Context: an optimization exercise on an open-source flow, tuned for small area. The choices shown serve that exercise and are no tape-out recipe. RTL that was checked went through simulation tests only; none was proved equivalent to the original. The series may have gaps, and a smaller design here may also do less where the tests do not look. No functional check of the RTL was part of runs 7 and 8.

==> flow/design.v <==
module processing_element (
    input clk, reset,
    input [15:0] in_a, in_b,
    output reg [15:0] out_a, out_b,
    output reg [31:0] acc
);
    always @(posedge clk or posedge reset) begin
        if (reset) begin
            acc <= 32'b0; out_a <= 16'b0; out_b <= 16'b0;
        end else begin
            acc <= acc + (in_a * in_b);
            out_a <= in_a; out_b <= in_b;
        end
    end
endmodule
==> flow/run.sh <==
#!/bin/bash
# synth_recipe.tcl (not shown) runs the flow's synth.tcl, then flattens the netlist and writes it again
# the make line also repeats each setting of config.mk as NAME=value (left out here)
make -C /OpenROAD-flow-scripts/flow DESIGN_CONFIG=/design/flow/config.mk WORK_HOME=/design/flow/orfs CLKGATE_MAP_FILE= SYNTH_SCRIPT=/design/flow/synth_recipe.tcl finish
==> flow/config.mk <==
export PLATFORM = sky130hd
export DESIGN_NAME = processing_element
export DESIGN_NICKNAME = processing_element
export VERILOG_FILES = /design/flow/design.v
export SDC_FILE = /design/flow/constraint.sdc
export NUM_CORES = 4
export LEC_CHECK = 0
export CAP_MARGIN = 20
export CORE_MARGIN = 2
export CORE_UTILIZATION = 40
export SLEW_MARGIN = 20
==> flow/constraint.sdc <==
create_clock -name core_clock -period 8.0 [get_ports {clk}]
set_input_delay 1.6000 -clock core_clock [delete_from_list [all_inputs] [get_ports {clk}]]
set_output_delay 1.6000 -clock core_clock [all_outputs]
set_load 0.01 [all_outputs]
### A small window of the routed layout, run 1

Region (116, 30) to (141, 55) µm. Cells in gray, sequential cells in the stronger gray; small squares are vias.
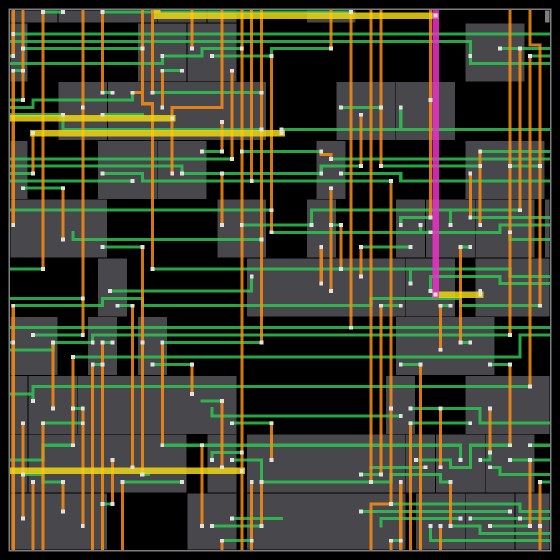
legend:
  yellow:
    layer: M3
  orange:
    layer: M2
  green:
    layer: M1
  magenta:
    layer: M4
most frequent: and2_1 (14), fa_1 (9), nand2_1 (7)
sequential cells in the window: 0
cells with their middle in the window: 40

### Power grid, run 1

The bar under the picture is 50 µm long. Pins as bars on the die edge. Tap cells in gray.
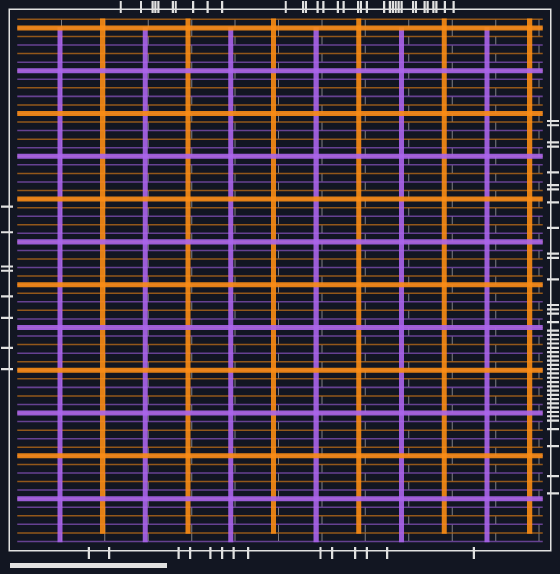
legend:
  purple:
    net: VSS
  orange:
    net: VDD
met5 straps: 12
signal pins: 98
rows: 61

### Placed standard cells, run 1

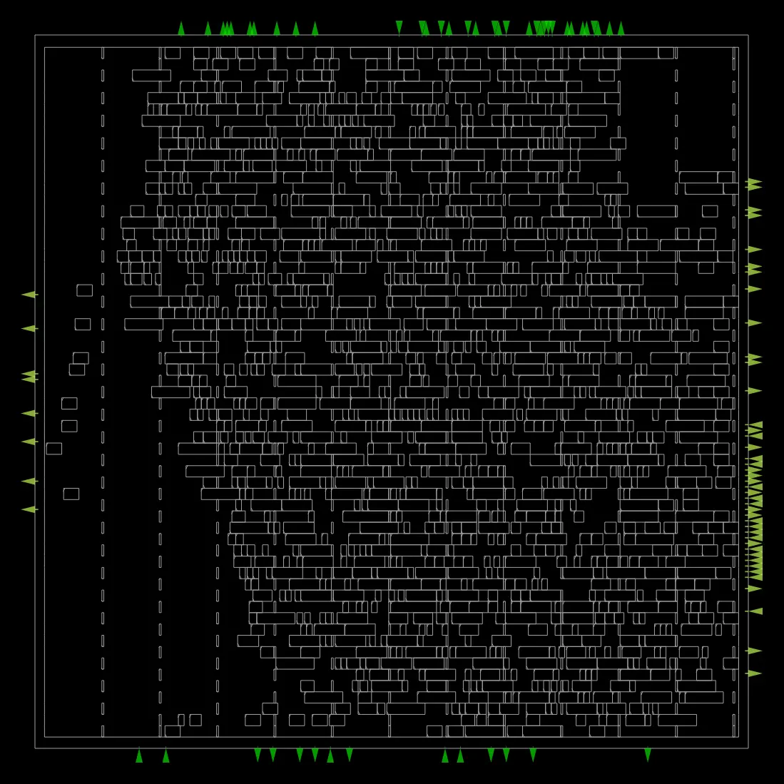
# Taps: 378
Core ar.: 27700 µm²
fill count: 2656
fin util: 47.3%
Seq/total area: 12.2%

==> flow_metrics.tcl, run 1 <==
set metrics [dict create \
    status "no timing/DRC/antenna violations" \
    cp-end-kind "flip-flop" \
    dp_hpwl_um 23200 \
    crit_path_start_kind "input port" \
    fin_worst_skew_ps 9.56 \
    pre_cts_slack_ps 237 \
    max-cap-violations 0 \
    clock.fmax_mhz 134 \
    dr.pass1.iters 7 \
    cts_resized 0 \
    htreeDepth 3 \
    drt_iter0_markers 478 \
    rsz0062_at_grt "false" \
    grt.total_usage_pct 20.4 \
    min_path_type "reg -> reg" \
    worstSetupPathType "in -> reg" \
    setup_viol 0 \
    grt_pass1_wl_um 46300 \
    worstPathMaxFanout 15 \
    synth_edf_count 0 \
    seq_area_frac_synth_pct 14.3 \
    fin_crit_ps 7450 \
    dieArea_um2 29500 \
    hold_viol 0 \
    synth_ff_type "dfrtp_1" \
    die_width_um 172 \
]
[run 1: kinds of logic (layout without fill, tap and decap cells)]
family          after synthesis  after routing  synth area share, %
buf+inv                     368            476                 12.5
simple gates                332            332                 14.4
fa+ha+maj                   324            324                 51.1
compound gates               93             93                 5.58
flops                        64             64                 14.3
xor+xnor                     27             27                 2.10
mux                           1              1               0.0891
[run 1: through the flow]
step | area [µm²] | utilization, % | std cells
after floorplan | 11200 | - | 1209
after global placement | 12800 | 46.2 | 1680
after detailed placement | 12800 | 46.2 | 1680
after CTS | 13100 | 47.3 | 1695
after global routing | 13100 | 47.3 | 1695
final | 13100 | 47.3 | 1695
[run 1: worst paths after layout]
kind | from | endpoint | slack, ps | cells past startpoint
max | in_b[6] | acc[21] | 550 | 18
min | acc[0] | acc[0] | 540 | 1
max reg2reg | acc[9] | acc[28] | 3460 | 15
min reg2reg | acc[0] | acc[0] | 540 | 1
max in group asynchronous | reset | out_a[8] | 5540 | 3
min in group asynchronous | reset | acc[10] | 1840 | 3
[run 1: sequential cells by signal, summed over array words and instances, names as in the netlist]
name,flops
acc,32
out_a,16
out_b,16
[run 1: area by class of cell]
cell class	count	area [µm²]	area share (%)
Timing Repair Buffer	135	1260	9.59
Tap cell	378	473	3.61
Sequential cell	64	1600	12.2
Clock inverter	4	70.1	0.535
Multi-Input combinational cell	777	8240	62.9
Inverter	326	1220	9.35
Clock buffer	11	233	1.78
[run 1: critical path, stage by stage]
cell	delay [ps]
clkdlybuf4s50_1	860
buf_4	210
nand2_1	70
fa_1	480
fa_1	510
inv_1	50
fa_1	500
inv_1	60
fa_1	560
fa_1	440
fa_1	510
inv_1	50
ha_1	340
a21oi_1	260
o21ai_0	150
a221o_2	500
a2111oi_0	390
a311oi_1	100
[run 1: cells in the final DEF, fill, tap and decap left out, types with 3 or more instances in the layout]
cell               n
o21ai_1            4
o21ai_0           17
dfrtp_1           64
xor2_1            13
a311oi_1           3
a21o_1             4
buf_4             38
xnor2_1           14
and4_1             4
nand2_1          172
o211ai_1           3
nand3_1            5
a21oi_1           32
nor3_1             5
nand4_1            5
nor2_1            14
ha_1              99
and2_1           117
inv_1            325
clkbuf_16          9
fa_1             225
clkdlybuf4s50_1   97
a211oi_1           3
[run 1: synthesized netlist by cell type (5+ instances only)]
| master | number |
|---|---|
| clkbuf_1 | 37 |
| and2_1 | 117 |
| nor2_1 | 14 |
| ha_1 | 99 |
| a21oi_1 | 32 |
| fa_1 | 225 |
| nand3_1 | 5 |
| nand4_1 | 5 |
| nand2_1 | 172 |
| inv_1 | 326 |
| o21ai_0 | 17 |
| xor2_1 | 13 |
| nor3_1 | 5 |
| dfrtp_1 | 64 |
| xnor2_1 | 14 |
[run 1: routing by layer]
metal / wire length, µm / up-vias / track usage, % / part of all wire, %
li1: - / 3757 / - / -
met1: 13400 / 4033 / 30.4 / 49
met2: 12600 / 179 / 32.1 / 46
met3: 1110 / 22 / 2.51 / 4.0
met4: 310 / 0 / 4.02 / 1.1
met5: 0 / - / 0 / 0
### M1 wires, run 1

The bar under the picture is 50 µm long. Supply wires on this layer in gray.
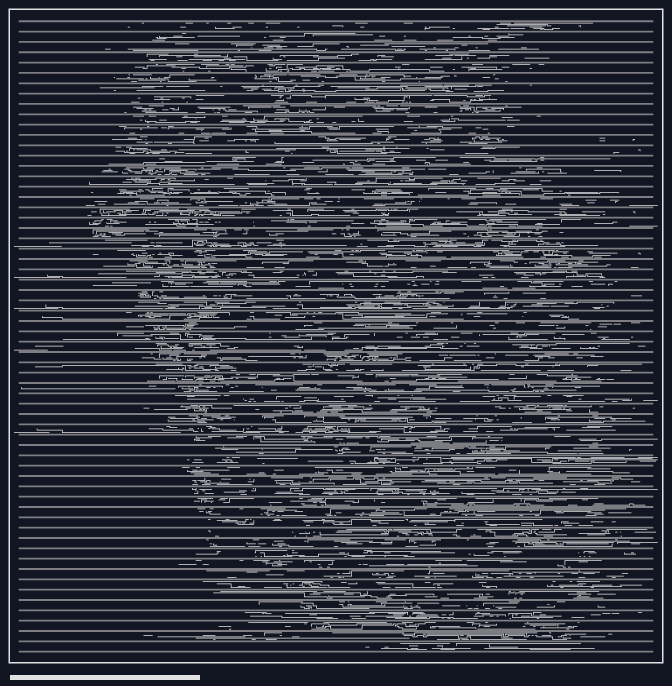

==> run 2: a larger rewrite; changed files in full <==
removed: flow/run.sh
==> flow/design.v <==
module processing_element (
    input clk, reset,
    input [15:0] in_a, in_b,
    output reg [15:0] out_a, out_b,
    output reg [31:0] acc
);
  wire [15:0] na, nb;
  pe_inv16 u_ia (.a(in_a), .y(na));
  pe_inv16 u_ib (.a(in_b), .y(nb));
  wire pp_0_0 = ~(na[0] | nb[0]);
  wire pp_0_1 = ~(na[0] | nb[1]);
  wire pp_0_2 = ~(na[0] | nb[2]);
  wire pp_0_3 = ~(na[0] | nb[3]);
  wire pp_0_4 = ~(na[0] | nb[4]);
  wire pp_0_5 = ~(na[0] | nb[5]);
  wire pp_0_6 = ~(na[0] | nb[6]);
  wire pp_0_7 = ~(na[0] | nb[7]);
  wire pp_0_8 = ~(na[0] | nb[8]);
  wire pp_0_9 = ~(na[0] | nb[9]);
  wire pp_0_10 = ~(na[0] | nb[10]);
  wire pp_0_11 = ~(na[0] | nb[11]);
  wire pp_0_12 = ~(na[0] | nb[12]);
  wire pp_0_13 = ~(na[0] | nb[13]);
  wire pp_0_14 = ~(na[0] | nb[14]);
  wire pp_0_15 = ~(na[0] | nb[15]);
  wire pp_1_0 = ~(na[1] | nb[0]);
  wire pp_1_1 = ~(na[1] | nb[1]);
  wire pp_1_2 = ~(na[1] | nb[2]);
  wire pp_1_3 = ~(na[1] | nb[3]);
  wire pp_1_4 = ~(na[1] | nb[4]);
  wire pp_1_5 = ~(na[1] | nb[5]);
  wire pp_1_6 = ~(na[1] | nb[6]);
  wire pp_1_7 = ~(na[1] | nb[7]);
  wire pp_1_8 = ~(na[1] | nb[8]);
  wire pp_1_9 = ~(na[1] | nb[9]);
  wire pp_1_10 = ~(na[1] | nb[10]);
  wire pp_1_11 = ~(na[1] | nb[11]);
  wire pp_1_12 = ~(na[1] | nb[12]);
  wire pp_1_13 = ~(na[1] | nb[13]);
  wire pp_1_14 = ~(na[1] | nb[14]);
  wire pp_1_15 = ~(na[1] | nb[15]);
  wire pp_2_0 = ~(na[2] | nb[0]);
  wire pp_2_1 = ~(na[2] | nb[1]);
  wire pp_2_2 = ~(na[2] | nb[2]);
  wire pp_2_3 = ~(na[2] | nb[3]);
  wire pp_2_4 = ~(na[2] | nb[4]);
  wire pp_2_5 = ~(na[2] | nb[5]);
  wire pp_2_6 = ~(na[2] | nb[6]);
  wire pp_2_7 = ~(na[2] | nb[7]);
  wire pp_2_8 = ~(na[2] | nb[8]);
  wire pp_2_9 = ~(na[2] | nb[9]);
  wire pp_2_10 = ~(na[2] | nb[10]);
  wire pp_2_11 = ~(na[2] | nb[11]);
  wire pp_2_12 = ~(na[2] | nb[12]);
  wire pp_2_13 = ~(na[2] | nb[13]);
  wire pp_2_14 = ~(na[2] | nb[14]);
  wire pp_2_15 = ~(na[2] | nb[15]);
  wire pp_3_0 = ~(na[3] | nb[0]);
  wire pp_3_1 = ~(na[3] | nb[1]);
  wire pp_3_2 = ~(na[3] | nb[2]);
  wire pp_3_3 = ~(na[3] | nb[3]);
  wire pp_3_4 = ~(na[3] | nb[4]);
  wire pp_3_5 = ~(na[3] | nb[5]);
  wire pp_3_6 = ~(na[3] | nb[6]);
  wire pp_3_7 = ~(na[3] | nb[7]);
  wire pp_3_8 = ~(na[3] | nb[8]);
  wire pp_3_9 = ~(na[3] | nb[9]);
  wire pp_3_10 = ~(na[3] | nb[10]);
  wire pp_3_11 = ~(na[3] | nb[11]);
  wire pp_3_12 = ~(na[3] | nb[12]);
  wire pp_3_13 = ~(na[3] | nb[13]);
  wire pp_3_14 = ~(na[3] | nb[14]);
  wire pp_3_15 = ~(na[3] | nb[15]);
  wire pp_4_0 = ~(na[4] | nb[0]);
  wire pp_4_1 = ~(na[4] | nb[1]);
  wire pp_4_2 = ~(na[4] | nb[2]);
  wire pp_4_3 = ~(na[4] | nb[3]);
  wire pp_4_4 = ~(na[4] | nb[4]);
  wire pp_4_5 = ~(na[4] | nb[5]);
  wire pp_4_6 = ~(na[4] | nb[6]);
  wire pp_4_7 = ~(na[4] | nb[7]);
  wire pp_4_8 = ~(na[4] | nb[8]);
  wire pp_4_9 = ~(na[4] | nb[9]);
  wire pp_4_10 = ~(na[4] | nb[10]);
  wire pp_4_11 = ~(na[4] | nb[11]);
  wire pp_4_12 = ~(na[4] | nb[12]);
  wire pp_4_13 = ~(na[4] | nb[13]);
  wire pp_4_14 = ~(na[4] | nb[14]);
  wire pp_4_15 = ~(na[4] | nb[15]);
  wire pp_5_0 = ~(na[5] | nb[0]);
  wire pp_5_1 = ~(na[5] | nb[1]);
  wire pp_5_2 = ~(na[5] | nb[2]);
  wire pp_5_3 = ~(na[5] | nb[3]);
  wire pp_5_4 = ~(na[5] | nb[4]);
  wire pp_5_5 = ~(na[5] | nb[5]);
  wire pp_5_6 = ~(na[5] | nb[6]);
  wire pp_5_7 = ~(na[5] | nb[7]);
  wire pp_5_8 = ~(na[5] | nb[8]);
  wire pp_5_9 = ~(na[5] | nb[9]);
  wire pp_5_10 = ~(na[5] | nb[10]);
  wire pp_5_11 = ~(na[5] | nb[11]);
  wire pp_5_12 = ~(na[5] | nb[12]);
  wire pp_5_13 = ~(na[5] | nb[13]);
  wire pp_5_14 = ~(na[5] | nb[14]);
  wire pp_5_15 = ~(na[5] | nb[15]);
  wire pp_6_0 = ~(na[6] | nb[0]);
  wire pp_6_1 = ~(na[6] | nb[1]);
  wire pp_6_2 = ~(na[6] | nb[2]);
  wire pp_6_3 = ~(na[6] | nb[3]);
  wire pp_6_4 = ~(na[6] | nb[4]);
  wire pp_6_5 = ~(na[6] | nb[5]);
  wire pp_6_6 = ~(na[6] | nb[6]);
  wire pp_6_7 = ~(na[6] | nb[7]);
  wire pp_6_8 = ~(na[6] | nb[8]);
  wire pp_6_9 = ~(na[6] | nb[9]);
  wire pp_6_10 = ~(na[6] | nb[10]);
  wire pp_6_11 = ~(na[6] | nb[11]);
  wire pp_6_12 = ~(na[6] | nb[12]);
  wire pp_6_13 = ~(na[6] | nb[13]);
  wire pp_6_14 = ~(na[6] | nb[14]);
  wire pp_6_15 = ~(na[6] | nb[15]);
  wire pp_7_0 = ~(na[7] | nb[0]);
  wire pp_7_1 = ~(na[7] | nb[1]);
  wire pp_7_2 = ~(na[7] | nb[2]);
  wire pp_7_3 = ~(na[7] | nb[3]);
  wire pp_7_4 = ~(na[7] | nb[4]);
  wire pp_7_5 = ~(na[7] | nb[5]);
  wire pp_7_6 = ~(na[7] | nb[6]);
  wire pp_7_7 = ~(na[7] | nb[7]);
  wire pp_7_8 = ~(na[7] | nb[8]);
  wire pp_7_9 = ~(na[7] | nb[9]);
  wire pp_7_10 = ~(na[7] | nb[10]);
  wire pp_7_11 = ~(na[7] | nb[11]);
  wire pp_7_12 = ~(na[7] | nb[12]);
  wire pp_7_13 = ~(na[7] | nb[13]);
  wire pp_7_14 = ~(na[7] | nb[14]);
  wire pp_7_15 = ~(na[7] | nb[15]);
  wire pp_8_0 = ~(na[8] | nb[0]);
  wire pp_8_1 = ~(na[8] | nb[1]);
  wire pp_8_2 = ~(na[8] | nb[2]);
  wire pp_8_3 = ~(na[8] | nb[3]);
  wire pp_8_4 = ~(na[8] | nb[4]);
  wire pp_8_5 = ~(na[8] | nb[5]);
  wire pp_8_6 = ~(na[8] | nb[6]);
  wire pp_8_7 = ~(na[8] | nb[7]);
  wire pp_8_8 = ~(na[8] | nb[8]);
  wire pp_8_9 = ~(na[8] | nb[9]);
  wire pp_8_10 = ~(na[8] | nb[10]);
  wire pp_8_11 = ~(na[8] | nb[11]);
  wire pp_8_12 = ~(na[8] | nb[12]);
  wire pp_8_13 = ~(na[8] | nb[13]);
  wire pp_8_14 = ~(na[8] | nb[14]);
  wire pp_8_15 = ~(na[8] | nb[15]);
  wire pp_9_0 = ~(na[9] | nb[0]);
  wire pp_9_1 = ~(na[9] | nb[1]);
  wire pp_9_2 = ~(na[9] | nb[2]);
  wire pp_9_3 = ~(na[9] | nb[3]);
  wire pp_9_4 = ~(na[9] | nb[4]);
  wire pp_9_5 = ~(na[9] | nb[5]);
  wire pp_9_6 = ~(na[9] | nb[6]);
  wire pp_9_7 = ~(na[9] | nb[7]);
  wire pp_9_8 = ~(na[9] | nb[8]);
  wire pp_9_9 = ~(na[9] | nb[9]);
  wire pp_9_10 = ~(na[9] | nb[10]);
  wire pp_9_11 = ~(na[9] | nb[11]);
  wire pp_9_12 = ~(na[9] | nb[12]);
  wire pp_9_13 = ~(na[9] | nb[13]);
  wire pp_9_14 = ~(na[9] | nb[14]);
  wire pp_9_15 = ~(na[9] | nb[15]);
  wire pp_10_0 = ~(na[10] | nb[0]);
  wire pp_10_1 = ~(na[10] | nb[1]);
  wire pp_10_2 = ~(na[10] | nb[2]);
  wire pp_10_3 = ~(na[10] | nb[3]);
  wire pp_10_4 = ~(na[10] | nb[4]);
  wire pp_10_5 = ~(na[10] | nb[5]);
  wire pp_10_6 = ~(na[10] | nb[6]);
  wire pp_10_7 = ~(na[10] | nb[7]);
  wire pp_10_8 = ~(na[10] | nb[8]);
  wire pp_10_9 = ~(na[10] | nb[9]);
  wire pp_10_10 = ~(na[10] | nb[10]);
  wire pp_10_11 = ~(na[10] | nb[11]);
  wire pp_10_12 = ~(na[10] | nb[12]);
  wire pp_10_13 = ~(na[10] | nb[13]);
  wire pp_10_14 = ~(na[10] | nb[14]);
  wire pp_10_15 = ~(na[10] | nb[15]);
  wire pp_11_0 = ~(na[11] | nb[0]);
  wire pp_11_1 = ~(na[11] | nb[1]);
  wire pp_11_2 = ~(na[11] | nb[2]);
  wire pp_11_3 = ~(na[11] | nb[3]);
  wire pp_11_4 = ~(na[11] | nb[4]);
  wire pp_11_5 = ~(na[11] | nb[5]);
  wire pp_11_6 = ~(na[11] | nb[6]);
  wire pp_11_7 = ~(na[11] | nb[7]);
  wire pp_11_8 = ~(na[11] | nb[8]);
  wire pp_11_9 = ~(na[11] | nb[9]);
  wire pp_11_10 = ~(na[11] | nb[10]);
  wire pp_11_11 = ~(na[11] | nb[11]);
  wire pp_11_12 = ~(na[11] | nb[12]);
  wire pp_11_13 = ~(na[11] | nb[13]);
  wire pp_11_14 = ~(na[11] | nb[14]);
  wire pp_11_15 = ~(na[11] | nb[15]);
  wire pp_12_0 = ~(na[12] | nb[0]);
  wire pp_12_1 = ~(na[12] | nb[1]);
  wire pp_12_2 = ~(na[12] | nb[2]);
  wire pp_12_3 = ~(na[12] | nb[3]);
  wire pp_12_4 = ~(na[12] | nb[4]);
  wire pp_12_5 = ~(na[12] | nb[5]);
  wire pp_12_6 = ~(na[12] | nb[6]);
  wire pp_12_7 = ~(na[12] | nb[7]);
  wire pp_12_8 = ~(na[12] | nb[8]);
  wire pp_12_9 = ~(na[12] | nb[9]);
  wire pp_12_10 = ~(na[12] | nb[10]);
  wire pp_12_11 = ~(na[12] | nb[11]);
  wire pp_12_12 = ~(na[12] | nb[12]);
  wire pp_12_13 = ~(na[12] | nb[13]);
  wire pp_12_14 = ~(na[12] | nb[14]);
  wire pp_12_15 = ~(na[12] | nb[15]);
  wire pp_13_0 = ~(na[13] | nb[0]);
  wire pp_13_1 = ~(na[13] | nb[1]);
  wire pp_13_2 = ~(na[13] | nb[2]);
  wire pp_13_3 = ~(na[13] | nb[3]);
  wire pp_13_4 = ~(na[13] | nb[4]);
  wire pp_13_5 = ~(na[13] | nb[5]);
  wire pp_13_6 = ~(na[13] | nb[6]);
  wire pp_13_7 = ~(na[13] | nb[7]);
  wire pp_13_8 = ~(na[13] | nb[8]);
  wire pp_13_9 = ~(na[13] | nb[9]);
  wire pp_13_10 = ~(na[13] | nb[10]);
  wire pp_13_11 = ~(na[13] | nb[11]);
  wire pp_13_12 = ~(na[13] | nb[12]);
  wire pp_13_13 = ~(na[13] | nb[13]);
  wire pp_13_14 = ~(na[13] | nb[14]);
  wire pp_13_15 = ~(na[13] | nb[15]);
  wire pp_14_0 = ~(na[14] | nb[0]);
  wire pp_14_1 = ~(na[14] | nb[1]);
  wire pp_14_2 = ~(na[14] | nb[2]);
  wire pp_14_3 = ~(na[14] | nb[3]);
  wire pp_14_4 = ~(na[14] | nb[4]);
  wire pp_14_5 = ~(na[14] | nb[5]);
  wire pp_14_6 = ~(na[14] | nb[6]);
  wire pp_14_7 = ~(na[14] | nb[7]);
  wire pp_14_8 = ~(na[14] | nb[8]);
  wire pp_14_9 = ~(na[14] | nb[9]);
  wire pp_14_10 = ~(na[14] | nb[10]);
  wire pp_14_11 = ~(na[14] | nb[11]);
  wire pp_14_12 = ~(na[14] | nb[12]);
  wire pp_14_13 = ~(na[14] | nb[13]);
  wire pp_14_14 = ~(na[14] | nb[14]);
  wire pp_14_15 = ~(na[14] | nb[15]);
  wire pp_15_0 = ~(na[15] | nb[0]);
  wire pp_15_1 = ~(na[15] | nb[1]);
  wire pp_15_2 = ~(na[15] | nb[2]);
  wire pp_15_3 = ~(na[15] | nb[3]);
  wire pp_15_4 = ~(na[15] | nb[4]);
  wire pp_15_5 = ~(na[15] | nb[5]);
  wire pp_15_6 = ~(na[15] | nb[6]);
  wire pp_15_7 = ~(na[15] | nb[7]);
  wire pp_15_8 = ~(na[15] | nb[8]);
  wire pp_15_9 = ~(na[15] | nb[9]);
  wire pp_15_10 = ~(na[15] | nb[10]);
  wire pp_15_11 = ~(na[15] | nb[11]);
  wire pp_15_12 = ~(na[15] | nb[12]);
  wire pp_15_13 = ~(na[15] | nb[13]);
  wire pp_15_14 = ~(na[15] | nb[14]);
  wire pp_15_15 = ~(na[15] | nb[15]);
  wire s1, c2;
  pe_ha u_s1 (.a(acc[12]), .b(pp_0_12), .s(s1), .co(c2));
  wire s3, c4;
  pe_fa u_s3 (.a(acc[13]), .b(pp_0_13), .c(pp_1_12), .s(s3), .co(c4));
  wire s5, c6;
  pe_ha u_s5 (.a(pp_2_11), .b(pp_3_10), .s(s5), .co(c6));
  wire s7, c8;
  pe_fa u_s7 (.a(acc[14]), .b(pp_0_14), .c(pp_1_13), .s(s7), .co(c8));
  wire s9, c10;
  pe_fa u_s9 (.a(pp_2_12), .b(pp_3_11), .c(pp_4_10), .s(s9), .co(c10));
  wire s11, c12;
  pe_ha u_s11 (.a(pp_5_9), .b(pp_6_8), .s(s11), .co(c12));
  wire s13, c14;
  pe_fa u_s13 (.a(acc[15]), .b(pp_0_15), .c(pp_1_14), .s(s13), .co(c14));
  wire s15, c16;
  pe_fa u_s15 (.a(pp_2_13), .b(pp_3_12), .c(pp_4_11), .s(s15), .co(c16));
  wire s17, c18;
  pe_fa u_s17 (.a(pp_5_10), .b(pp_6_9), .c(pp_7_8), .s(s17), .co(c18));
  wire s19, c20;
  pe_ha u_s19 (.a(pp_8_7), .b(pp_9_6), .s(s19), .co(c20));
  wire s21, c22;
  pe_fa u_s21 (.a(acc[16]), .b(pp_1_15), .c(pp_2_14), .s(s21), .co(c22));
  wire s23, c24;
  pe_fa u_s23 (.a(pp_3_13), .b(pp_4_12), .c(pp_5_11), .s(s23), .co(c24));
  wire s25, c26;
  pe_fa u_s25 (.a(pp_6_10), .b(pp_7_9), .c(pp_8_8), .s(s25), .co(c26));
  wire s27, c28;
  pe_ha u_s27 (.a(pp_9_7), .b(pp_10_6), .s(s27), .co(c28));
  wire s29, c30;
  pe_fa u_s29 (.a(acc[17]), .b(pp_2_15), .c(pp_3_14), .s(s29), .co(c30));
  wire s31, c32;
  pe_fa u_s31 (.a(pp_4_13), .b(pp_5_12), .c(pp_6_11), .s(s31), .co(c32));
  wire s33, c34;
  pe_fa u_s33 (.a(pp_7_10), .b(pp_8_9), .c(pp_9_8), .s(s33), .co(c34));
  wire s35, c36;
  pe_fa u_s35 (.a(acc[18]), .b(pp_3_15), .c(pp_4_14), .s(s35), .co(c36));
  wire s37, c38;
  pe_fa u_s37 (.a(pp_5_13), .b(pp_6_12), .c(pp_7_11), .s(s37), .co(c38));
  wire s39, c40;
  pe_fa u_s39 (.a(acc[19]), .b(pp_4_15), .c(pp_5_14), .s(s39), .co(c40));
  wire s41, c42;
  pe_ha u_s41 (.a(acc[8]), .b(pp_0_8), .s(s41), .co(c42));
  wire s43, c44;
  pe_fa u_s43 (.a(acc[9]), .b(pp_0_9), .c(pp_1_8), .s(s43), .co(c44));
  wire s45, c46;
  pe_ha u_s45 (.a(pp_2_7), .b(pp_3_6), .s(s45), .co(c46));
  wire s47, c48;
  pe_fa u_s47 (.a(acc[10]), .b(pp_0_10), .c(pp_1_9), .s(s47), .co(c48));
  wire s49, c50;
  pe_fa u_s49 (.a(pp_2_8), .b(pp_3_7), .c(pp_4_6), .s(s49), .co(c50));
  wire s51, c52;
  pe_ha u_s51 (.a(pp_5_5), .b(pp_6_4), .s(s51), .co(c52));
  wire s53, c54;
  pe_fa u_s53 (.a(acc[11]), .b(pp_0_11), .c(pp_1_10), .s(s53), .co(c54));
  wire s55, c56;
  pe_fa u_s55 (.a(pp_2_9), .b(pp_3_8), .c(pp_4_7), .s(s55), .co(c56));
  wire s57, c58;
  pe_fa u_s57 (.a(pp_5_6), .b(pp_6_5), .c(pp_7_4), .s(s57), .co(c58));
  wire s59, c60;
  pe_ha u_s59 (.a(pp_8_3), .b(pp_9_2), .s(s59), .co(c60));
  wire s61, c62;
  pe_fa u_s61 (.a(pp_1_11), .b(pp_2_10), .c(pp_3_9), .s(s61), .co(c62));
  wire s63, c64;
  pe_fa u_s63 (.a(pp_4_8), .b(pp_5_7), .c(pp_6_6), .s(s63), .co(c64));
  wire s65, c66;
  pe_fa u_s65 (.a(pp_7_5), .b(pp_8_4), .c(pp_9_3), .s(s65), .co(c66));
  wire s67, c68;
  pe_fa u_s67 (.a(pp_10_2), .b(pp_11_1), .c(pp_12_0), .s(s67), .co(c68));
  wire s69, c70;
  pe_fa u_s69 (.a(pp_4_9), .b(pp_5_8), .c(pp_6_7), .s(s69), .co(c70));
  wire s71, c72;
  pe_fa u_s71 (.a(pp_7_6), .b(pp_8_5), .c(pp_9_4), .s(s71), .co(c72));
  wire s73, c74;
  pe_fa u_s73 (.a(pp_10_3), .b(pp_11_2), .c(pp_12_1), .s(s73), .co(c74));
  wire s75, c76;
  pe_fa u_s75 (.a(pp_13_0), .b(c2), .c(s5), .s(s75), .co(c76));
  wire s77, c78;
  pe_fa u_s77 (.a(pp_7_7), .b(pp_8_6), .c(pp_9_5), .s(s77), .co(c78));
  wire s79, c80;
  pe_fa u_s79 (.a(pp_10_4), .b(pp_11_3), .c(pp_12_2), .s(s79), .co(c80));
  wire s81, c82;
  pe_fa u_s81 (.a(pp_13_1), .b(pp_14_0), .c(c6), .s(s81), .co(c82));
  wire s83, c84;
  pe_fa u_s83 (.a(s11), .b(c4), .c(c70), .s(s83), .co(c84));
  wire s85, c86;
  pe_fa u_s85 (.a(pp_10_5), .b(pp_11_4), .c(pp_12_3), .s(s85), .co(c86));
  wire s87, c88;
  pe_fa u_s87 (.a(pp_13_2), .b(pp_14_1), .c(pp_15_0), .s(s87), .co(c88));
  wire s89, c90;
  pe_fa u_s89 (.a(c12), .b(s19), .c(c8), .s(s89), .co(c90));
  wire s91, c92;
  pe_fa u_s91 (.a(c10), .b(c78), .c(c80), .s(s91), .co(c92));
  wire s93, c94;
  pe_fa u_s93 (.a(pp_11_5), .b(pp_12_4), .c(pp_13_3), .s(s93), .co(c94));
  wire s95, c96;
  pe_fa u_s95 (.a(pp_14_2), .b(pp_15_1), .c(c20), .s(s95), .co(c96));
  wire s97, c98;
  pe_fa u_s97 (.a(s27), .b(c14), .c(c16), .s(s97), .co(c98));
  wire s99, c100;
  pe_fa u_s99 (.a(c18), .b(c86), .c(c88), .s(s99), .co(c100));
  wire s101, c102;
  pe_fa u_s101 (.a(pp_10_7), .b(pp_11_6), .c(pp_12_5), .s(s101), .co(c102));
  wire s103, c104;
  pe_fa u_s103 (.a(pp_13_4), .b(pp_14_3), .c(pp_15_2), .s(s103), .co(c104));
  wire s105, c106;
  pe_fa u_s105 (.a(c28), .b(c22), .c(c24), .s(s105), .co(c106));
  wire s107, c108;
  pe_fa u_s107 (.a(c26), .b(c94), .c(s29), .s(s107), .co(c108));
  wire s109, c110;
  pe_fa u_s109 (.a(pp_8_10), .b(pp_9_9), .c(pp_10_8), .s(s109), .co(c110));
  wire s111, c112;
  pe_fa u_s111 (.a(pp_11_7), .b(pp_12_6), .c(pp_13_5), .s(s111), .co(c112));
  wire s113, c114;
  pe_fa u_s113 (.a(pp_14_4), .b(pp_15_3), .c(c30), .s(s113), .co(c114));
  wire s115, c116;
  pe_fa u_s115 (.a(c32), .b(c34), .c(c102), .s(s115), .co(c116));
  wire s117, c118;
  pe_fa u_s117 (.a(pp_6_13), .b(pp_7_12), .c(pp_8_11), .s(s117), .co(c118));
  wire s119, c120;
  pe_fa u_s119 (.a(pp_9_10), .b(pp_10_9), .c(pp_11_8), .s(s119), .co(c120));
  wire s121, c122;
  pe_fa u_s121 (.a(pp_12_7), .b(pp_13_6), .c(pp_14_5), .s(s121), .co(c122));
  wire s123, c124;
  pe_fa u_s123 (.a(pp_15_4), .b(c36), .c(c38), .s(s123), .co(c124));
  wire s125, c126;
  pe_fa u_s125 (.a(acc[20]), .b(pp_5_15), .c(pp_6_14), .s(s125), .co(c126));
  wire s127, c128;
  pe_fa u_s127 (.a(pp_7_13), .b(pp_8_12), .c(pp_9_11), .s(s127), .co(c128));
  wire s129, c130;
  pe_fa u_s129 (.a(pp_10_10), .b(pp_11_9), .c(pp_12_8), .s(s129), .co(c130));
  wire s131, c132;
  pe_fa u_s131 (.a(pp_13_7), .b(pp_14_6), .c(pp_15_5), .s(s131), .co(c132));
  wire s133, c134;
  pe_fa u_s133 (.a(acc[21]), .b(pp_6_15), .c(pp_7_14), .s(s133), .co(c134));
  wire s135, c136;
  pe_fa u_s135 (.a(pp_8_13), .b(pp_9_12), .c(pp_10_11), .s(s135), .co(c136));
  wire s137, c138;
  pe_fa u_s137 (.a(pp_11_10), .b(pp_12_9), .c(pp_13_8), .s(s137), .co(c138));
  wire s139, c140;
  pe_fa u_s139 (.a(acc[22]), .b(pp_7_15), .c(pp_8_14), .s(s139), .co(c140));
  wire s141, c142;
  pe_fa u_s141 (.a(pp_9_13), .b(pp_10_12), .c(pp_11_11), .s(s141), .co(c142));
  wire s143, c144;
  pe_fa u_s143 (.a(acc[23]), .b(pp_8_15), .c(pp_9_14), .s(s143), .co(c144));
  wire s145, c146;
  pe_ha u_s145 (.a(acc[5]), .b(pp_0_5), .s(s145), .co(c146));
  wire s147, c148;
  pe_fa u_s147 (.a(acc[6]), .b(pp_0_6), .c(pp_1_5), .s(s147), .co(c148));
  wire s149, c150;
  pe_ha u_s149 (.a(pp_2_4), .b(pp_3_3), .s(s149), .co(c150));
  wire s151, c152;
  pe_fa u_s151 (.a(acc[7]), .b(pp_0_7), .c(pp_1_6), .s(s151), .co(c152));
  wire s153, c154;
  pe_fa u_s153 (.a(pp_2_5), .b(pp_3_4), .c(pp_4_3), .s(s153), .co(c154));
  wire s155, c156;
  pe_ha u_s155 (.a(pp_5_2), .b(pp_6_1), .s(s155), .co(c156));
  wire s157, c158;
  pe_fa u_s157 (.a(pp_1_7), .b(pp_2_6), .c(pp_3_5), .s(s157), .co(c158));
  wire s159, c160;
  pe_fa u_s159 (.a(pp_4_4), .b(pp_5_3), .c(pp_6_2), .s(s159), .co(c160));
  wire s161, c162;
  pe_fa u_s161 (.a(pp_7_1), .b(pp_8_0), .c(c156), .s(s161), .co(c162));
  wire s163, c164;
  pe_fa u_s163 (.a(pp_4_5), .b(pp_5_4), .c(pp_6_3), .s(s163), .co(c164));
  wire s165, c166;
  pe_fa u_s165 (.a(pp_7_2), .b(pp_8_1), .c(pp_9_0), .s(s165), .co(c166));
  wire s167, c168;
  pe_fa u_s167 (.a(c42), .b(s45), .c(c158), .s(s167), .co(c168));
  wire s169, c170;
  pe_fa u_s169 (.a(pp_7_3), .b(pp_8_2), .c(pp_9_1), .s(s169), .co(c170));
  wire s171, c172;
  pe_fa u_s171 (.a(pp_10_0), .b(c46), .c(s51), .s(s171), .co(c172));
  wire s173, c174;
  pe_fa u_s173 (.a(c44), .b(c164), .c(c166), .s(s173), .co(c174));
  wire s175, c176;
  pe_fa u_s175 (.a(pp_10_1), .b(pp_11_0), .c(c52), .s(s175), .co(c176));
  wire s177, c178;
  pe_fa u_s177 (.a(s59), .b(c48), .c(c50), .s(s177), .co(c178));
  wire s179, c180;
  pe_fa u_s179 (.a(c170), .b(s53), .c(s55), .s(s179), .co(c180));
  wire s181, c182;
  pe_fa u_s181 (.a(c60), .b(s1), .c(c54), .s(s181), .co(c182));
  wire s183, c184;
  pe_fa u_s183 (.a(c56), .b(c58), .c(s61), .s(s183), .co(c184));
  wire s185, c186;
  pe_fa u_s185 (.a(s63), .b(s65), .c(s67), .s(s185), .co(c186));
  wire s187, c188;
  pe_fa u_s187 (.a(c62), .b(c64), .c(c66), .s(s187), .co(c188));
  wire s189, c190;
  pe_fa u_s189 (.a(c68), .b(s3), .c(s69), .s(s189), .co(c190));
  wire s191, c192;
  pe_fa u_s191 (.a(s71), .b(s73), .c(s75), .s(s191), .co(c192));
  wire s193, c194;
  pe_fa u_s193 (.a(c72), .b(c74), .c(s7), .s(s193), .co(c194));
  wire s195, c196;
  pe_fa u_s195 (.a(s9), .b(s77), .c(s79), .s(s195), .co(c196));
  wire s197, c198;
  pe_fa u_s197 (.a(s81), .b(c76), .c(c188), .s(s197), .co(c198));
  wire s199, c200;
  pe_fa u_s199 (.a(s13), .b(s15), .c(s17), .s(s199), .co(c200));
  wire s201, c202;
  pe_fa u_s201 (.a(s85), .b(s87), .c(c82), .s(s201), .co(c202));
  wire s203, c204;
  pe_fa u_s203 (.a(c84), .b(c194), .c(c196), .s(s203), .co(c204));
  wire s205, c206;
  pe_fa u_s205 (.a(s21), .b(s23), .c(s25), .s(s205), .co(c206));
  wire s207, c208;
  pe_fa u_s207 (.a(s93), .b(s95), .c(c90), .s(s207), .co(c208));
  wire s209, c210;
  pe_fa u_s209 (.a(c92), .b(c200), .c(s97), .s(s209), .co(c210));
  wire s211, c212;
  pe_fa u_s211 (.a(s31), .b(s33), .c(s101), .s(s211), .co(c212));
  wire s213, c214;
  pe_fa u_s213 (.a(s103), .b(c96), .c(c98), .s(s213), .co(c214));
  wire s215, c216;
  pe_fa u_s215 (.a(c100), .b(c206), .c(s105), .s(s215), .co(c216));
  wire s217, c218;
  pe_fa u_s217 (.a(c104), .b(s35), .c(s37), .s(s217), .co(c218));
  wire s219, c220;
  pe_fa u_s219 (.a(s109), .b(s111), .c(c106), .s(s219), .co(c220));
  wire s221, c222;
  pe_fa u_s221 (.a(c108), .b(c212), .c(s113), .s(s221), .co(c222));
  wire s223, c224;
  pe_fa u_s223 (.a(c110), .b(c112), .c(s39), .s(s223), .co(c224));
  wire s225, c226;
  pe_fa u_s225 (.a(s117), .b(s119), .c(s121), .s(s225), .co(c226));
  wire s227, c228;
  pe_fa u_s227 (.a(c114), .b(c116), .c(c218), .s(s227), .co(c228));
  wire s229, c230;
  pe_fa u_s229 (.a(c40), .b(c118), .c(c120), .s(s229), .co(c230));
  wire s231, c232;
  pe_fa u_s231 (.a(c122), .b(s125), .c(s127), .s(s231), .co(c232));
  wire s233, c234;
  pe_fa u_s233 (.a(s129), .b(s131), .c(c124), .s(s233), .co(c234));
  wire s235, c236;
  pe_fa u_s235 (.a(pp_14_7), .b(pp_15_6), .c(c126), .s(s235), .co(c236));
  wire s237, c238;
  pe_fa u_s237 (.a(c128), .b(c130), .c(c132), .s(s237), .co(c238));
  wire s239, c240;
  pe_fa u_s239 (.a(s133), .b(s135), .c(s137), .s(s239), .co(c240));
  wire s241, c242;
  pe_fa u_s241 (.a(pp_12_10), .b(pp_13_9), .c(pp_14_8), .s(s241), .co(c242));
  wire s243, c244;
  pe_fa u_s243 (.a(pp_15_7), .b(c134), .c(c136), .s(s243), .co(c244));
  wire s245, c246;
  pe_fa u_s245 (.a(c138), .b(s139), .c(s141), .s(s245), .co(c246));
  wire s247, c248;
  pe_fa u_s247 (.a(pp_10_13), .b(pp_11_12), .c(pp_12_11), .s(s247), .co(c248));
  wire s249, c250;
  pe_fa u_s249 (.a(pp_13_10), .b(pp_14_9), .c(pp_15_8), .s(s249), .co(c250));
  wire s251, c252;
  pe_fa u_s251 (.a(c140), .b(c142), .c(c242), .s(s251), .co(c252));
  wire s253, c254;
  pe_fa u_s253 (.a(acc[24]), .b(pp_9_15), .c(pp_10_14), .s(s253), .co(c254));
  wire s255, c256;
  pe_fa u_s255 (.a(pp_11_13), .b(pp_12_12), .c(pp_13_11), .s(s255), .co(c256));
  wire s257, c258;
  pe_fa u_s257 (.a(pp_14_10), .b(pp_15_9), .c(c144), .s(s257), .co(c258));
  wire s259, c260;
  pe_fa u_s259 (.a(acc[25]), .b(pp_10_15), .c(pp_11_14), .s(s259), .co(c260));
  wire s261, c262;
  pe_fa u_s261 (.a(pp_12_13), .b(pp_13_12), .c(pp_14_11), .s(s261), .co(c262));
  wire s263, c264;
  pe_fa u_s263 (.a(acc[26]), .b(pp_11_15), .c(pp_12_14), .s(s263), .co(c264));
  wire s265, c266;
  pe_ha u_s265 (.a(acc[3]), .b(pp_0_3), .s(s265), .co(c266));
  wire s267, c268;
  pe_fa u_s267 (.a(acc[4]), .b(pp_0_4), .c(pp_1_3), .s(s267), .co(c268));
  wire s269, c270;
  pe_ha u_s269 (.a(pp_2_2), .b(pp_3_1), .s(s269), .co(c270));
  wire s271, c272;
  pe_fa u_s271 (.a(pp_1_4), .b(pp_2_3), .c(pp_3_2), .s(s271), .co(c272));
  wire s273, c274;
  pe_fa u_s273 (.a(pp_4_1), .b(pp_5_0), .c(c270), .s(s273), .co(c274));
  wire s275, c276;
  pe_fa u_s275 (.a(pp_4_2), .b(pp_5_1), .c(pp_6_0), .s(s275), .co(c276));
  wire s277, c278;
  pe_fa u_s277 (.a(c146), .b(s149), .c(c272), .s(s277), .co(c278));
  wire s279, c280;
  pe_fa u_s279 (.a(pp_7_0), .b(c150), .c(s155), .s(s279), .co(c280));
  wire s281, c282;
  pe_fa u_s281 (.a(c148), .b(c276), .c(s151), .s(s281), .co(c282));
  wire s283, c284;
  pe_fa u_s283 (.a(s41), .b(c152), .c(c154), .s(s283), .co(c284));
  wire s285, c286;
  pe_fa u_s285 (.a(s157), .b(s159), .c(s161), .s(s285), .co(c286));
  wire s287, c288;
  pe_fa u_s287 (.a(c160), .b(s43), .c(s163), .s(s287), .co(c288));
  wire s289, c290;
  pe_fa u_s289 (.a(s165), .b(c162), .c(c284), .s(s289), .co(c290));
  wire s291, c292;
  pe_fa u_s291 (.a(s47), .b(s49), .c(s169), .s(s291), .co(c292));
  wire s293, c294;
  pe_fa u_s293 (.a(s171), .b(c168), .c(c288), .s(s293), .co(c294));
  wire s295, c296;
  pe_fa u_s295 (.a(s57), .b(s175), .c(c172), .s(s295), .co(c296));
  wire s297, c298;
  pe_fa u_s297 (.a(c174), .b(c292), .c(s177), .s(s297), .co(c298));
  wire s299, c300;
  pe_fa u_s299 (.a(c176), .b(c178), .c(c180), .s(s299), .co(c300));
  wire s301, c302;
  pe_fa u_s301 (.a(s181), .b(s183), .c(s185), .s(s301), .co(c302));
  wire s303, c304;
  pe_fa u_s303 (.a(c182), .b(c184), .c(c186), .s(s303), .co(c304));
  wire s305, c306;
  pe_fa u_s305 (.a(s187), .b(s189), .c(s191), .s(s305), .co(c306));
  wire s307, c308;
  pe_fa u_s307 (.a(c190), .b(s83), .c(s193), .s(s307), .co(c308));
  wire s309, c310;
  pe_fa u_s309 (.a(s195), .b(c192), .c(s197), .s(s309), .co(c310));
  wire s311, c312;
  pe_fa u_s311 (.a(s89), .b(s91), .c(s199), .s(s311), .co(c312));
  wire s313, c314;
  pe_fa u_s313 (.a(s201), .b(c198), .c(c308), .s(s313), .co(c314));
  wire s315, c316;
  pe_fa u_s315 (.a(s99), .b(s205), .c(c202), .s(s315), .co(c316));
  wire s317, c318;
  pe_fa u_s317 (.a(c204), .b(s207), .c(c312), .s(s317), .co(c318));
  wire s319, c320;
  pe_fa u_s319 (.a(s107), .b(s211), .c(c208), .s(s319), .co(c320));
  wire s321, c322;
  pe_fa u_s321 (.a(s213), .b(c210), .c(s215), .s(s321), .co(c322));
  wire s323, c324;
  pe_fa u_s323 (.a(s115), .b(s217), .c(c214), .s(s323), .co(c324));
  wire s325, c326;
  pe_fa u_s325 (.a(s219), .b(c216), .c(s221), .s(s325), .co(c326));
  wire s327, c328;
  pe_fa u_s327 (.a(s123), .b(s223), .c(s225), .s(s327), .co(c328));
  wire s329, c330;
  pe_fa u_s329 (.a(c220), .b(c222), .c(s227), .s(s329), .co(c330));
  wire s331, c332;
  pe_fa u_s331 (.a(c224), .b(c226), .c(s229), .s(s331), .co(c332));
  wire s333, c334;
  pe_fa u_s333 (.a(s231), .b(c228), .c(s233), .s(s333), .co(c334));
  wire s335, c336;
  pe_fa u_s335 (.a(c230), .b(c232), .c(s235), .s(s335), .co(c336));
  wire s337, c338;
  pe_fa u_s337 (.a(s237), .b(s239), .c(c234), .s(s337), .co(c338));
  wire s339, c340;
  pe_fa u_s339 (.a(s241), .b(c236), .c(c238), .s(s339), .co(c340));
  wire s341, c342;
  pe_fa u_s341 (.a(c240), .b(s243), .c(s245), .s(s341), .co(c342));
  wire s343, c344;
  pe_fa u_s343 (.a(s143), .b(s247), .c(s249), .s(s343), .co(c344));
  wire s345, c346;
  pe_fa u_s345 (.a(c244), .b(c246), .c(s251), .s(s345), .co(c346));
  wire s347, c348;
  pe_fa u_s347 (.a(c248), .b(c250), .c(s253), .s(s347), .co(c348));
  wire s349, c350;
  pe_fa u_s349 (.a(s255), .b(c252), .c(c344), .s(s349), .co(c350));
  wire s351, c352;
  pe_fa u_s351 (.a(pp_15_10), .b(c254), .c(c256), .s(s351), .co(c352));
  wire s353, c354;
  pe_fa u_s353 (.a(s259), .b(s261), .c(c258), .s(s353), .co(c354));
  wire s355, c356;
  pe_fa u_s355 (.a(pp_13_13), .b(pp_14_12), .c(pp_15_11), .s(s355), .co(c356));
  wire s357, c358;
  pe_fa u_s357 (.a(c260), .b(c262), .c(s263), .s(s357), .co(c358));
  wire s359, c360;
  pe_fa u_s359 (.a(acc[27]), .b(pp_12_15), .c(pp_13_14), .s(s359), .co(c360));
  wire s361, c362;
  pe_fa u_s361 (.a(pp_14_13), .b(pp_15_12), .c(c264), .s(s361), .co(c362));
  wire s363, c364;
  pe_fa u_s363 (.a(acc[28]), .b(pp_13_15), .c(pp_14_14), .s(s363), .co(c364));
  wire s365, c366;
  pe_ha u_s365 (.a(acc[2]), .b(pp_0_2), .s(s365), .co(c366));
  wire s367, c368;
  pe_fa u_s367 (.a(pp_1_2), .b(pp_2_1), .c(pp_3_0), .s(s367), .co(c368));
  wire s369, c370;
  pe_fa u_s369 (.a(pp_4_0), .b(c266), .c(s269), .s(s369), .co(c370));
  wire s371, c372;
  pe_fa u_s371 (.a(s145), .b(c268), .c(s271), .s(s371), .co(c372));
  wire s373, c374;
  pe_fa u_s373 (.a(s147), .b(s275), .c(c274), .s(s373), .co(c374));
  wire s375, c376;
  pe_fa u_s375 (.a(s153), .b(s279), .c(c278), .s(s375), .co(c376));
  wire s377, c378;
  pe_fa u_s377 (.a(c280), .b(c282), .c(s283), .s(s377), .co(c378));
  wire s379, c380;
  pe_fa u_s379 (.a(s167), .b(s287), .c(c286), .s(s379), .co(c380));
  wire s381, c382;
  pe_fa u_s381 (.a(s173), .b(s291), .c(c290), .s(s381), .co(c382));
  wire s383, c384;
  pe_fa u_s383 (.a(s179), .b(s295), .c(c294), .s(s383), .co(c384));
  wire s385, c386;
  pe_fa u_s385 (.a(c296), .b(c298), .c(s299), .s(s385), .co(c386));
  wire s387, c388;
  pe_fa u_s387 (.a(c300), .b(c302), .c(s303), .s(s387), .co(c388));
  wire s389, c390;
  pe_fa u_s389 (.a(c304), .b(s307), .c(c306), .s(s389), .co(c390));
  wire s391, c392;
  pe_fa u_s391 (.a(s203), .b(s311), .c(c310), .s(s391), .co(c392));
  wire s393, c394;
  pe_fa u_s393 (.a(s209), .b(s315), .c(c314), .s(s393), .co(c394));
  wire s395, c396;
  pe_fa u_s395 (.a(c316), .b(s319), .c(c318), .s(s395), .co(c396));
  wire s397, c398;
  pe_fa u_s397 (.a(c320), .b(s323), .c(c322), .s(s397), .co(c398));
  wire s399, c400;
  pe_fa u_s399 (.a(s327), .b(c324), .c(c326), .s(s399), .co(c400));
  wire s401, c402;
  pe_fa u_s401 (.a(c328), .b(s331), .c(c330), .s(s401), .co(c402));
  wire s403, c404;
  pe_fa u_s403 (.a(c332), .b(s335), .c(c334), .s(s403), .co(c404));
  wire s405, c406;
  pe_fa u_s405 (.a(s339), .b(c336), .c(s341), .s(s405), .co(c406));
  wire s407, c408;
  pe_fa u_s407 (.a(s343), .b(c340), .c(c342), .s(s407), .co(c408));
  wire s409, c410;
  pe_fa u_s409 (.a(s257), .b(s347), .c(c346), .s(s409), .co(c410));
  wire s411, c412;
  pe_fa u_s411 (.a(c348), .b(s351), .c(c350), .s(s411), .co(c412));
  wire s413, c414;
  pe_fa u_s413 (.a(s355), .b(c352), .c(s357), .s(s413), .co(c414));
  wire s415, c416;
  pe_fa u_s415 (.a(c356), .b(s359), .c(c358), .s(s415), .co(c416));
  wire s417, c418;
  pe_fa u_s417 (.a(pp_15_13), .b(c360), .c(s363), .s(s417), .co(c418));
  wire s419, c420;
  pe_fa u_s419 (.a(acc[29]), .b(pp_14_15), .c(pp_15_14), .s(s419), .co(c420));
  wire s421, c422;
  pe_ha u_s421 (.a(acc[1]), .b(pp_0_1), .s(s421), .co(c422));
  wire s423, c424;
  pe_fa u_s423 (.a(pp_1_1), .b(pp_2_0), .c(c422), .s(s423), .co(c424));
  wire s425, c426;
  pe_fa u_s425 (.a(c366), .b(s265), .c(s367), .s(s425), .co(c426));
  wire s427, c428;
  pe_fa u_s427 (.a(c368), .b(s267), .c(s369), .s(s427), .co(c428));
  wire s429, c430;
  pe_fa u_s429 (.a(s273), .b(c370), .c(s371), .s(s429), .co(c430));
  wire s431, c432;
  pe_fa u_s431 (.a(c372), .b(s277), .c(s373), .s(s431), .co(c432));
  wire s433, c434;
  pe_fa u_s433 (.a(s281), .b(c374), .c(s375), .s(s433), .co(c434));
  wire s435, c436;
  pe_fa u_s435 (.a(s285), .b(c376), .c(s377), .s(s435), .co(c436));
  wire s437, c438;
  pe_fa u_s437 (.a(s289), .b(c378), .c(s379), .s(s437), .co(c438));
  wire s439, c440;
  pe_fa u_s439 (.a(s293), .b(c380), .c(s381), .s(s439), .co(c440));
  wire s441, c442;
  pe_fa u_s441 (.a(s297), .b(c382), .c(s383), .s(s441), .co(c442));
  wire s443, c444;
  pe_fa u_s443 (.a(s301), .b(c384), .c(s385), .s(s443), .co(c444));
  wire s445, c446;
  pe_fa u_s445 (.a(s305), .b(c386), .c(s387), .s(s445), .co(c446));
  wire s447, c448;
  pe_fa u_s447 (.a(s309), .b(c388), .c(s389), .s(s447), .co(c448));
  wire s449, c450;
  pe_fa u_s449 (.a(s313), .b(c390), .c(s391), .s(s449), .co(c450));
  wire s451, c452;
  pe_fa u_s451 (.a(s317), .b(c392), .c(s393), .s(s451), .co(c452));
  wire s453, c454;
  pe_fa u_s453 (.a(s321), .b(c394), .c(s395), .s(s453), .co(c454));
  wire s455, c456;
  pe_fa u_s455 (.a(s325), .b(c396), .c(s397), .s(s455), .co(c456));
  wire s457, c458;
  pe_fa u_s457 (.a(s329), .b(c398), .c(s399), .s(s457), .co(c458));
  wire s459, c460;
  pe_fa u_s459 (.a(s333), .b(c400), .c(s401), .s(s459), .co(c460));
  wire s461, c462;
  pe_fa u_s461 (.a(s337), .b(s403), .c(c402), .s(s461), .co(c462));
  wire s463, c464;
  pe_fa u_s463 (.a(c338), .b(s405), .c(c404), .s(s463), .co(c464));
  wire s465, c466;
  pe_fa u_s465 (.a(s345), .b(c406), .c(s407), .s(s465), .co(c466));
  wire s467, c468;
  pe_fa u_s467 (.a(s349), .b(c408), .c(s409), .s(s467), .co(c468));
  wire s469, c470;
  pe_fa u_s469 (.a(s353), .b(c410), .c(s411), .s(s469), .co(c470));
  wire s471, c472;
  pe_fa u_s471 (.a(c354), .b(s413), .c(c412), .s(s471), .co(c472));
  wire s473, c474;
  pe_fa u_s473 (.a(s361), .b(c414), .c(s415), .s(s473), .co(c474));
  wire s475, c476;
  pe_fa u_s475 (.a(c362), .b(s417), .c(c416), .s(s475), .co(c476));
  wire s477, c478;
  pe_fa u_s477 (.a(c364), .b(s419), .c(c418), .s(s477), .co(c478));
  wire s479, c480;
  pe_fa u_s479 (.a(acc[30]), .b(pp_15_15), .c(c420), .s(s479), .co(c480));
  wire s481;
  assign s481 = acc[31] ^ c480;
  wire s482, c483;
  pe_ha u_s482 (.a(pp_0_0), .b(acc[0]), .s(s482), .co(c483));
  wire s484, c485;
  pe_fa u_s484 (.a(pp_1_0), .b(s421), .c(c483), .s(s484), .co(c485));
  wire s486, c487;
  pe_fa u_s486 (.a(s365), .b(s423), .c(c485), .s(s486), .co(c487));
  wire s488, c489;
  pe_fa u_s488 (.a(c424), .b(s425), .c(c487), .s(s488), .co(c489));
  wire s490, c491;
  pe_fa u_s490 (.a(c426), .b(s427), .c(c489), .s(s490), .co(c491));
  wire s492, c493;
  pe_fa u_s492 (.a(c428), .b(s429), .c(c491), .s(s492), .co(c493));
  wire s494, c495;
  pe_fa u_s494 (.a(c430), .b(s431), .c(c493), .s(s494), .co(c495));
  wire g496 = c495;
  wire p497 = 1'b0;
  wire g498 = c432 & s433;
  wire p499 = c432 ^ s433;
  wire g500 = c434 & s435;
  wire p501 = c434 ^ s435;
  wire g502 = c436 & s437;
  wire p503 = c436 ^ s437;
  wire g504 = c438 & s439;
  wire p505 = c438 ^ s439;
  wire g506 = c440 & s441;
  wire p507 = c440 ^ s441;
  wire g508 = c442 & s443;
  wire p509 = c442 ^ s443;
  wire g510 = c444 & s445;
  wire p511 = c444 ^ s445;
  wire g512 = c446 & s447;
  wire p513 = c446 ^ s447;
  wire g514 = c448 & s449;
  wire p515 = c448 ^ s449;
  wire g516 = c450 & s451;
  wire p517 = c450 ^ s451;
  wire g518 = c452 & s453;
  wire p519 = c452 ^ s453;
  wire g520 = c454 & s455;
  wire p521 = c454 ^ s455;
  wire g522 = c456 & s457;
  wire p523 = c456 ^ s457;
  wire g524 = c458 & s459;
  wire p525 = c458 ^ s459;
  wire g526 = c460 & s461;
  wire p527 = c460 ^ s461;
  wire g528 = c462 & s463;
  wire p529 = c462 ^ s463;
  wire g530 = c464 & s465;
  wire p531 = c464 ^ s465;
  wire g532 = c466 & s467;
  wire p533 = c466 ^ s467;
  wire g534 = c468 & s469;
  wire p535 = c468 ^ s469;
  wire g536 = c470 & s471;
  wire p537 = c470 ^ s471;
  wire g538 = c472 & s473;
  wire p539 = c472 ^ s473;
  wire g540 = c474 & s475;
  wire p541 = c474 ^ s475;
  wire g542 = c476 & s477;
  wire p543 = c476 ^ s477;
  wire g544 = c478 & s479;
  wire p545 = c478 ^ s479;
  wire G546 = g498 | (p499 & g496);
  wire G547 = g502 | (p503 & g500);
  wire P548 = p503 & p501;
  wire G549 = g506 | (p507 & g504);
  wire P550 = p507 & p505;
  wire G551 = g510 | (p511 & g508);
  wire P552 = p511 & p509;
  wire G553 = g514 | (p515 & g512);
  wire P554 = p515 & p513;
  wire G555 = g518 | (p519 & g516);
  wire P556 = p519 & p517;
  wire G557 = g522 | (p523 & g520);
  wire P558 = p523 & p521;
  wire G559 = g526 | (p527 & g524);
  wire P560 = p527 & p525;
  wire G561 = g530 | (p531 & g528);
  wire P562 = p531 & p529;
  wire G563 = g534 | (p535 & g532);
  wire P564 = p535 & p533;
  wire G565 = g538 | (p539 & g536);
  wire P566 = p539 & p537;
  wire G567 = g542 | (p543 & g540);
  wire P568 = p543 & p541;
  wire G569 = G547 | (P548 & G546);
  wire G570 = G551 | (P552 & G549);
  wire P571 = P552 & P550;
  wire G572 = G555 | (P556 & G553);
  wire P573 = P556 & P554;
  wire G574 = G559 | (P560 & G557);
  wire P575 = P560 & P558;
  wire G576 = G563 | (P564 & G561);
  wire P577 = P564 & P562;
  wire G578 = G567 | (P568 & G565);
  wire P579 = P568 & P566;
  wire G580 = G570 | (P571 & G569);
  wire G581 = G574 | (P575 & G572);
  wire P582 = P575 & P573;
  wire G583 = G578 | (P579 & G576);
  wire P584 = P579 & P577;
  wire G585 = G581 | (P582 & G580);
  wire G586 = G583 | (P584 & G585);
  wire G587 = G572 | (P573 & G580);
  wire G588 = G576 | (P577 & G585);
  wire G589 = G549 | (P550 & G569);
  wire G590 = G553 | (P554 & G580);
  wire G591 = G557 | (P558 & G587);
  wire G592 = G561 | (P562 & G585);
  wire G593 = G565 | (P566 & G588);
  wire G594 = g500 | (p501 & G546);
  wire G595 = g504 | (p505 & G569);
  wire G596 = g508 | (p509 & G589);
  wire G597 = g512 | (p513 & G580);
  wire G598 = g516 | (p517 & G590);
  wire G599 = g520 | (p521 & G587);
  wire G600 = g524 | (p525 & G591);
  wire G601 = g528 | (p529 & G585);
  wire G602 = g532 | (p533 & G592);
  wire G603 = g536 | (p537 & G588);
  wire G604 = g540 | (p541 & G593);
  wire G605 = g544 | (p545 & G586);
  wire o606 = p499 ^ g496;
  wire o607 = p501 ^ G546;
  wire o608 = p503 ^ G594;
  wire o609 = p505 ^ G569;
  wire o610 = p507 ^ G595;
  wire o611 = p509 ^ G589;
  wire o612 = p511 ^ G596;
  wire o613 = p513 ^ G580;
  wire o614 = p515 ^ G597;
  wire o615 = p517 ^ G590;
  wire o616 = p519 ^ G598;
  wire o617 = p521 ^ G587;
  wire o618 = p523 ^ G599;
  wire o619 = p525 ^ G591;
  wire o620 = p527 ^ G600;
  wire o621 = p529 ^ G585;
  wire o622 = p531 ^ G601;
  wire o623 = p533 ^ G592;
  wire o624 = p535 ^ G602;
  wire o625 = p537 ^ G588;
  wire o626 = p539 ^ G603;
  wire o627 = p541 ^ G593;
  wire o628 = p543 ^ G604;
  wire o629 = p545 ^ G586;
  wire o630 = s481 ^ G605;
  wire [31:0] nxt;
  assign nxt[0] = s482;
  assign nxt[1] = s484;
  assign nxt[2] = s486;
  assign nxt[3] = s488;
  assign nxt[4] = s490;
  assign nxt[5] = s492;
  assign nxt[6] = s494;
  assign nxt[7] = o606;
  assign nxt[8] = o607;
  assign nxt[9] = o608;
  assign nxt[10] = o609;
  assign nxt[11] = o610;
  assign nxt[12] = o611;
  assign nxt[13] = o612;
  assign nxt[14] = o613;
  assign nxt[15] = o614;
  assign nxt[16] = o615;
  assign nxt[17] = o616;
  assign nxt[18] = o617;
  assign nxt[19] = o618;
  assign nxt[20] = o619;
  assign nxt[21] = o620;
  assign nxt[22] = o621;
  assign nxt[23] = o622;
  assign nxt[24] = o623;
  assign nxt[25] = o624;
  assign nxt[26] = o625;
  assign nxt[27] = o626;
  assign nxt[28] = o627;
  assign nxt[29] = o628;
  assign nxt[30] = o629;
  assign nxt[31] = o630;
  always @(posedge clk or posedge reset) begin
    if (reset) begin
      acc <= 32'b0; out_a <= 16'b0; out_b <= 16'b0;
    end else begin
      acc <= nxt;
      out_a <= in_a; out_b <= in_b;
    end
  end
endmodule
module pe_fa (input a, b, c, output s, co);
  assign s = a ^ b ^ c;
  assign co = (a & b) | (a & c) | (b & c);
endmodule
module pe_ha (input a, b, output s, co);
  assign s = a ^ b;
  assign co = a & b;
endmodule
module pe_inv16 (input [15:0] a, output [15:0] y);
  assign y = ~a;
endmodule
==> flow/flow/run.sh <==
#!/bin/bash
# Standard ORFS layout, with smaller port buffers and no CTS dummy loads.
set -euo pipefail
export BUFFER_PORTS_ARGS="-buffer_cell sky130_fd_sc_hd__buf_1"
export CTS_ARGS="-sink_clustering_enable -repair_clock_nets -dont_use_dummy_load"
bash standard.sh > flow_make.log 2>&1
==> flow/standard.sh <==
#!/bin/bash
# synth_recipe.tcl (not shown) runs the flow's synth.tcl, then flattens the netlist and writes it again
# the make line also repeats each setting of config.mk as NAME=value (left out here)
make -C /OpenROAD-flow-scripts/flow DESIGN_CONFIG=/design/flow/config.mk WORK_HOME=/design/flow/orfs CLKGATE_MAP_FILE= SYNTH_SCRIPT=/design/flow/synth_recipe.tcl "${@:-finish}"
==> flow/config.mk <==
export PLATFORM = sky130hd
export DESIGN_NAME = processing_element
export DESIGN_NICKNAME = processing_element
export VERILOG_FILES = /design/flow/design.v
export SDC_FILE = /design/flow/constraint.sdc
export NUM_CORES = 4
export LEC_CHECK = 0
export CAP_MARGIN = 0
export CORE_MARGIN = 2
export CORE_UTILIZATION = 40
export SLEW_MARGIN = 0
export SYNTH_HIERARCHICAL = 1
### M1 wires, run 2

The bar under the picture is 50 µm long. Supply wires on this layer in gray.
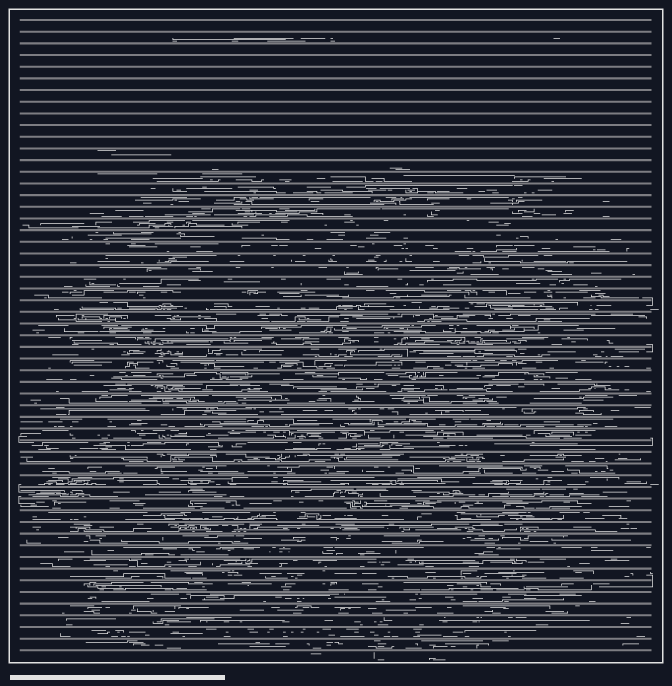
longest straight run: 63.0 µm
nets with wire on the layer: 1004
met1 Use GR: 27.7%
WL final: 23200 µm

==> flow_metrics.tcl, run 2 <==
set metrics [dict create \
    status "no timing/DRC/antenna violations" \
    rsz0062_at_grt "false" \
    reg2reg_slack_ps 2470 \
    worstPathCellList "buf_1 -> inv_1 -> nor2_1 -> ha_1 -> fa_1 -> fa_1 -> fa_1 -> fa_1 -> fa_1 -> fa_1 -> fa_1 -> a211oi_2 -> o211a_1 -> and4bb_1 -> a211oi_2 -> a311oi_2 -> fa_1 -> xnor2_1" \
    critPathBufInv 2 \
    grt.total_usage_pct 21.6 \
    layout_commonest_cell "nor2_1" \
    path_depth 18 \
    grtUsageMet2_pct 36.6 \
    synth_ff_type "dfrtp_1" \
    grt_pass1_wl_um 38000 \
    cts_resized 0 \
    final_cell_mix "261 x nor2_1, 243 x fa_1, 97 x buf_1" \
    dp_hpwl_um 18600 \
    min_path_type "reg -> reg" \
    reg2reg_depth 15 \
    top_regs "acc x32, out_a x16, out_b x16" \
    worstSetupPathType "in -> reg" \
    max_stage_delay_ps 450 \
    dr.pass1.iters 6 \
    cp_slowest_cell "fa_1" \
    hold_viol 0 \
    crit_path_start_kind "input port" \
    setup_viol 0 \
    holdPathStages 1 \
    htreeDepth 3 \
    gr-max-usage-layer "met2" \
    drt_iter0_markers 336 \
    cp-end-kind "flip-flop" \
    synth.most_common_cell "nor2_1" \
    die_height_um 152 \
    fin_crit_ps 6970 \
    crit_family "adder cells" \
    fin_worst_skew_ps 18.9 \
    seq_area_frac_synth_pct 18.3 \
    max-cap-violations 0 \
    synth_edf_count 0 \
    top_register "acc" \
    worstPathMaxFanout 16 \
]
### Placed standard cells, run 2

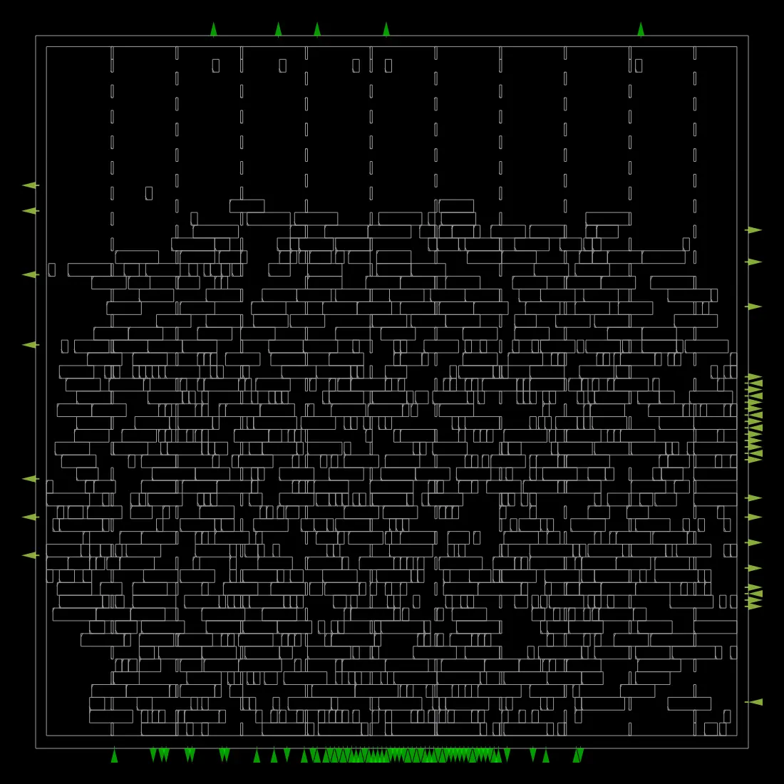
Rows: 54
Core ar.: 21600 µm²

## run 2: worst paths after layout
path | start | to
worst max-delay path | in_b[1] | acc[31]
worst min-delay path | acc[0] | acc[0]
worst max register to register | acc[1] | acc[31]
worst min register to register | acc[0] | acc[0]
max in group asynchronous | reset | acc[25]
min in group asynchronous | reset | acc[8]
## run 2: logic make-up after synthesis
logic type | count (synthesis) | share of synthesized area, %
AO/OA/AOI/OAI | 28 | 2.43
adder cells (fa/ha/maj) | 282 | 61.1
flip-flops | 64 | 18.3
XOR/XNOR | 13 | 1.30
buffers and inverters | 112 | 4.80
AND/OR/NAND/NOR | 275 | 12.0
## run 2: routing by layer
metal | share of wire [%] | up-vias
met5 | 0 | -
met3 | 6.4 | 72
met1 | 39 | 3043
li1 | - | 2450
met4 | 4.6 | 0
met2 | 50 | 261
## run 2: per-stage QoR
| step | setup slack (ps) | area, µm² | std cells | utilization (%) |
|---|---|---|---|---|
| finish | 1030 | 9670 | 1125 | 44.7 |
| detailed placement | 707 | 9450 | 1116 | 43.7 |
| global placement | 701 | 9450 | 1116 | 43.7 |
| CTS | 1030 | 9670 | 1125 | 44.7 |
| global route | 759 | 9670 | 1125 | 44.7 |
| floorplan | 1270 | 8750 | 774 | - |
## run 2: area by class of cell
type	instances	area (µm²)
multi-input cells	598	6730
repair buffers	126	582
well taps	280	350
clock buffers	9	225
fillers	2024	11900
inverters	48	180
flip-flops and latches	64	1600
## run 2: Yosys stat by module (local to each module, per instance)
module / cells / flops+latches / copies in the design
processing_element: 495 / 64 / 1
pe_ha: 1 / 0 / 17
pe_inv16: 16 / 0 / 2
pe_fa: 1 / 0 / 230
### A small window of the routed layout, run 2

Region (101, 25) to (126, 50) µm. Cells in gray, sequential cells in the stronger gray; small squares are vias.
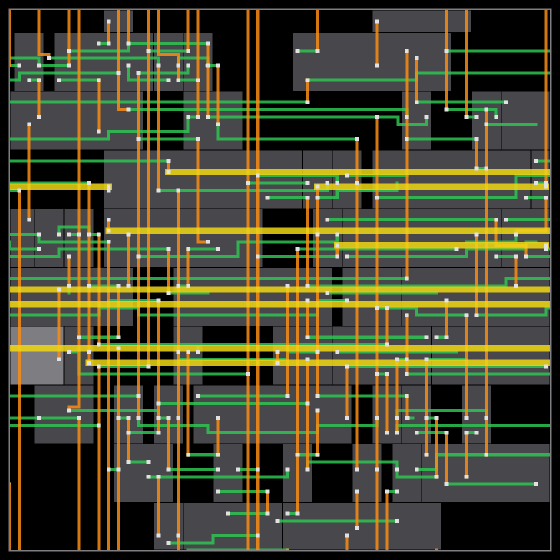

## Run 3: what changed since run 2
--- a/flow/config.mk
+++ b/flow/config.mk
@@ -9,4 +9,6 @@
 export CORE_MARGIN = 2
 export CORE_UTILIZATION = 40
+export CTS_BUF_LIST = sky130_fd_sc_hd__clkbuf_2
+export GPL_TIMING_DRIVEN = 0
 export SLEW_MARGIN = 0
 export SYNTH_HIERARCHICAL = 1
### A small window of the routed layout, run 3

Region (101, 25) to (126, 50) µm. Cells in gray, sequential cells in the stronger gray; small squares are vias.
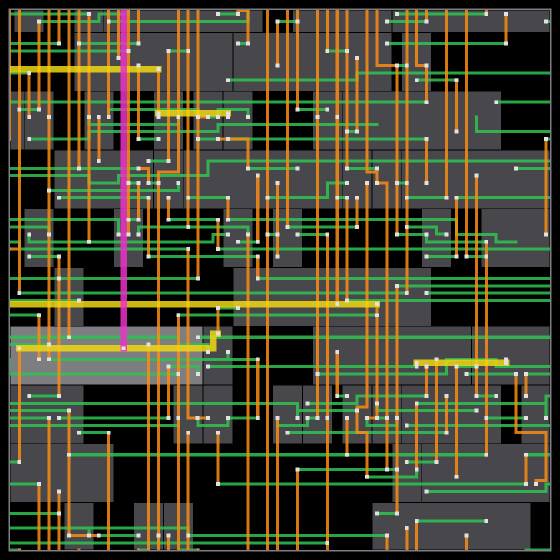
legend:
  magenta:
    layer: M4
  green:
    layer: M1
  yellow:
    layer: M3
  orange:
    layer: M2
sequential cells in the window: 1
cells with their middle in the window: 42
netlist names of flops here include: acc (1)
most frequent: nor2_1 (27), fa_1 (8), ha_1 (3)

==> flow_metrics.tcl, run 3 <==
set metrics [dict create \
    dp_hpwl_um 19300 \
    top_register "acc" \
    num_rows 54 \
    synth_top_family_by_area "adder cells" \
    cts_resized 0 \
    synthXorXnorAreaFrac_pct 1.30 \
    synthAdderAreaFrac_pct 61.1 \
    seq_area_frac_synth_pct 18.3 \
    layout_commonest_cell "nor2_1" \
    final_cells 1160 \
    synthMuxAreaShare_pct 0 \
    grtUsageMet2_pct 37.9 \
    nFillCells 2040 \
    setup_slack_ps 469 \
    hold_viol 0 \
    yosys.area_share.simple_pct 12.0 \
    grt_pass1_wl_um 39400 \
    gr-max-usage-layer "met2" \
    cp-end-kind "flip-flop" \
    synth_compound_area_share_pct 2.43 \
    min_path_type "reg -> reg" \
    setup_viol 0 \
    dp.cells 1151 \
    crit_path_start_kind "input port" \
    htreeDepth 3 \
    worstPathMaxFanout 10 \
    rsz0062_at_grt "false" \
    grt.total_usage_pct 22.4 \
    dr.pass1.iters 7 \
    worstSetupPathType "in -> reg" \
    die_height_um 152 \
    status "no timing/DRC/antenna violations" \
    core_um2 21600 \
    design_area_um2 9700 \
    fin_worst_skew_ps 3.78 \
    synth.most_common_cell "nor2_1" \
    max-cap-violations 0 \
    synth_ff_type "dfrtp_1" \
    final_cell_mix "261 x nor2_1, 243 x fa_1, 104 x buf_1" \
    numCtsBuffers 9 \
]
### M1 wires, run 3

The bar under the picture is 50 µm long. Supply wires on this layer in gray.
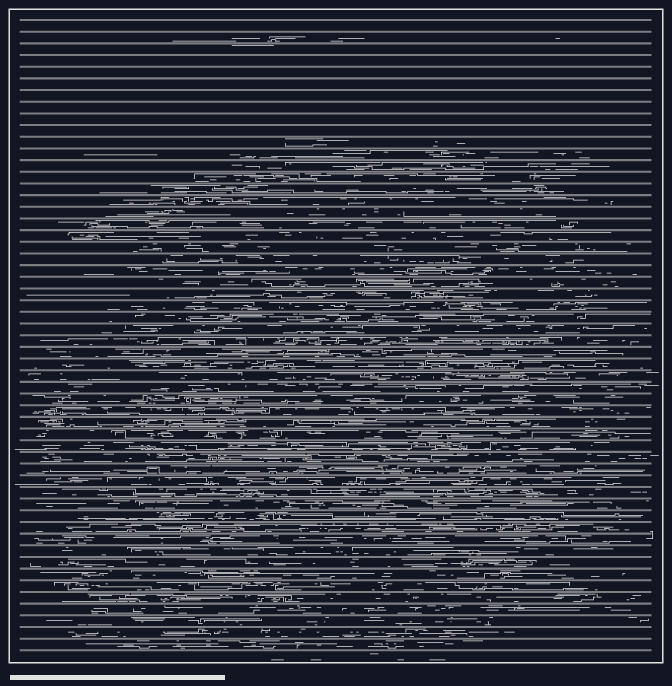
share of all routed wire: 41%
longest straight run: 90.2 µm
met1 Use GR: 29.7%
WL final: 23900 µm
via count: 5955

## run 3: cell types whose count changed in the layout (fill, tap and decap cells not counted)
cell      change
buf_1         +7
clkbuf_1     +57
inv_4         +1
inv_2         -1
buf_4        -29
## run 3: cell families (layout without fill, tap and decap cells)
logic type | count (synthesis) | in the layout
AO/OA/AOI/OAI | 28 | 28
XOR/XNOR | 13 | 13
adder cells (fa/ha/maj) | 282 | 282
buffers and inverters | 112 | 218
flip-flops | 64 | 64
AND/OR/NAND/NOR | 275 | 275
## run 3: worst max-delay path, cell delays in order
cell      delay, ps
buf_1            90
inv_1            50
clkbuf_1        290
clkbuf_1        460
nor2_1          100
ha_1            320
fa_1            430
fa_1            410
fa_1            430
fa_1            400
fa_1            400
fa_1            410
fa_1            440
a211oi_2        290
o211a_1         330
and4bb_1        240
a211oi_2        350
a311oi_2        180
fa_1            410
xnor2_1         140
## run 3: path summary, 6_finish.rpt
check                         from      end  slack (ps)  depth (start not counted)
setup / recovery           in_b[1]  acc[31]         470                         20
hold / removal              acc[0]   acc[0]         520                          1
setup reg to reg            acc[1]  acc[31]        2280                         15
hold reg to reg             acc[0]   acc[0]         520                          1
max in group asynchronous    reset  acc[22]        6040                          2
min in group asynchronous    reset   acc[4]        1420                          2
## run 3: layer usage
metal,share of wire (%),vias up
met5,0,-
met4,3.1,0
met3,5.4,43
met2,51,222
met1,41,3171
li1,-,2519
## run 3: area by class of cell
type                            instances  area, µm²  area share (%)
Clock buffer                            9        225            2.32
Tap cell                              280        350            3.61
Sequential cell                        64       1600            16.5
Multi-Input combinational cell        598       6730            69.4
Timing Repair Buffer                   97        364            3.75
Inverter                               48        183            1.88
Buffer                                 64        240            2.48
## run 3: Yosys stat by module, one instance, submodules excluded
module | times used | flops+latches | cells
processing_element | 1 | 64 | 495
pe_inv16 | 2 | 0 | 16
pe_fa | 230 | 0 | 1
pe_ha | 17 | 0 | 1
## run 3: per-stage QoR
| stage | utilization (%) | hold WS [ps] |
|---|---|---|
| 6_report | 44.8 | 517 |
| 3_3_place_gp | 43.8 | 478 |
| 3_5_place_dp | 43.8 | 505 |
| 4_1_cts | 44.8 | 517 |
| 2_1_floorplan | - | 532 |
| 5_1_grt | 44.8 | 543 |
## Run 4: what changed since run 3
--- a/flow/config.mk
+++ b/flow/config.mk
@@ -9,5 +9,5 @@
 export CORE_MARGIN = 2
 export CORE_UTILIZATION = 40
-export CTS_BUF_LIST = sky130_fd_sc_hd__clkbuf_2
+export CTS_BUF_LIST = sky130_fd_sc_hd__clkbuf_4
 export GPL_TIMING_DRIVEN = 0
 export SLEW_MARGIN = 0
### Power grid, run 4

The bar under the picture is 50 µm long. Pins as bars on the die edge. Tap cells in gray.
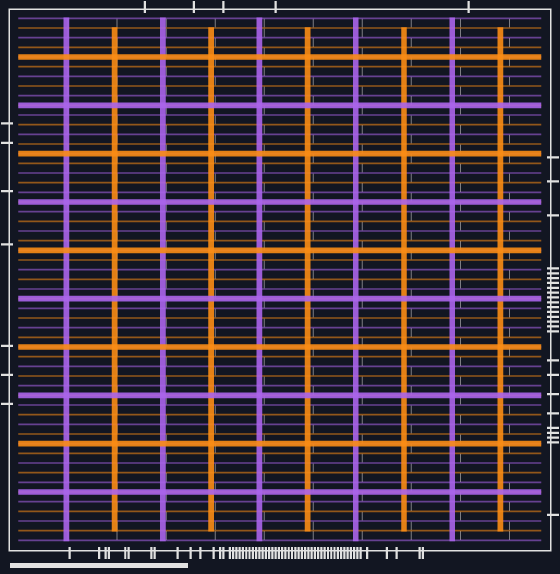
legend:
  orange:
    net: VDD
  purple:
    net: VSS
met4 straps: 10
met1 rails: 55
tap cells: 280
rows: 54
signal pins: 98
Die W: 152 µm
chip height: 152 µm

==> flow_metrics.tcl, run 4 <==
set metrics [dict create \
    clk_root_buffer_cell "clkbuf_16" \
    met1_usage_pct 29.7 \
    min_path_type "reg -> reg" \
    rsz0062_at_grt "false" \
    reg2reg_slack_ps 2280 \
    path_depth 20 \
    cp-end-kind "flip-flop" \
    critPathBufInv 4 \
    final_cells 1160 \
    synthTopCellsByCount "261 x nor2_1, 243 x fa_1, 64 x dfrtp_1" \
    top_register "acc" \
    holdPathStages 1 \
    worstPathMaxFanout 10 \
    grtUsageMet2_pct 37.9 \
    area_growth_pct 10.8 \
    synth_ff_type "dfrtp_1" \
    crit_top_cell "fa_1" \
    vias 5955 \
    hold_viol 0 \
    crit_family "adder cells" \
    io_buffer_count 97 \
    gr-max-usage-layer "met2" \
    htreeDepth 3 \
    worstPathCellList "buf_1 -> inv_1 -> clkbuf_1 -> clkbuf_1 -> nor2_1 -> ha_1 -> fa_1 -> fa_1 -> fa_1 -> fa_1 -> fa_1 -> fa_1 -> fa_1 -> a211oi_2 -> o211a_1 -> and4bb_1 -> a211oi_2 -> a311oi_2 -> fa_1 -> xnor2_1" \
    max_stage_delay_ps 460 \
    wirelength_um 23900 \
    status "no timing/DRC/antenna violations" \
    startpoint "in_b[1]" \
    dp_hpwl_um 19300 \
    max-cap-violations 0 \
    synth.most_common_cell "nor2_1" \
    core_um2 21600 \
    num_rows 54 \
    dp.cells 1151 \
    r2r_start "acc[1]" \
    final_cell_mix "261 x nor2_1, 243 x fa_1, 104 x buf_1" \
    cp_slowest_cell "clkbuf_1" \
    crit_path_start_kind "input port" \
    cts_resized 0 \
    numCtsBuffers 9 \
    setup_viol 0 \
    grt.total_usage_pct 22.4 \
    layout_commonest_cell "nor2_1" \
    reg2reg_to "acc[31]" \
    dr.pass1.iters 7 \
    fin_worst_skew_ps 3.78 \
]
### Placed standard cells, run 4

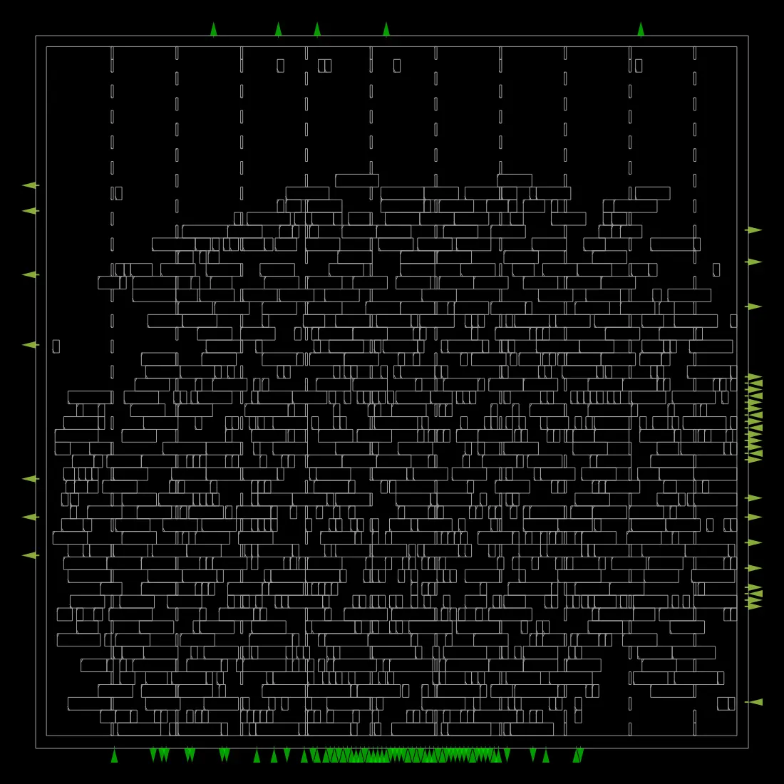
fin util: 44.8%
fill count: 2040
number of flip-flops and latches: 64
Seq/total area: 16.5%
# Taps: 280

[run 4: how the worst min path moves through the flow]
stage	startpoint	to	slack, ps
after detailed placement	acc[0]	acc[0]	510
after global placement	acc[0]	acc[0]	480
final	acc[0]	acc[0]	520
after global routing	acc[0]	acc[0]	540
after floorplan	acc[0]	acc[0]	530
after CTS	acc[0]	acc[0]	520
[run 4: modules after synthesis, one instance, submodules excluded]
module	times used	cells
pe_inv16	2	16
pe_ha	17	1
pe_fa	230	1
processing_element	1	495
[run 4: logic make-up (layout without fill, tap and decap cells)]
family,Yosys count,count (layout),share of synthesized area (%)
simple gates,275,275,12.0
flops,64,64,18.3
compound gates,28,28,2.43
fa+ha+maj,282,282,61.1
xor+xnor,13,13,1.30
buf+inv,112,218,4.80
[run 4: layout make-up]
type	count	area (µm²)	area share (%)
plain buffers	64	240	2.48
clock buffers	9	225	2.32
inverters	48	183	1.88
multi-input cells	598	6730	69.4
flip-flops and latches	64	1600	16.5
well taps	280	350	3.61
repair buffers	97	364	3.75
[run 4: worst register-to-register path, stage by stage (launching register included)]
cell	delay (ps)
dfrtp_1	410
ha_1	330
fa_1	430
fa_1	410
fa_1	430
fa_1	400
fa_1	400
fa_1	410
fa_1	440
a211oi_2	290
o211a_1	330
and4bb_1	240
a211oi_2	350
a311oi_2	180
fa_1	410
xnor2_1	140
[run 4: per-stage QoR]
step | worst slack (ps) | area, µm² | utilization [%]
final | 469 | 9700 | 44.8
after global routing | 170 | 9700 | 44.8
after global placement | 193 | 9470 | 43.8
after floorplan | 1270 | 8750 | -
after CTS | 487 | 9700 | 44.8
after detailed placement | 184 | 9470 | 43.8
[run 4: metal layers]
metal | up-vias | share of wire (%) | wire length [µm]
met5 | - | 0 | 0
met1 | 3171 | 41 | 9760
met3 | 43 | 5.4 | 1290
met4 | 0 | 3.1 | 739
li1 | 2519 | - | -
met2 | 222 | 51 | 12100
### I/O pins on the die edge, run 4

The bar under the picture is 50 µm long. Pins as bars across the die edge, other pins in gray.
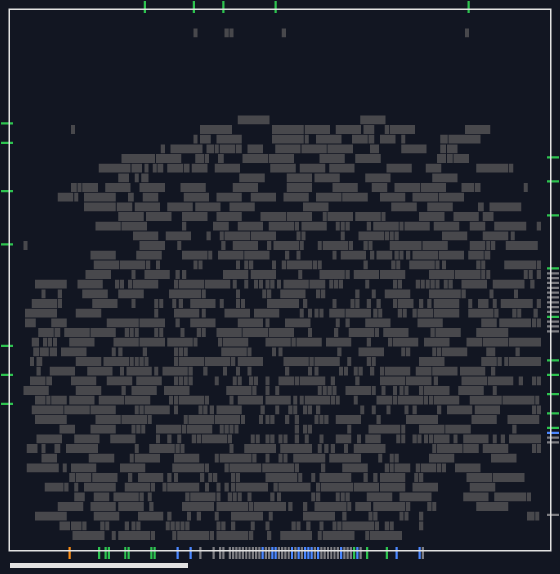

## Run 5: what changed since run 4
==> flow/flow/run.sh (replaced) <==
#!/bin/bash
# Standard ORFS layout, with smaller port buffers, synthesis buffers removed
# at floorplan, and a clock tree of small buffers without dummy loads.
set -euo pipefail
export BUFFER_PORTS_ARGS="-buffer_cell sky130_fd_sc_hd__buf_1"
export REMOVE_ABC_BUFFERS=1
export CTS_ARGS="-sink_clustering_enable -repair_clock_nets -dont_use_dummy_load -buf_list sky130_fd_sc_hd__clkbuf_8"
bash standard.sh > flow_make.log 2>&1
--- a/flow/config.mk
+++ b/flow/config.mk
@@ -9,5 +9,4 @@
 export CORE_MARGIN = 2
 export CORE_UTILIZATION = 40
-export CTS_BUF_LIST = sky130_fd_sc_hd__clkbuf_4
 export GPL_TIMING_DRIVEN = 0
 export SLEW_MARGIN = 0
### I/O pins on the die edge, run 5

The bar under the picture is 50 µm long. Pins as bars across the die edge, other pins in gray.
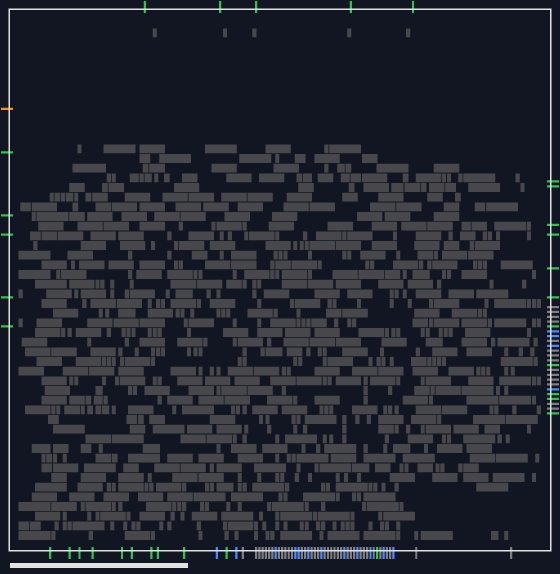
legend:
  orange:
    port: clk
    pins: 1
    direction: input
    edge: left
  green:
    port: acc
    pins: 32
    direction: output
    edge: 11 bottom, 11 right, 5 top, 5 left
  blue:
    port: in_b
    pins: 16
    direction: input
    edge: 12 bottom, 4 right

### Placed standard cells, run 5

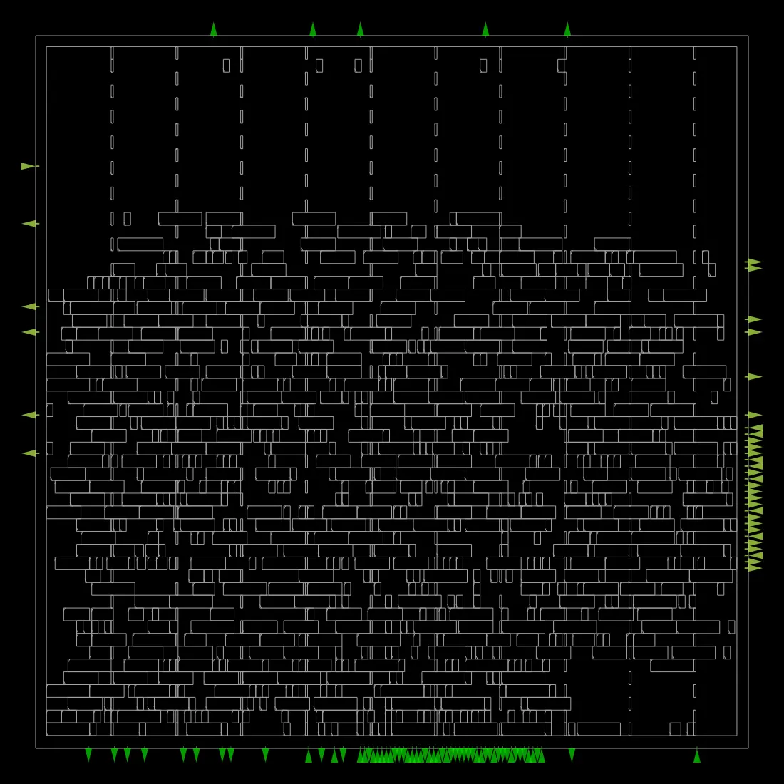
Final Instance Count excl. Fillers: 1096
Seq/total area: 17.1%
fin util: 43.3%
fill count: 2081

==> flow_metrics.tcl, run 5 <==
set metrics [dict create \
    dr.pass1.iters 5 \
    design_area_um2 9360 \
    min_path_type "reg -> reg" \
    io_buffer_count 97 \
    die_height_um 152 \
    max-cap-violations 0 \
    rsz0062_at_grt "false" \
    grt.total_usage_pct 21.2 \
    r2r_start "acc[1]" \
    final_cell_mix "261 x nor2_1, 243 x fa_1, 97 x buf_1" \
    num_rows 54 \
    synth.most_common_cell "nor2_1" \
    yosysTopAreaCellShare_pct 55.6 \
    cp_slowest_cell "inv_1" \
    vias 5669 \
    startpoint "in_a[0]" \
    cts_setup_buffers 0 \
    cts_resized 0 \
    core_um2 21600 \
    clk_root_buffer_cell "clkbuf_8" \
    setup_viol 0 \
    cp-end-kind "flip-flop" \
    wirelength_um 22200 \
    seq_area_um2 1600 \
    top_register "acc" \
    path_clk_slew_ps 80 \
    reg2reg_slack_ps 2390 \
    fin_worst_skew_ps 24.1 \
    numCtsBuffers 9 \
    cts_num_sinks 64 \
    hold_viol 0 \
    drive_gt1_share_pct 1.84 \
    multi_input_area_um2 6730 \
    area_growth_pct 6.86 \
    placed_cell_area_um2 9230 \
    htreeDepth 3 \
    worstPathCellList "buf_1 -> inv_1 -> nor2_1 -> ha_1 -> fa_1 -> fa_1 -> fa_1 -> fa_1 -> fa_1 -> fa_1 -> fa_1 -> a211oi_2 -> o211a_1 -> and4bb_1 -> a211oi_2 -> a311oi_2 -> fa_1 -> xnor2_1" \
    reg2reg_to "acc[31]" \
    tns_ps 0 \
    status "no timing/DRC/antenna violations" \
    dp_hpwl_um 17000 \
    post-route-drc-count 0 \
    cp.required_ps 8240 \
    layout_commonest_cell "nor2_1" \
    crit_path_start_kind "input port" \
    worstPathMaxFanout 16 \
    crit_top_cell "fa_1" \
    dp.cells 1087 \
    synthCells 774 \
    synthTopCellsByCount "261 x nor2_1, 243 x fa_1, 64 x dfrtp_1" \
    synth_ff_type "dfrtp_1" \
    ys_seq_elements 64 \
    clk-insertion-delay-late_ps 370 \
    max_stage_delay_ps 490 \
    die_width_um 152 \
    diodes 0 \
    grt_max_degree 65 \
]
## run 5: per-stage QoR
stage	hold slack [ps]	setup WS (ps)
after global placement	480	495
after floorplan	532	1530
after detailed placement	488	478
final	504	860
after CTS	507	851
after global routing	517	592
## run 5: area by class of cell
type,instances,area share [%]
multi-input cells,598,72.0
flip-flops and latches,64,17.1
repair buffers,97,3.89
well taps,280,3.74
inverters,48,1.95
clock buffers,9,1.32
## run 5: worst min-delay path by stage
stage                     slack [ps]  cells after the start      to  startpoint
final                            500                      1  acc[0]      acc[0]
after global routing             520                      1  acc[0]      acc[0]
after CTS                        510                      1  acc[0]      acc[0]
after detailed placement         490                      1  acc[0]      acc[0]
after global placement           480                      1  acc[0]      acc[0]
after floorplan                  530                      1  acc[0]      acc[0]
## run 5: cells by family after synthesis
group	synth area share, %
and+or+nand+nor	12.0
buffers and inverters	4.80
AOI/OAI and AO/OA	2.43
adders and majority gates	61.1
DFF	18.3
xor gates and xnor gates	1.30
## run 5: metal layers
metal / part of all wire (%) / GRT usage (%) / wire length, µm
met5: 0 / 0 / 0
met4: 3.5 / 8.63 / 782
met3: 5.3 / 4.05 / 1190
met2: 50 / 35.7 / 11100
met1: 41 / 27.0 / 9160
## run 5: Yosys stat by module, one instance, submodules excluded
module / flip-flops and latches / area, µm² / cells
pe_inv16: 0 / 60.1 / 16
pe_ha: 0 / 12.5 / 1
processing_element: 64 / 3820 / 495
pe_fa: 0 / 20.0 / 1
## run 5: critical path, delay by kind of cell
| family | cells | cell delay [ps] |
|---|---|---|
| compound gates | 4 | 1110 |
| fa+ha+maj | 9 | 3620 |
| simple gates | 2 | 340 |
| buf+inv | 2 | 570 |
| xor+xnor | 1 | 140 |
### M1 wires, run 5

The bar under the picture is 50 µm long. Supply wires on this layer in gray.
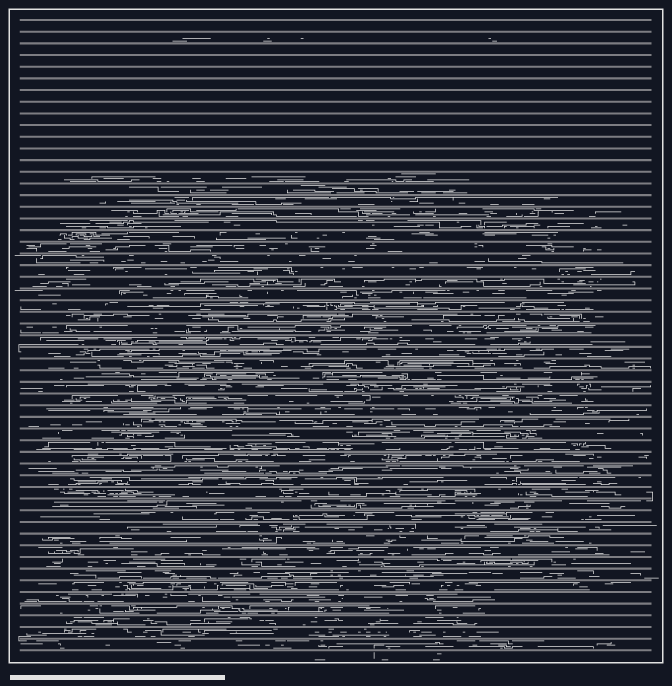

## Run 6: what changed since run 5
==> flow/run.sh (new file) <==
#!/bin/bash
# synth_recipe.tcl (not shown) runs the flow's synth.tcl, then flattens the netlist and writes it again
# the make line also repeats each setting of config.mk as NAME=value (left out here)
make -C /OpenROAD-flow-scripts/flow DESIGN_CONFIG=/design/flow/config.mk WORK_HOME=/design/flow/orfs CLKGATE_MAP_FILE= SYNTH_SCRIPT=/design/flow/synth_recipe.tcl finish
--- a/flow/config.mk
+++ b/flow/config.mk
@@ -6,8 +6,7 @@
 export NUM_CORES = 4
 export LEC_CHECK = 0
-export CAP_MARGIN = 0
+export CAP_MARGIN = 20
 export CORE_MARGIN = 2
 export CORE_UTILIZATION = 40
-export GPL_TIMING_DRIVEN = 0
-export SLEW_MARGIN = 0
+export SLEW_MARGIN = 20
 export SYNTH_HIERARCHICAL = 1
removed: flow/flow/run.sh
removed: flow/standard.sh
### M1 wires, run 6

The bar under the picture is 50 µm long. Supply wires on this layer in gray.
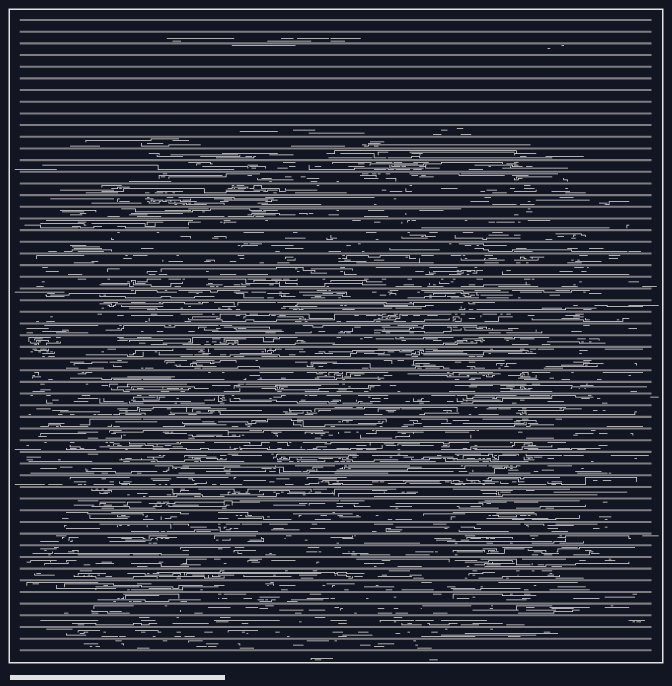
nets with wire on the layer: 1039
longest straight run: 46.9 µm
wire length on this layer: 9410 µm

### A small window of the routed layout, run 6

Region (101, 25) to (126, 50) µm. Cells in gray, sequential cells in the stronger gray; small squares are vias.
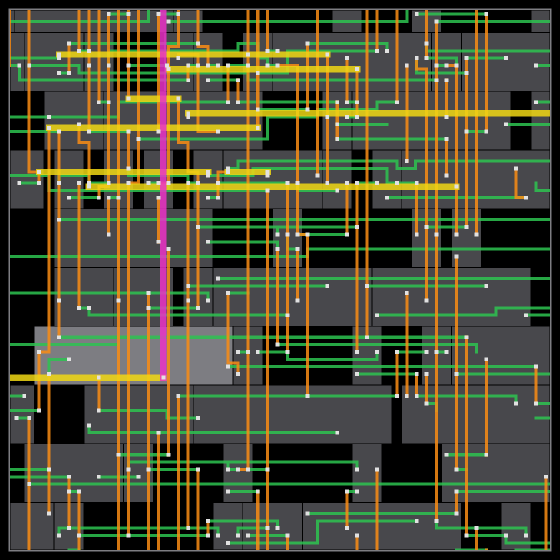
legend:
  green:
    layer: M1
  magenta:
    layer: M4
  yellow:
    layer: M3
  orange:
    layer: M2
most frequent: nor2_1 (25), fa_1 (11), buf_4 (6)
netlist names of flops here include: out_a (1)
sequential cells in the window: 1
cells with their middle in the window: 50

==> flow_metrics.tcl, run 6 <==
set metrics [dict create \
    nFillCells 1994 \
    io_buffer_count 97 \
    met1_usage_pct 28.4 \
    worstPathCellList "clkdlybuf4s50_1 -> inv_1 -> nor2_1 -> fa_1 -> fa_1 -> fa_1 -> fa_1 -> fa_1 -> fa_1 -> fa_1 -> a211oi_2 -> o211a_1 -> and4bb_1 -> a211oi_2 -> a311oi_2 -> fa_1 -> xnor2_1" \
    wirelength_um 23800 \
    worstPathMaxFanout 16 \
    seq_area_um2 1600 \
    grt_max_degree 65 \
    synthTopCellsByCount "261 x nor2_1, 243 x fa_1, 64 x dfrtp_1" \
    synth_top_family_by_area "adder cells" \
    clk_root_buffer_cell "clkbuf_16" \
    multi_input_area_um2 6730 \
    status "no timing/DRC/antenna violations" \
    dp_hpwl_um 19100 \
    reg2reg_to "acc[31]" \
    synthCells 774 \
    cp-end-kind "flip-flop" \
    die_width_um 152 \
    fin_worst_skew_ps 7.86 \
    cp_slowest_cell "fa_1" \
    pre_cts_slack_ps 341 \
    ys_seq_elements 64 \
    r2r_start "acc[1]" \
    area_growth_pct 19.2 \
    num_rows 54 \
    placed_cell_area_um2 10100 \
    cts_setup_buffers 0 \
    synth_ff_type "dfrtp_1" \
    vias 5835 \
    rsz0062_at_grt "false" \
    max_stage_delay_ps 520 \
    grt.met3_usage_pct 4.16 \
    grtUsageMet2_pct 38.4 \
    hold_ws_ps 498 \
    synth_compound_area_share_pct 2.43 \
    final_cells 1142 \
    crit_path_start_kind "input port" \
    holdPathStages 1 \
    synth.most_common_cell "nor2_1" \
    post-route-drc-count 0 \
    path_clk_slew_ps 60 \
    yosysTopAreaCellShare_pct 55.6 \
    synthMuxAreaShare_pct 0 \
    setup_viol 0 \
    final_cell_mix "261 x nor2_1, 243 x fa_1, 97 x clkdlybuf4s50_1" \
    synthAdderAreaFrac_pct 61.1 \
    tns_ps 0 \
    grt.total_usage_pct 22.3 \
    cts_resized 0 \
    critPathBufInv 2 \
]
[run 6: worst min-delay path by stage]
stage,from,end,slack (ps)
2_1_floorplan,acc[0],acc[0],530
3_3_place_gp,acc[0],acc[0],480
3_5_place_dp,acc[0],acc[0],490
4_1_cts,acc[0],acc[0],500
5_1_grt,acc[0],acc[0],520
6_report,acc[0],acc[0],500
[run 6: worst register-to-register path, cell delays in order, from the launching register on]
cell      delay (ps)
dfrtp_1          400
ha_1             320
fa_1             420
fa_1             410
fa_1             400
fa_1             400
fa_1             400
fa_1             410
fa_1             440
a211oi_2         290
o211a_1          330
and4bb_1         240
a211oi_2         310
a311oi_2         180
fa_1             400
xnor2_1          140
[run 6: cell type report]
class	instances	area share, %
Inverter	48	1.73
Multi-Input combinational cell	598	64.5
Clock buffer	10	2.29
Sequential cell	64	15.3
Timing Repair Buffer	136	12.1
Tap cell	280	3.36
Clock inverter	6	0.647
[run 6: layer usage]
metal,part of all wire (%),routed length [µm]
met1,39,9410
met2,52,12300
met3,5.4,1300
met4,3.5,838
met5,0,0
[run 6: Yosys stat by module, one instance, submodules excluded]
module / cells / copies in the design / flops+latches / cell area (µm²)
processing_element: 495 / 1 / 64 / 3820
pe_inv16: 16 / 2 / 0 / 60.1
pe_fa: 1 / 230 / 0 / 20.0
pe_ha: 1 / 17 / 0 / 12.5
[run 6: cells by family (layout without fill, tap and decap cells)]
family,Yosys count,in the layout
and+or+nand+nor,275,275
adders and majority gates,282,282
DFF,64,64
AOI/OAI and AO/OA,28,28
buffers and inverters,112,200
xor gates and xnor gates,13,13
### I/O pins on the die edge, run 6

The bar under the picture is 50 µm long. Pins as bars across the die edge, other pins in gray.
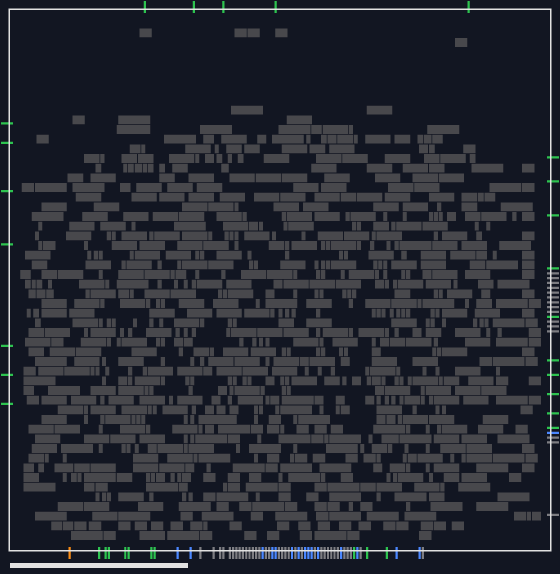

## Run 7: what changed since run 6
--- a/flow/design.v
+++ b/flow/design.v
@@ -760,12 +760,12 @@
   wire s494, c495;
   pe_fa u_s494 (.a(c430), .b(s431), .c(c493), .s(s494), .co(c495));
-  wire g496 = c495;
-  wire p497 = 1'b0;
-  wire g498 = c432 & s433;
-  wire p499 = c432 ^ s433;
-  wire g500 = c434 & s435;
-  wire p501 = c434 ^ s435;
-  wire g502 = c436 & s437;
-  wire p503 = c436 ^ s437;
+  wire s496, c497;
+  pe_fa u_s496 (.a(c432), .b(s433), .c(c495), .s(s496), .co(c497));
+  wire s498, c499;
+  pe_fa u_s498 (.a(c434), .b(s435), .c(c497), .s(s498), .co(c499));
+  wire s500, c501;
+  pe_fa u_s500 (.a(c436), .b(s437), .c(c499), .s(s500), .co(c501));
+  wire g502 = c501;
+  wire p503 = 1'b0;
   wire g504 = c438 & s439;
   wire p505 = c438 ^ s439;
@@ -810,89 +810,77 @@
   wire g544 = c478 & s479;
   wire p545 = c478 ^ s479;
-  wire G546 = g498 | (p499 & g496);
-  wire G547 = g502 | (p503 & g500);
-  wire P548 = p503 & p501;
-  wire G549 = g506 | (p507 & g504);
-  wire P550 = p507 & p505;
-  wire G551 = g510 | (p511 & g508);
-  wire P552 = p511 & p509;
-  wire G553 = g514 | (p515 & g512);
-  wire P554 = p515 & p513;
-  wire G555 = g518 | (p519 & g516);
-  wire P556 = p519 & p517;
-  wire G557 = g522 | (p523 & g520);
-  wire P558 = p523 & p521;
-  wire G559 = g526 | (p527 & g524);
-  wire P560 = p527 & p525;
-  wire G561 = g530 | (p531 & g528);
-  wire P562 = p531 & p529;
-  wire G563 = g534 | (p535 & g532);
-  wire P564 = p535 & p533;
-  wire G565 = g538 | (p539 & g536);
-  wire P566 = p539 & p537;
-  wire G567 = g542 | (p543 & g540);
-  wire P568 = p543 & p541;
-  wire G569 = G547 | (P548 & G546);
-  wire G570 = G551 | (P552 & G549);
-  wire P571 = P552 & P550;
-  wire G572 = G555 | (P556 & G553);
-  wire P573 = P556 & P554;
-  wire G574 = G559 | (P560 & G557);
-  wire P575 = P560 & P558;
-  wire G576 = G563 | (P564 & G561);
-  wire P577 = P564 & P562;
-  wire G578 = G567 | (P568 & G565);
-  wire P579 = P568 & P566;
-  wire G580 = G570 | (P571 & G569);
-  wire G581 = G574 | (P575 & G572);
-  wire P582 = P575 & P573;
-  wire G583 = G578 | (P579 & G576);
-  wire P584 = P579 & P577;
-  wire G585 = G581 | (P582 & G580);
-  wire G586 = G583 | (P584 & G585);
-  wire G587 = G572 | (P573 & G580);
-  wire G588 = G576 | (P577 & G585);
-  wire G589 = G549 | (P550 & G569);
-  wire G590 = G553 | (P554 & G580);
-  wire G591 = G557 | (P558 & G587);
-  wire G592 = G561 | (P562 & G585);
-  wire G593 = G565 | (P566 & G588);
-  wire G594 = g500 | (p501 & G546);
-  wire G595 = g504 | (p505 & G569);
-  wire G596 = g508 | (p509 & G589);
-  wire G597 = g512 | (p513 & G580);
-  wire G598 = g516 | (p517 & G590);
-  wire G599 = g520 | (p521 & G587);
-  wire G600 = g524 | (p525 & G591);
-  wire G601 = g528 | (p529 & G585);
-  wire G602 = g532 | (p533 & G592);
-  wire G603 = g536 | (p537 & G588);
-  wire G604 = g540 | (p541 & G593);
-  wire G605 = g544 | (p545 & G586);
-  wire o606 = p499 ^ g496;
-  wire o607 = p501 ^ G546;
-  wire o608 = p503 ^ G594;
-  wire o609 = p505 ^ G569;
-  wire o610 = p507 ^ G595;
-  wire o611 = p509 ^ G589;
-  wire o612 = p511 ^ G596;
-  wire o613 = p513 ^ G580;
-  wire o614 = p515 ^ G597;
-  wire o615 = p517 ^ G590;
-  wire o616 = p519 ^ G598;
-  wire o617 = p521 ^ G587;
-  wire o618 = p523 ^ G599;
-  wire o619 = p525 ^ G591;
-  wire o620 = p527 ^ G600;
-  wire o621 = p529 ^ G585;
-  wire o622 = p531 ^ G601;
-  wire o623 = p533 ^ G592;
-  wire o624 = p535 ^ G602;
-  wire o625 = p537 ^ G588;
-  wire o626 = p539 ^ G603;
-  wire o627 = p541 ^ G593;
-  wire o628 = p543 ^ G604;
-  wire o629 = p545 ^ G586;
-  wire o630 = s481 ^ G605;
+  wire G546 = g504 | (p505 & g502);
+  wire G547 = g508 | (p509 & g506);
+  wire P548 = p509 & p507;
+  wire G549 = g512 | (p513 & g510);
+  wire P550 = p513 & p511;
+  wire G551 = g516 | (p517 & g514);
+  wire P552 = p517 & p515;
+  wire G553 = g520 | (p521 & g518);
+  wire P554 = p521 & p519;
+  wire G555 = g524 | (p525 & g522);
+  wire P556 = p525 & p523;
+  wire G557 = g528 | (p529 & g526);
+  wire P558 = p529 & p527;
+  wire G559 = g532 | (p533 & g530);
+  wire P560 = p533 & p531;
+  wire G561 = g536 | (p537 & g534);
+  wire P562 = p537 & p535;
+  wire G563 = g540 | (p541 & g538);
+  wire P564 = p541 & p539;
+  wire G565 = g544 | (p545 & g542);
+  wire P566 = p545 & p543;
+  wire G567 = G547 | (P548 & G546);
+  wire G568 = G551 | (P552 & G549);
+  wire P569 = P552 & P550;
+  wire G570 = G555 | (P556 & G553);
+  wire P571 = P556 & P554;
+  wire G572 = G559 | (P560 & G557);
+  wire P573 = P560 & P558;
+  wire G574 = G563 | (P564 & G561);
+  wire P575 = P564 & P562;
+  wire G576 = G568 | (P569 & G567);
+  wire G577 = G572 | (P573 & G570);
+  wire P578 = P573 & P571;
+  wire G579 = G577 | (P578 & G576);
+  wire G580 = G570 | (P571 & G576);
+  wire G581 = G574 | (P575 & G579);
+  wire G582 = G549 | (P550 & G567);
+  wire G583 = G553 | (P554 & G576);
+  wire G584 = G557 | (P558 & G580);
+  wire G585 = G561 | (P562 & G579);
+  wire G586 = G565 | (P566 & G581);
+  wire G587 = g506 | (p507 & G546);
+  wire G588 = g510 | (p511 & G567);
+  wire G589 = g514 | (p515 & G582);
+  wire G590 = g518 | (p519 & G576);
+  wire G591 = g522 | (p523 & G583);
+  wire G592 = g526 | (p527 & G580);
+  wire G593 = g530 | (p531 & G584);
+  wire G594 = g534 | (p535 & G579);
+  wire G595 = g538 | (p539 & G585);
+  wire G596 = g542 | (p543 & G581);
+  wire o597 = p505 ^ g502;
+  wire o598 = p507 ^ G546;
+  wire o599 = p509 ^ G587;
+  wire o600 = p511 ^ G567;
+  wire o601 = p513 ^ G588;
+  wire o602 = p515 ^ G582;
+  wire o603 = p517 ^ G589;
+  wire o604 = p519 ^ G576;
+  wire o605 = p521 ^ G590;
+  wire o606 = p523 ^ G583;
+  wire o607 = p525 ^ G591;
+  wire o608 = p527 ^ G580;
+  wire o609 = p529 ^ G592;
+  wire o610 = p531 ^ G584;
+  wire o611 = p533 ^ G593;
+  wire o612 = p535 ^ G579;
+  wire o613 = p537 ^ G594;
+  wire o614 = p539 ^ G585;
+  wire o615 = p541 ^ G595;
+  wire o616 = p543 ^ G581;
+  wire o617 = p545 ^ G596;
+  wire o618 = s481 ^ G586;
   wire [31:0] nxt;
   assign nxt[0] = s482;
@@ -903,29 +891,29 @@
   assign nxt[5] = s492;
   assign nxt[6] = s494;
-  assign nxt[7] = o606;
-  assign nxt[8] = o607;
-  assign nxt[9] = o608;
-  assign nxt[10] = o609;
-  assign nxt[11] = o610;
-  assign nxt[12] = o611;
-  assign nxt[13] = o612;
-  assign nxt[14] = o613;
-  assign nxt[15] = o614;
-  assign nxt[16] = o615;
-  assign nxt[17] = o616;
-  assign nxt[18] = o617;
-  assign nxt[19] = o618;
-  assign nxt[20] = o619;
-  assign nxt[21] = o620;
-  assign nxt[22] = o621;
-  assign nxt[23] = o622;
-  assign nxt[24] = o623;
-  assign nxt[25] = o624;
-  assign nxt[26] = o625;
-  assign nxt[27] = o626;
-  assign nxt[28] = o627;
-  assign nxt[29] = o628;
-  assign nxt[30] = o629;
-  assign nxt[31] = o630;
+  assign nxt[7] = s496;
+  assign nxt[8] = s498;
+  assign nxt[9] = s500;
+  assign nxt[10] = o597;
+  assign nxt[11] = o598;
+  assign nxt[12] = o599;
+  assign nxt[13] = o600;
+  assign nxt[14] = o601;
+  assign nxt[15] = o602;
+  assign nxt[16] = o603;
+  assign nxt[17] = o604;
+  assign nxt[18] = o605;
+  assign nxt[19] = o606;
+  assign nxt[20] = o607;
+  assign nxt[21] = o608;
+  assign nxt[22] = o609;
+  assign nxt[23] = o610;
+  assign nxt[24] = o611;
+  assign nxt[25] = o612;
+  assign nxt[26] = o613;
+  assign nxt[27] = o614;
+  assign nxt[28] = o615;
+  assign nxt[29] = o616;
+  assign nxt[30] = o617;
+  assign nxt[31] = o618;
   always @(posedge clk or posedge reset) begin
     if (reset) begin
==> flow/flow/run.sh (new file) <==
#!/bin/bash
# Standard ORFS layout, with smaller port buffers, synthesis buffers removed
# at floorplan, and a clock tree of small buffers without dummy loads.
set -euo pipefail
export BUFFER_PORTS_ARGS="-buffer_cell sky130_fd_sc_hd__buf_1"
export REMOVE_ABC_BUFFERS=1
export CTS_ARGS="-sink_clustering_enable -repair_clock_nets -dont_use_dummy_load -buf_list sky130_fd_sc_hd__clkbuf_8"
bash standard.sh > flow_make.log 2>&1
==> flow/standard.sh (new file) <==
#!/bin/bash
# synth_recipe.tcl (not shown) runs the flow's synth.tcl, then flattens the netlist and writes it again
# the make line also repeats each setting of config.mk as NAME=value (left out here)
make -C /OpenROAD-flow-scripts/flow DESIGN_CONFIG=/design/flow/config.mk WORK_HOME=/design/flow/orfs CLKGATE_MAP_FILE= SYNTH_SCRIPT=/design/flow/synth_recipe.tcl "${@:-finish}"
--- a/flow/config.mk
+++ b/flow/config.mk
@@ -6,7 +6,8 @@
 export NUM_CORES = 4
 export LEC_CHECK = 0
-export CAP_MARGIN = 20
+export CAP_MARGIN = 0
 export CORE_MARGIN = 2
 export CORE_UTILIZATION = 40
-export SLEW_MARGIN = 20
+export GPL_TIMING_DRIVEN = 0
+export SLEW_MARGIN = 0
 export SYNTH_HIERARCHICAL = 1
removed: flow/run.sh
### I/O pins on the die edge, run 7

The bar under the picture is 50 µm long. Pins as bars across the die edge, other pins in gray.
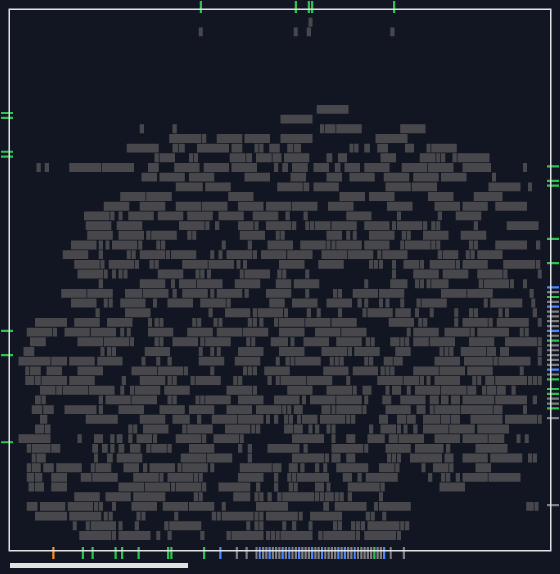
legend:
  orange:
    port: clk
    pins: 1
    direction: input
    edge: bottom
  green:
    port: acc
    pins: 32
    direction: output
    edge: 11 right, 9 bottom, 7 left, 5 top
  blue:
    port: in_b
    pins: 16
    direction: input
    edge: 12 bottom, 4 right
all pins by edge: 54 bottom, 32 right, 7 left, 5 top

==> flow_metrics.tcl, run 7 <==
set metrics [dict create \
    status "no timing/DRC/antenna violations" \
    pre_cts_slack_ps -673 \
    ys_seq_elements 64 \
    clk_root_buffer_cell "clkbuf_8" \
    placed_cell_area_um2 9200 \
    cp-end-kind "flip-flop" \
    reg2reg_to "acc[28]" \
    yosysTopAreaCellShare_pct 56.0 \
    vias 5875 \
    area_growth_pct 9.84 \
    synthCells 772 \
    cp_slowest_cell "fa_1" \
    hold_ws_ps 497 \
    die_width_um 152 \
    grt.total_usage_pct 22.5 \
    path_clk_slew_ps 70 \
    post-route-drc-count 0 \
    synth_ff_type "dfrtp_1" \
    num_rows 54 \
    rsz0062_at_grt "false" \
    worstPathMaxFanout 6 \
    critPathBufInv 3 \
    synthTopCellsByCount "259 x nor2_1, 244 x fa_1, 64 x clkbuf_1, 64 x dfrtp_1, 47 x inv_1" \
    dp_hpwl_um 16600 \
    wirelength_um 23100 \
    final_cell_mix "258 x nor2_1, 240 x fa_1, 96 x buf_1" \
    max_stage_delay_ps 470 \
]
### A small window of the routed layout, run 7

Region (101, 25) to (126, 50) µm. Cells in gray, sequential cells in the stronger gray; small squares are vias.
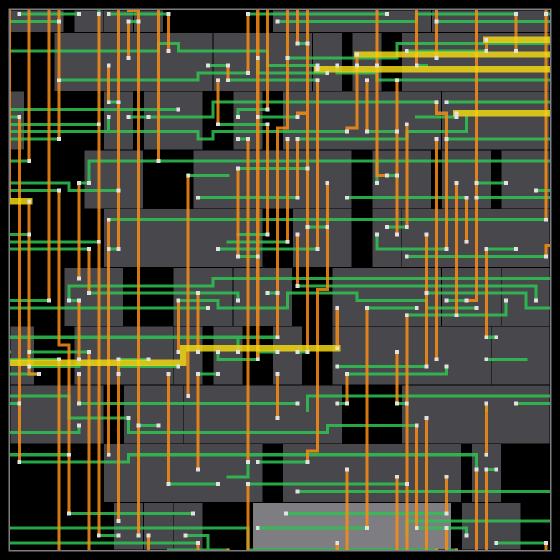
legend:
  green:
    layer: M1
  orange:
    layer: M2
  yellow:
    layer: M3
sequential cells in the window: 1
cells with their middle in the window: 43
most frequent: fa_1 (11), buf_4 (11), nor2_1 (10)
netlist names of flops here include: acc (1)

==> run 7: cell count changes in the layout (fill, tap and decap cells not counted), moves of 3 or more <==
cell	change
a21o_1	+3
inv_1	-11
buf_1	+96
buf_4	-14
fa_1	-3
nor2_1	-3
o21ai_1	-3
clkinvlp_4	+8
o21ai_0	+4
clkbuf_16	-9
clkbuf_8	+8
clkdlybuf4s50_1	-97
fa_2	+4
==> run 7: area by class of cell <==
class | instances | area (µm²)
multi-input combinational | 597 | 6740
timing repair buffer | 122 | 553
fill | 2032 | 12000
clock buffer | 9 | 124
sequential | 64 | 1600
tap | 280 | 350
inverter | 47 | 216
==> run 7: worst min-delay path by stage <==
stage                       from     end  slack, ps  cells after the start
after floorplan           acc[0]  acc[0]        530                      1
after CTS                 acc[0]  acc[0]        500                      1
after global placement    acc[0]  acc[0]        480                      1
final                     acc[0]  acc[0]        500                      1
after detailed placement  acc[0]  acc[0]        480                      1
after global routing      acc[0]  acc[0]        540                      1
==> run 7: cell families (layout without fill, tap and decap cells) <==
kind of cell	after synthesis	in the layout	share of synthesized area, %
DFF	64	64	18.4
AOI/OAI and AO/OA	31	31	2.45
buffers and inverters	111	178	4.78
adders and majority gates	281	281	61.3
xor gates and xnor gates	11	11	1.10
and+or+nand+nor	274	274	12.0
==> run 7: per-module statistics from Yosys (local to each module, per instance) <==
module / cells / cell area (µm²) / copies in the design / flops+latches
processing_element: 490 / 3730 / 1 / 64
pe_fa: 1 / 20.0 / 233 / 0
pe_inv16: 16 / 60.1 / 2 / 0
pe_ha: 1 / 12.5 / 17 / 0
==> run 7: stage by stage <==
step                      std cells  setup TNS, ps  util (%)
after CTS                      1114              0      44.0
final                          1119              0      44.3
after global routing           1119              0      44.3
after detailed placement       1085          -4530      42.6
after floorplan                 708              0         -
after global placement         1085          -4160      42.5
==> run 7: per-layer routing <==
metal,GRT usage [%],share of wire [%]
met1,28.6,39
met2,38.9,51
met3,4.97,6.4
met4,6.67,3.0
met5,0,0
==> run 7: repair_timing <==
item	4_1_cts	5_1_grt
resized for setup	8	12
hold endpoints to repair	0	0
setup buffers	20	5
pin swaps	0	2
endpoints found under the setup margin	7	7
### M1 wires, run 7

The bar under the picture is 50 µm long. Supply wires on this layer in gray.
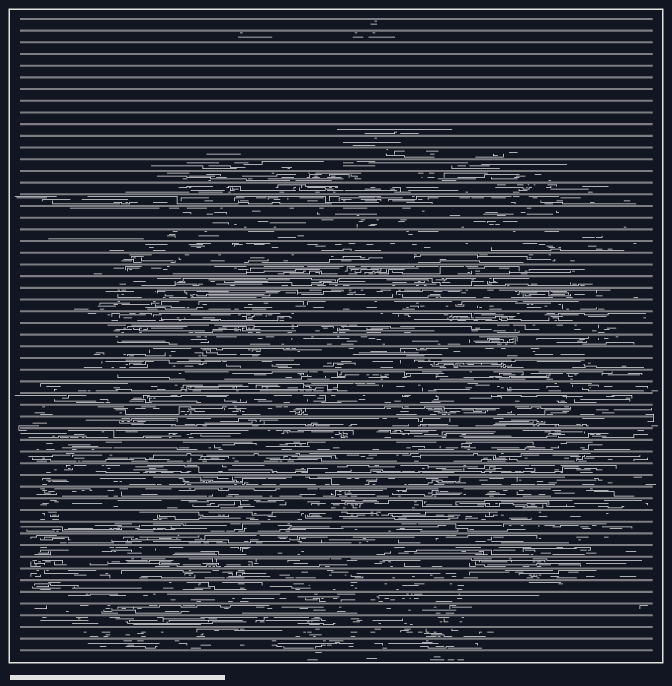

## Run 8: what changed since run 7
--- a/flow/design.v
+++ b/flow/design.v
@@ -766,12 +766,12 @@
   wire s500, c501;
   pe_fa u_s500 (.a(c436), .b(s437), .c(c499), .s(s500), .co(c501));
-  wire g502 = c501;
-  wire p503 = 1'b0;
-  wire g504 = c438 & s439;
-  wire p505 = c438 ^ s439;
-  wire g506 = c440 & s441;
-  wire p507 = c440 ^ s441;
-  wire g508 = c442 & s443;
-  wire p509 = c442 ^ s443;
+  wire s502, c503;
+  pe_fa u_s502 (.a(c438), .b(s439), .c(c501), .s(s502), .co(c503));
+  wire s504, c505;
+  pe_fa u_s504 (.a(c440), .b(s441), .c(c503), .s(s504), .co(c505));
+  wire s506, c507;
+  pe_fa u_s506 (.a(c442), .b(s443), .c(c505), .s(s506), .co(c507));
+  wire g508 = c507;
+  wire p509 = 1'b0;
   wire g510 = c444 & s445;
   wire p511 = c444 ^ s445;
@@ -810,77 +810,65 @@
   wire g544 = c478 & s479;
   wire p545 = c478 ^ s479;
-  wire G546 = g504 | (p505 & g502);
-  wire G547 = g508 | (p509 & g506);
-  wire P548 = p509 & p507;
-  wire G549 = g512 | (p513 & g510);
-  wire P550 = p513 & p511;
-  wire G551 = g516 | (p517 & g514);
-  wire P552 = p517 & p515;
-  wire G553 = g520 | (p521 & g518);
-  wire P554 = p521 & p519;
-  wire G555 = g524 | (p525 & g522);
-  wire P556 = p525 & p523;
-  wire G557 = g528 | (p529 & g526);
-  wire P558 = p529 & p527;
-  wire G559 = g532 | (p533 & g530);
-  wire P560 = p533 & p531;
-  wire G561 = g536 | (p537 & g534);
-  wire P562 = p537 & p535;
-  wire G563 = g540 | (p541 & g538);
-  wire P564 = p541 & p539;
-  wire G565 = g544 | (p545 & g542);
-  wire P566 = p545 & p543;
-  wire G567 = G547 | (P548 & G546);
-  wire G568 = G551 | (P552 & G549);
-  wire P569 = P552 & P550;
-  wire G570 = G555 | (P556 & G553);
-  wire P571 = P556 & P554;
-  wire G572 = G559 | (P560 & G557);
-  wire P573 = P560 & P558;
-  wire G574 = G563 | (P564 & G561);
-  wire P575 = P564 & P562;
-  wire G576 = G568 | (P569 & G567);
-  wire G577 = G572 | (P573 & G570);
-  wire P578 = P573 & P571;
-  wire G579 = G577 | (P578 & G576);
-  wire G580 = G570 | (P571 & G576);
-  wire G581 = G574 | (P575 & G579);
-  wire G582 = G549 | (P550 & G567);
-  wire G583 = G553 | (P554 & G576);
-  wire G584 = G557 | (P558 & G580);
-  wire G585 = G561 | (P562 & G579);
-  wire G586 = G565 | (P566 & G581);
-  wire G587 = g506 | (p507 & G546);
-  wire G588 = g510 | (p511 & G567);
-  wire G589 = g514 | (p515 & G582);
-  wire G590 = g518 | (p519 & G576);
-  wire G591 = g522 | (p523 & G583);
-  wire G592 = g526 | (p527 & G580);
-  wire G593 = g530 | (p531 & G584);
-  wire G594 = g534 | (p535 & G579);
-  wire G595 = g538 | (p539 & G585);
-  wire G596 = g542 | (p543 & G581);
-  wire o597 = p505 ^ g502;
-  wire o598 = p507 ^ G546;
-  wire o599 = p509 ^ G587;
-  wire o600 = p511 ^ G567;
-  wire o601 = p513 ^ G588;
-  wire o602 = p515 ^ G582;
-  wire o603 = p517 ^ G589;
-  wire o604 = p519 ^ G576;
-  wire o605 = p521 ^ G590;
-  wire o606 = p523 ^ G583;
-  wire o607 = p525 ^ G591;
-  wire o608 = p527 ^ G580;
-  wire o609 = p529 ^ G592;
-  wire o610 = p531 ^ G584;
-  wire o611 = p533 ^ G593;
-  wire o612 = p535 ^ G579;
-  wire o613 = p537 ^ G594;
-  wire o614 = p539 ^ G585;
-  wire o615 = p541 ^ G595;
-  wire o616 = p543 ^ G581;
-  wire o617 = p545 ^ G596;
-  wire o618 = s481 ^ G586;
+  wire G546 = g510 | (p511 & g508);
+  wire G547 = g514 | (p515 & g512);
+  wire P548 = p515 & p513;
+  wire G549 = g518 | (p519 & g516);
+  wire P550 = p519 & p517;
+  wire G551 = g522 | (p523 & g520);
+  wire P552 = p523 & p521;
+  wire G553 = g526 | (p527 & g524);
+  wire P554 = p527 & p525;
+  wire G555 = g530 | (p531 & g528);
+  wire P556 = p531 & p529;
+  wire G557 = g534 | (p535 & g532);
+  wire P558 = p535 & p533;
+  wire G559 = g538 | (p539 & g536);
+  wire P560 = p539 & p537;
+  wire G561 = g542 | (p543 & g540);
+  wire P562 = p543 & p541;
+  wire G563 = G547 | (P548 & G546);
+  wire G564 = G551 | (P552 & G549);
+  wire P565 = P552 & P550;
+  wire G566 = G555 | (P556 & G553);
+  wire P567 = P556 & P554;
+  wire G568 = G559 | (P560 & G557);
+  wire P569 = P560 & P558;
+  wire G570 = G564 | (P565 & G563);
+  wire G571 = G568 | (P569 & G566);
+  wire P572 = P569 & P567;
+  wire G573 = G571 | (P572 & G570);
+  wire G574 = G566 | (P567 & G570);
+  wire G575 = G549 | (P550 & G563);
+  wire G576 = G553 | (P554 & G570);
+  wire G577 = G557 | (P558 & G574);
+  wire G578 = G561 | (P562 & G573);
+  wire G579 = g512 | (p513 & G546);
+  wire G580 = g516 | (p517 & G563);
+  wire G581 = g520 | (p521 & G575);
+  wire G582 = g524 | (p525 & G570);
+  wire G583 = g528 | (p529 & G576);
+  wire G584 = g532 | (p533 & G574);
+  wire G585 = g536 | (p537 & G577);
+  wire G586 = g540 | (p541 & G573);
+  wire G587 = g544 | (p545 & G578);
+  wire o588 = p511 ^ g508;
+  wire o589 = p513 ^ G546;
+  wire o590 = p515 ^ G579;
+  wire o591 = p517 ^ G563;
+  wire o592 = p519 ^ G580;
+  wire o593 = p521 ^ G575;
+  wire o594 = p523 ^ G581;
+  wire o595 = p525 ^ G570;
+  wire o596 = p527 ^ G582;
+  wire o597 = p529 ^ G576;
+  wire o598 = p531 ^ G583;
+  wire o599 = p533 ^ G574;
+  wire o600 = p535 ^ G584;
+  wire o601 = p537 ^ G577;
+  wire o602 = p539 ^ G585;
+  wire o603 = p541 ^ G573;
+  wire o604 = p543 ^ G586;
+  wire o605 = p545 ^ G578;
+  wire o606 = s481 ^ G587;
   wire [31:0] nxt;
   assign nxt[0] = s482;
@@ -894,26 +882,26 @@
   assign nxt[8] = s498;
   assign nxt[9] = s500;
-  assign nxt[10] = o597;
-  assign nxt[11] = o598;
-  assign nxt[12] = o599;
-  assign nxt[13] = o600;
-  assign nxt[14] = o601;
-  assign nxt[15] = o602;
-  assign nxt[16] = o603;
-  assign nxt[17] = o604;
-  assign nxt[18] = o605;
-  assign nxt[19] = o606;
-  assign nxt[20] = o607;
-  assign nxt[21] = o608;
-  assign nxt[22] = o609;
-  assign nxt[23] = o610;
-  assign nxt[24] = o611;
-  assign nxt[25] = o612;
-  assign nxt[26] = o613;
-  assign nxt[27] = o614;
-  assign nxt[28] = o615;
-  assign nxt[29] = o616;
-  assign nxt[30] = o617;
-  assign nxt[31] = o618;
+  assign nxt[10] = s502;
+  assign nxt[11] = s504;
+  assign nxt[12] = s506;
+  assign nxt[13] = o588;
+  assign nxt[14] = o589;
+  assign nxt[15] = o590;
+  assign nxt[16] = o591;
+  assign nxt[17] = o592;
+  assign nxt[18] = o593;
+  assign nxt[19] = o594;
+  assign nxt[20] = o595;
+  assign nxt[21] = o596;
+  assign nxt[22] = o597;
+  assign nxt[23] = o598;
+  assign nxt[24] = o599;
+  assign nxt[25] = o600;
+  assign nxt[26] = o601;
+  assign nxt[27] = o602;
+  assign nxt[28] = o603;
+  assign nxt[29] = o604;
+  assign nxt[30] = o605;
+  assign nxt[31] = o606;
   always @(posedge clk or posedge reset) begin
     if (reset) begin
### M1 wires, run 8

The bar under the picture is 50 µm long. Supply wires on this layer in gray.
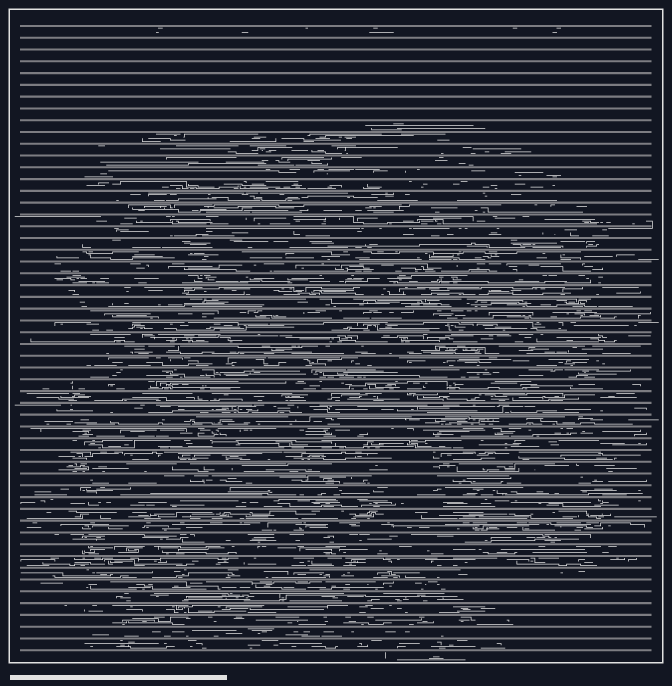
main direction: horizontal
longest straight run: 39.3 µm

==> flow_metrics.tcl, run 8 <==
set metrics [dict create \
    status "no timing/DRC/antenna violations" \
    area_growth_pct 12.1 \
    cp_slowest_cell "fa_2" \
    ys_seq_elements 64 \
    met1_usage_pct 29.9 \
    synthMuxAreaShare_pct 0 \
    pre_cts_slack_ps -1490 \
    tns_ps 0 \
    grtUsageMet2_pct 34.7 \
    synth_compound_area_share_pct 1.57 \
    worstPathMaxFanout 4 \
    met2WireLength_um 11000 \
    post-route-drc-count 0 \
    grt.met3_usage_pct 4.33 \
    cts_resized 52 \
    synthCells 753 \
    final_cell_mix "250 x nor2_1, 228 x fa_1, 90 x buf_1" \
    synthXorXnorAreaFrac_pct 1.02 \
    gr-max-usage-layer "met2" \
    multi_input_area_um2 6730 \
    placed_cell_area_um2 9060 \
    yosysTopAreaCellShare_pct 57.3 \
    seq_area_um2 1600 \
    dp.cells 1061 \
    synthAdderAreaFrac_pct 62.1 \
    clk_root_buffer_cell "clkbuf_8" \
    final_cells 1095 \
]
### I/O pins on the die edge, run 8

The bar under the picture is 50 µm long. Pins as bars across the die edge, other pins in gray.
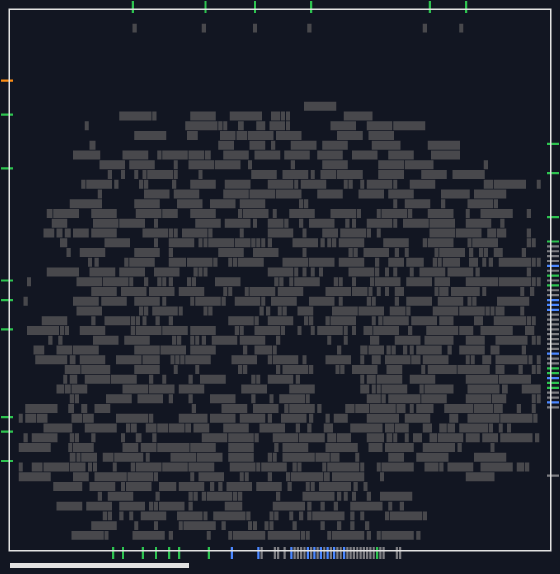
legend:
  green:
    port: acc
    pins: 32
    direction: output
    edge: 10 right, 8 bottom, 8 left, 6 top
  orange:
    port: clk
    pins: 1
    direction: input
    edge: left
  blue:
    port: in_b
    pins: 16
    direction: input
    edge: 9 bottom, 7 right

[run 8: cell types whose count changed after synthesis, sizes merged, moves of 2 or more]
cell,delta
fa,+2
nor3,-2
nand4,+2
a21o,-4
o211ai,-2
ha,-4
or3,-2
xor2,-2
[run 8: layout make-up]
cell class | instances | area share, %
multi-input cells | 579 | 69.9
flip-flops and latches | 64 | 16.6
repair buffers | 122 | 6.39
well taps | 275 | 3.57
inverters | 46 | 2.25
clock buffers | 9 | 1.29
[run 8: path summary, 6_finish.rpt]
kind	depth (start not counted)	from	to
max	22	in_b[1]	acc[30]
max reg2reg	19	acc[1]	acc[30]
max in group asynchronous	2	reset	acc[25]
min	1	acc[0]	acc[0]
min in group asynchronous	2	reset	acc[2]
min reg2reg	1	acc[0]	acc[0]

[what the ideal ports hide]
In the flow no input, the clock included, has a driving cell. The finished layouts below were timed again as built, in two steps. Step 1: set_driving_cell puts a clkbuf_16 on clk and a buf_2 on each other input, an assumption about the parent block. Step 2 also shifts input and output timing later by t, the mid clock arrival at the registers, as if the neighbouring blocks saw the same clock. Slacks: ideal / step 1 / step 2; pairs: ideal / step 1.
run	shift t [ns]	setup WS [ns]	slew at the worst register clock pin (ns)	pins driven straight from the clock port
run 1	0.389	0.552 / 0.572 / 0.183	0.06 / 0.06	1
run 2	0.385	1.034 / 1.055 / 0.670	0.07 / 0.07	1
run 3	0.388	0.469 / 0.494 / 0.106	0.05 / 0.05	1
run 4	0.388	0.469 / 0.494 / 0.106	0.05 / 0.05	1
run 5	0.401	0.860 / 0.875 / 0.474	0.08 / 0.08	1
run 6	0.395	0.715 / 0.726 / 0.331	0.07 / 0.07	1
run 7	0.395	0.252 / 0.256 / -0.139	0.07 / 0.07	1
run 8	0.405	0.093 / 0.082 / -0.323	0.08 / 0.08	1
Met with ideal ports but missed after step 2: setup timing in run 7 and run 8. The setup slack of run 8, which loses most, moves by -0.011 ns with the drivers and by -0.416 ns with both steps.
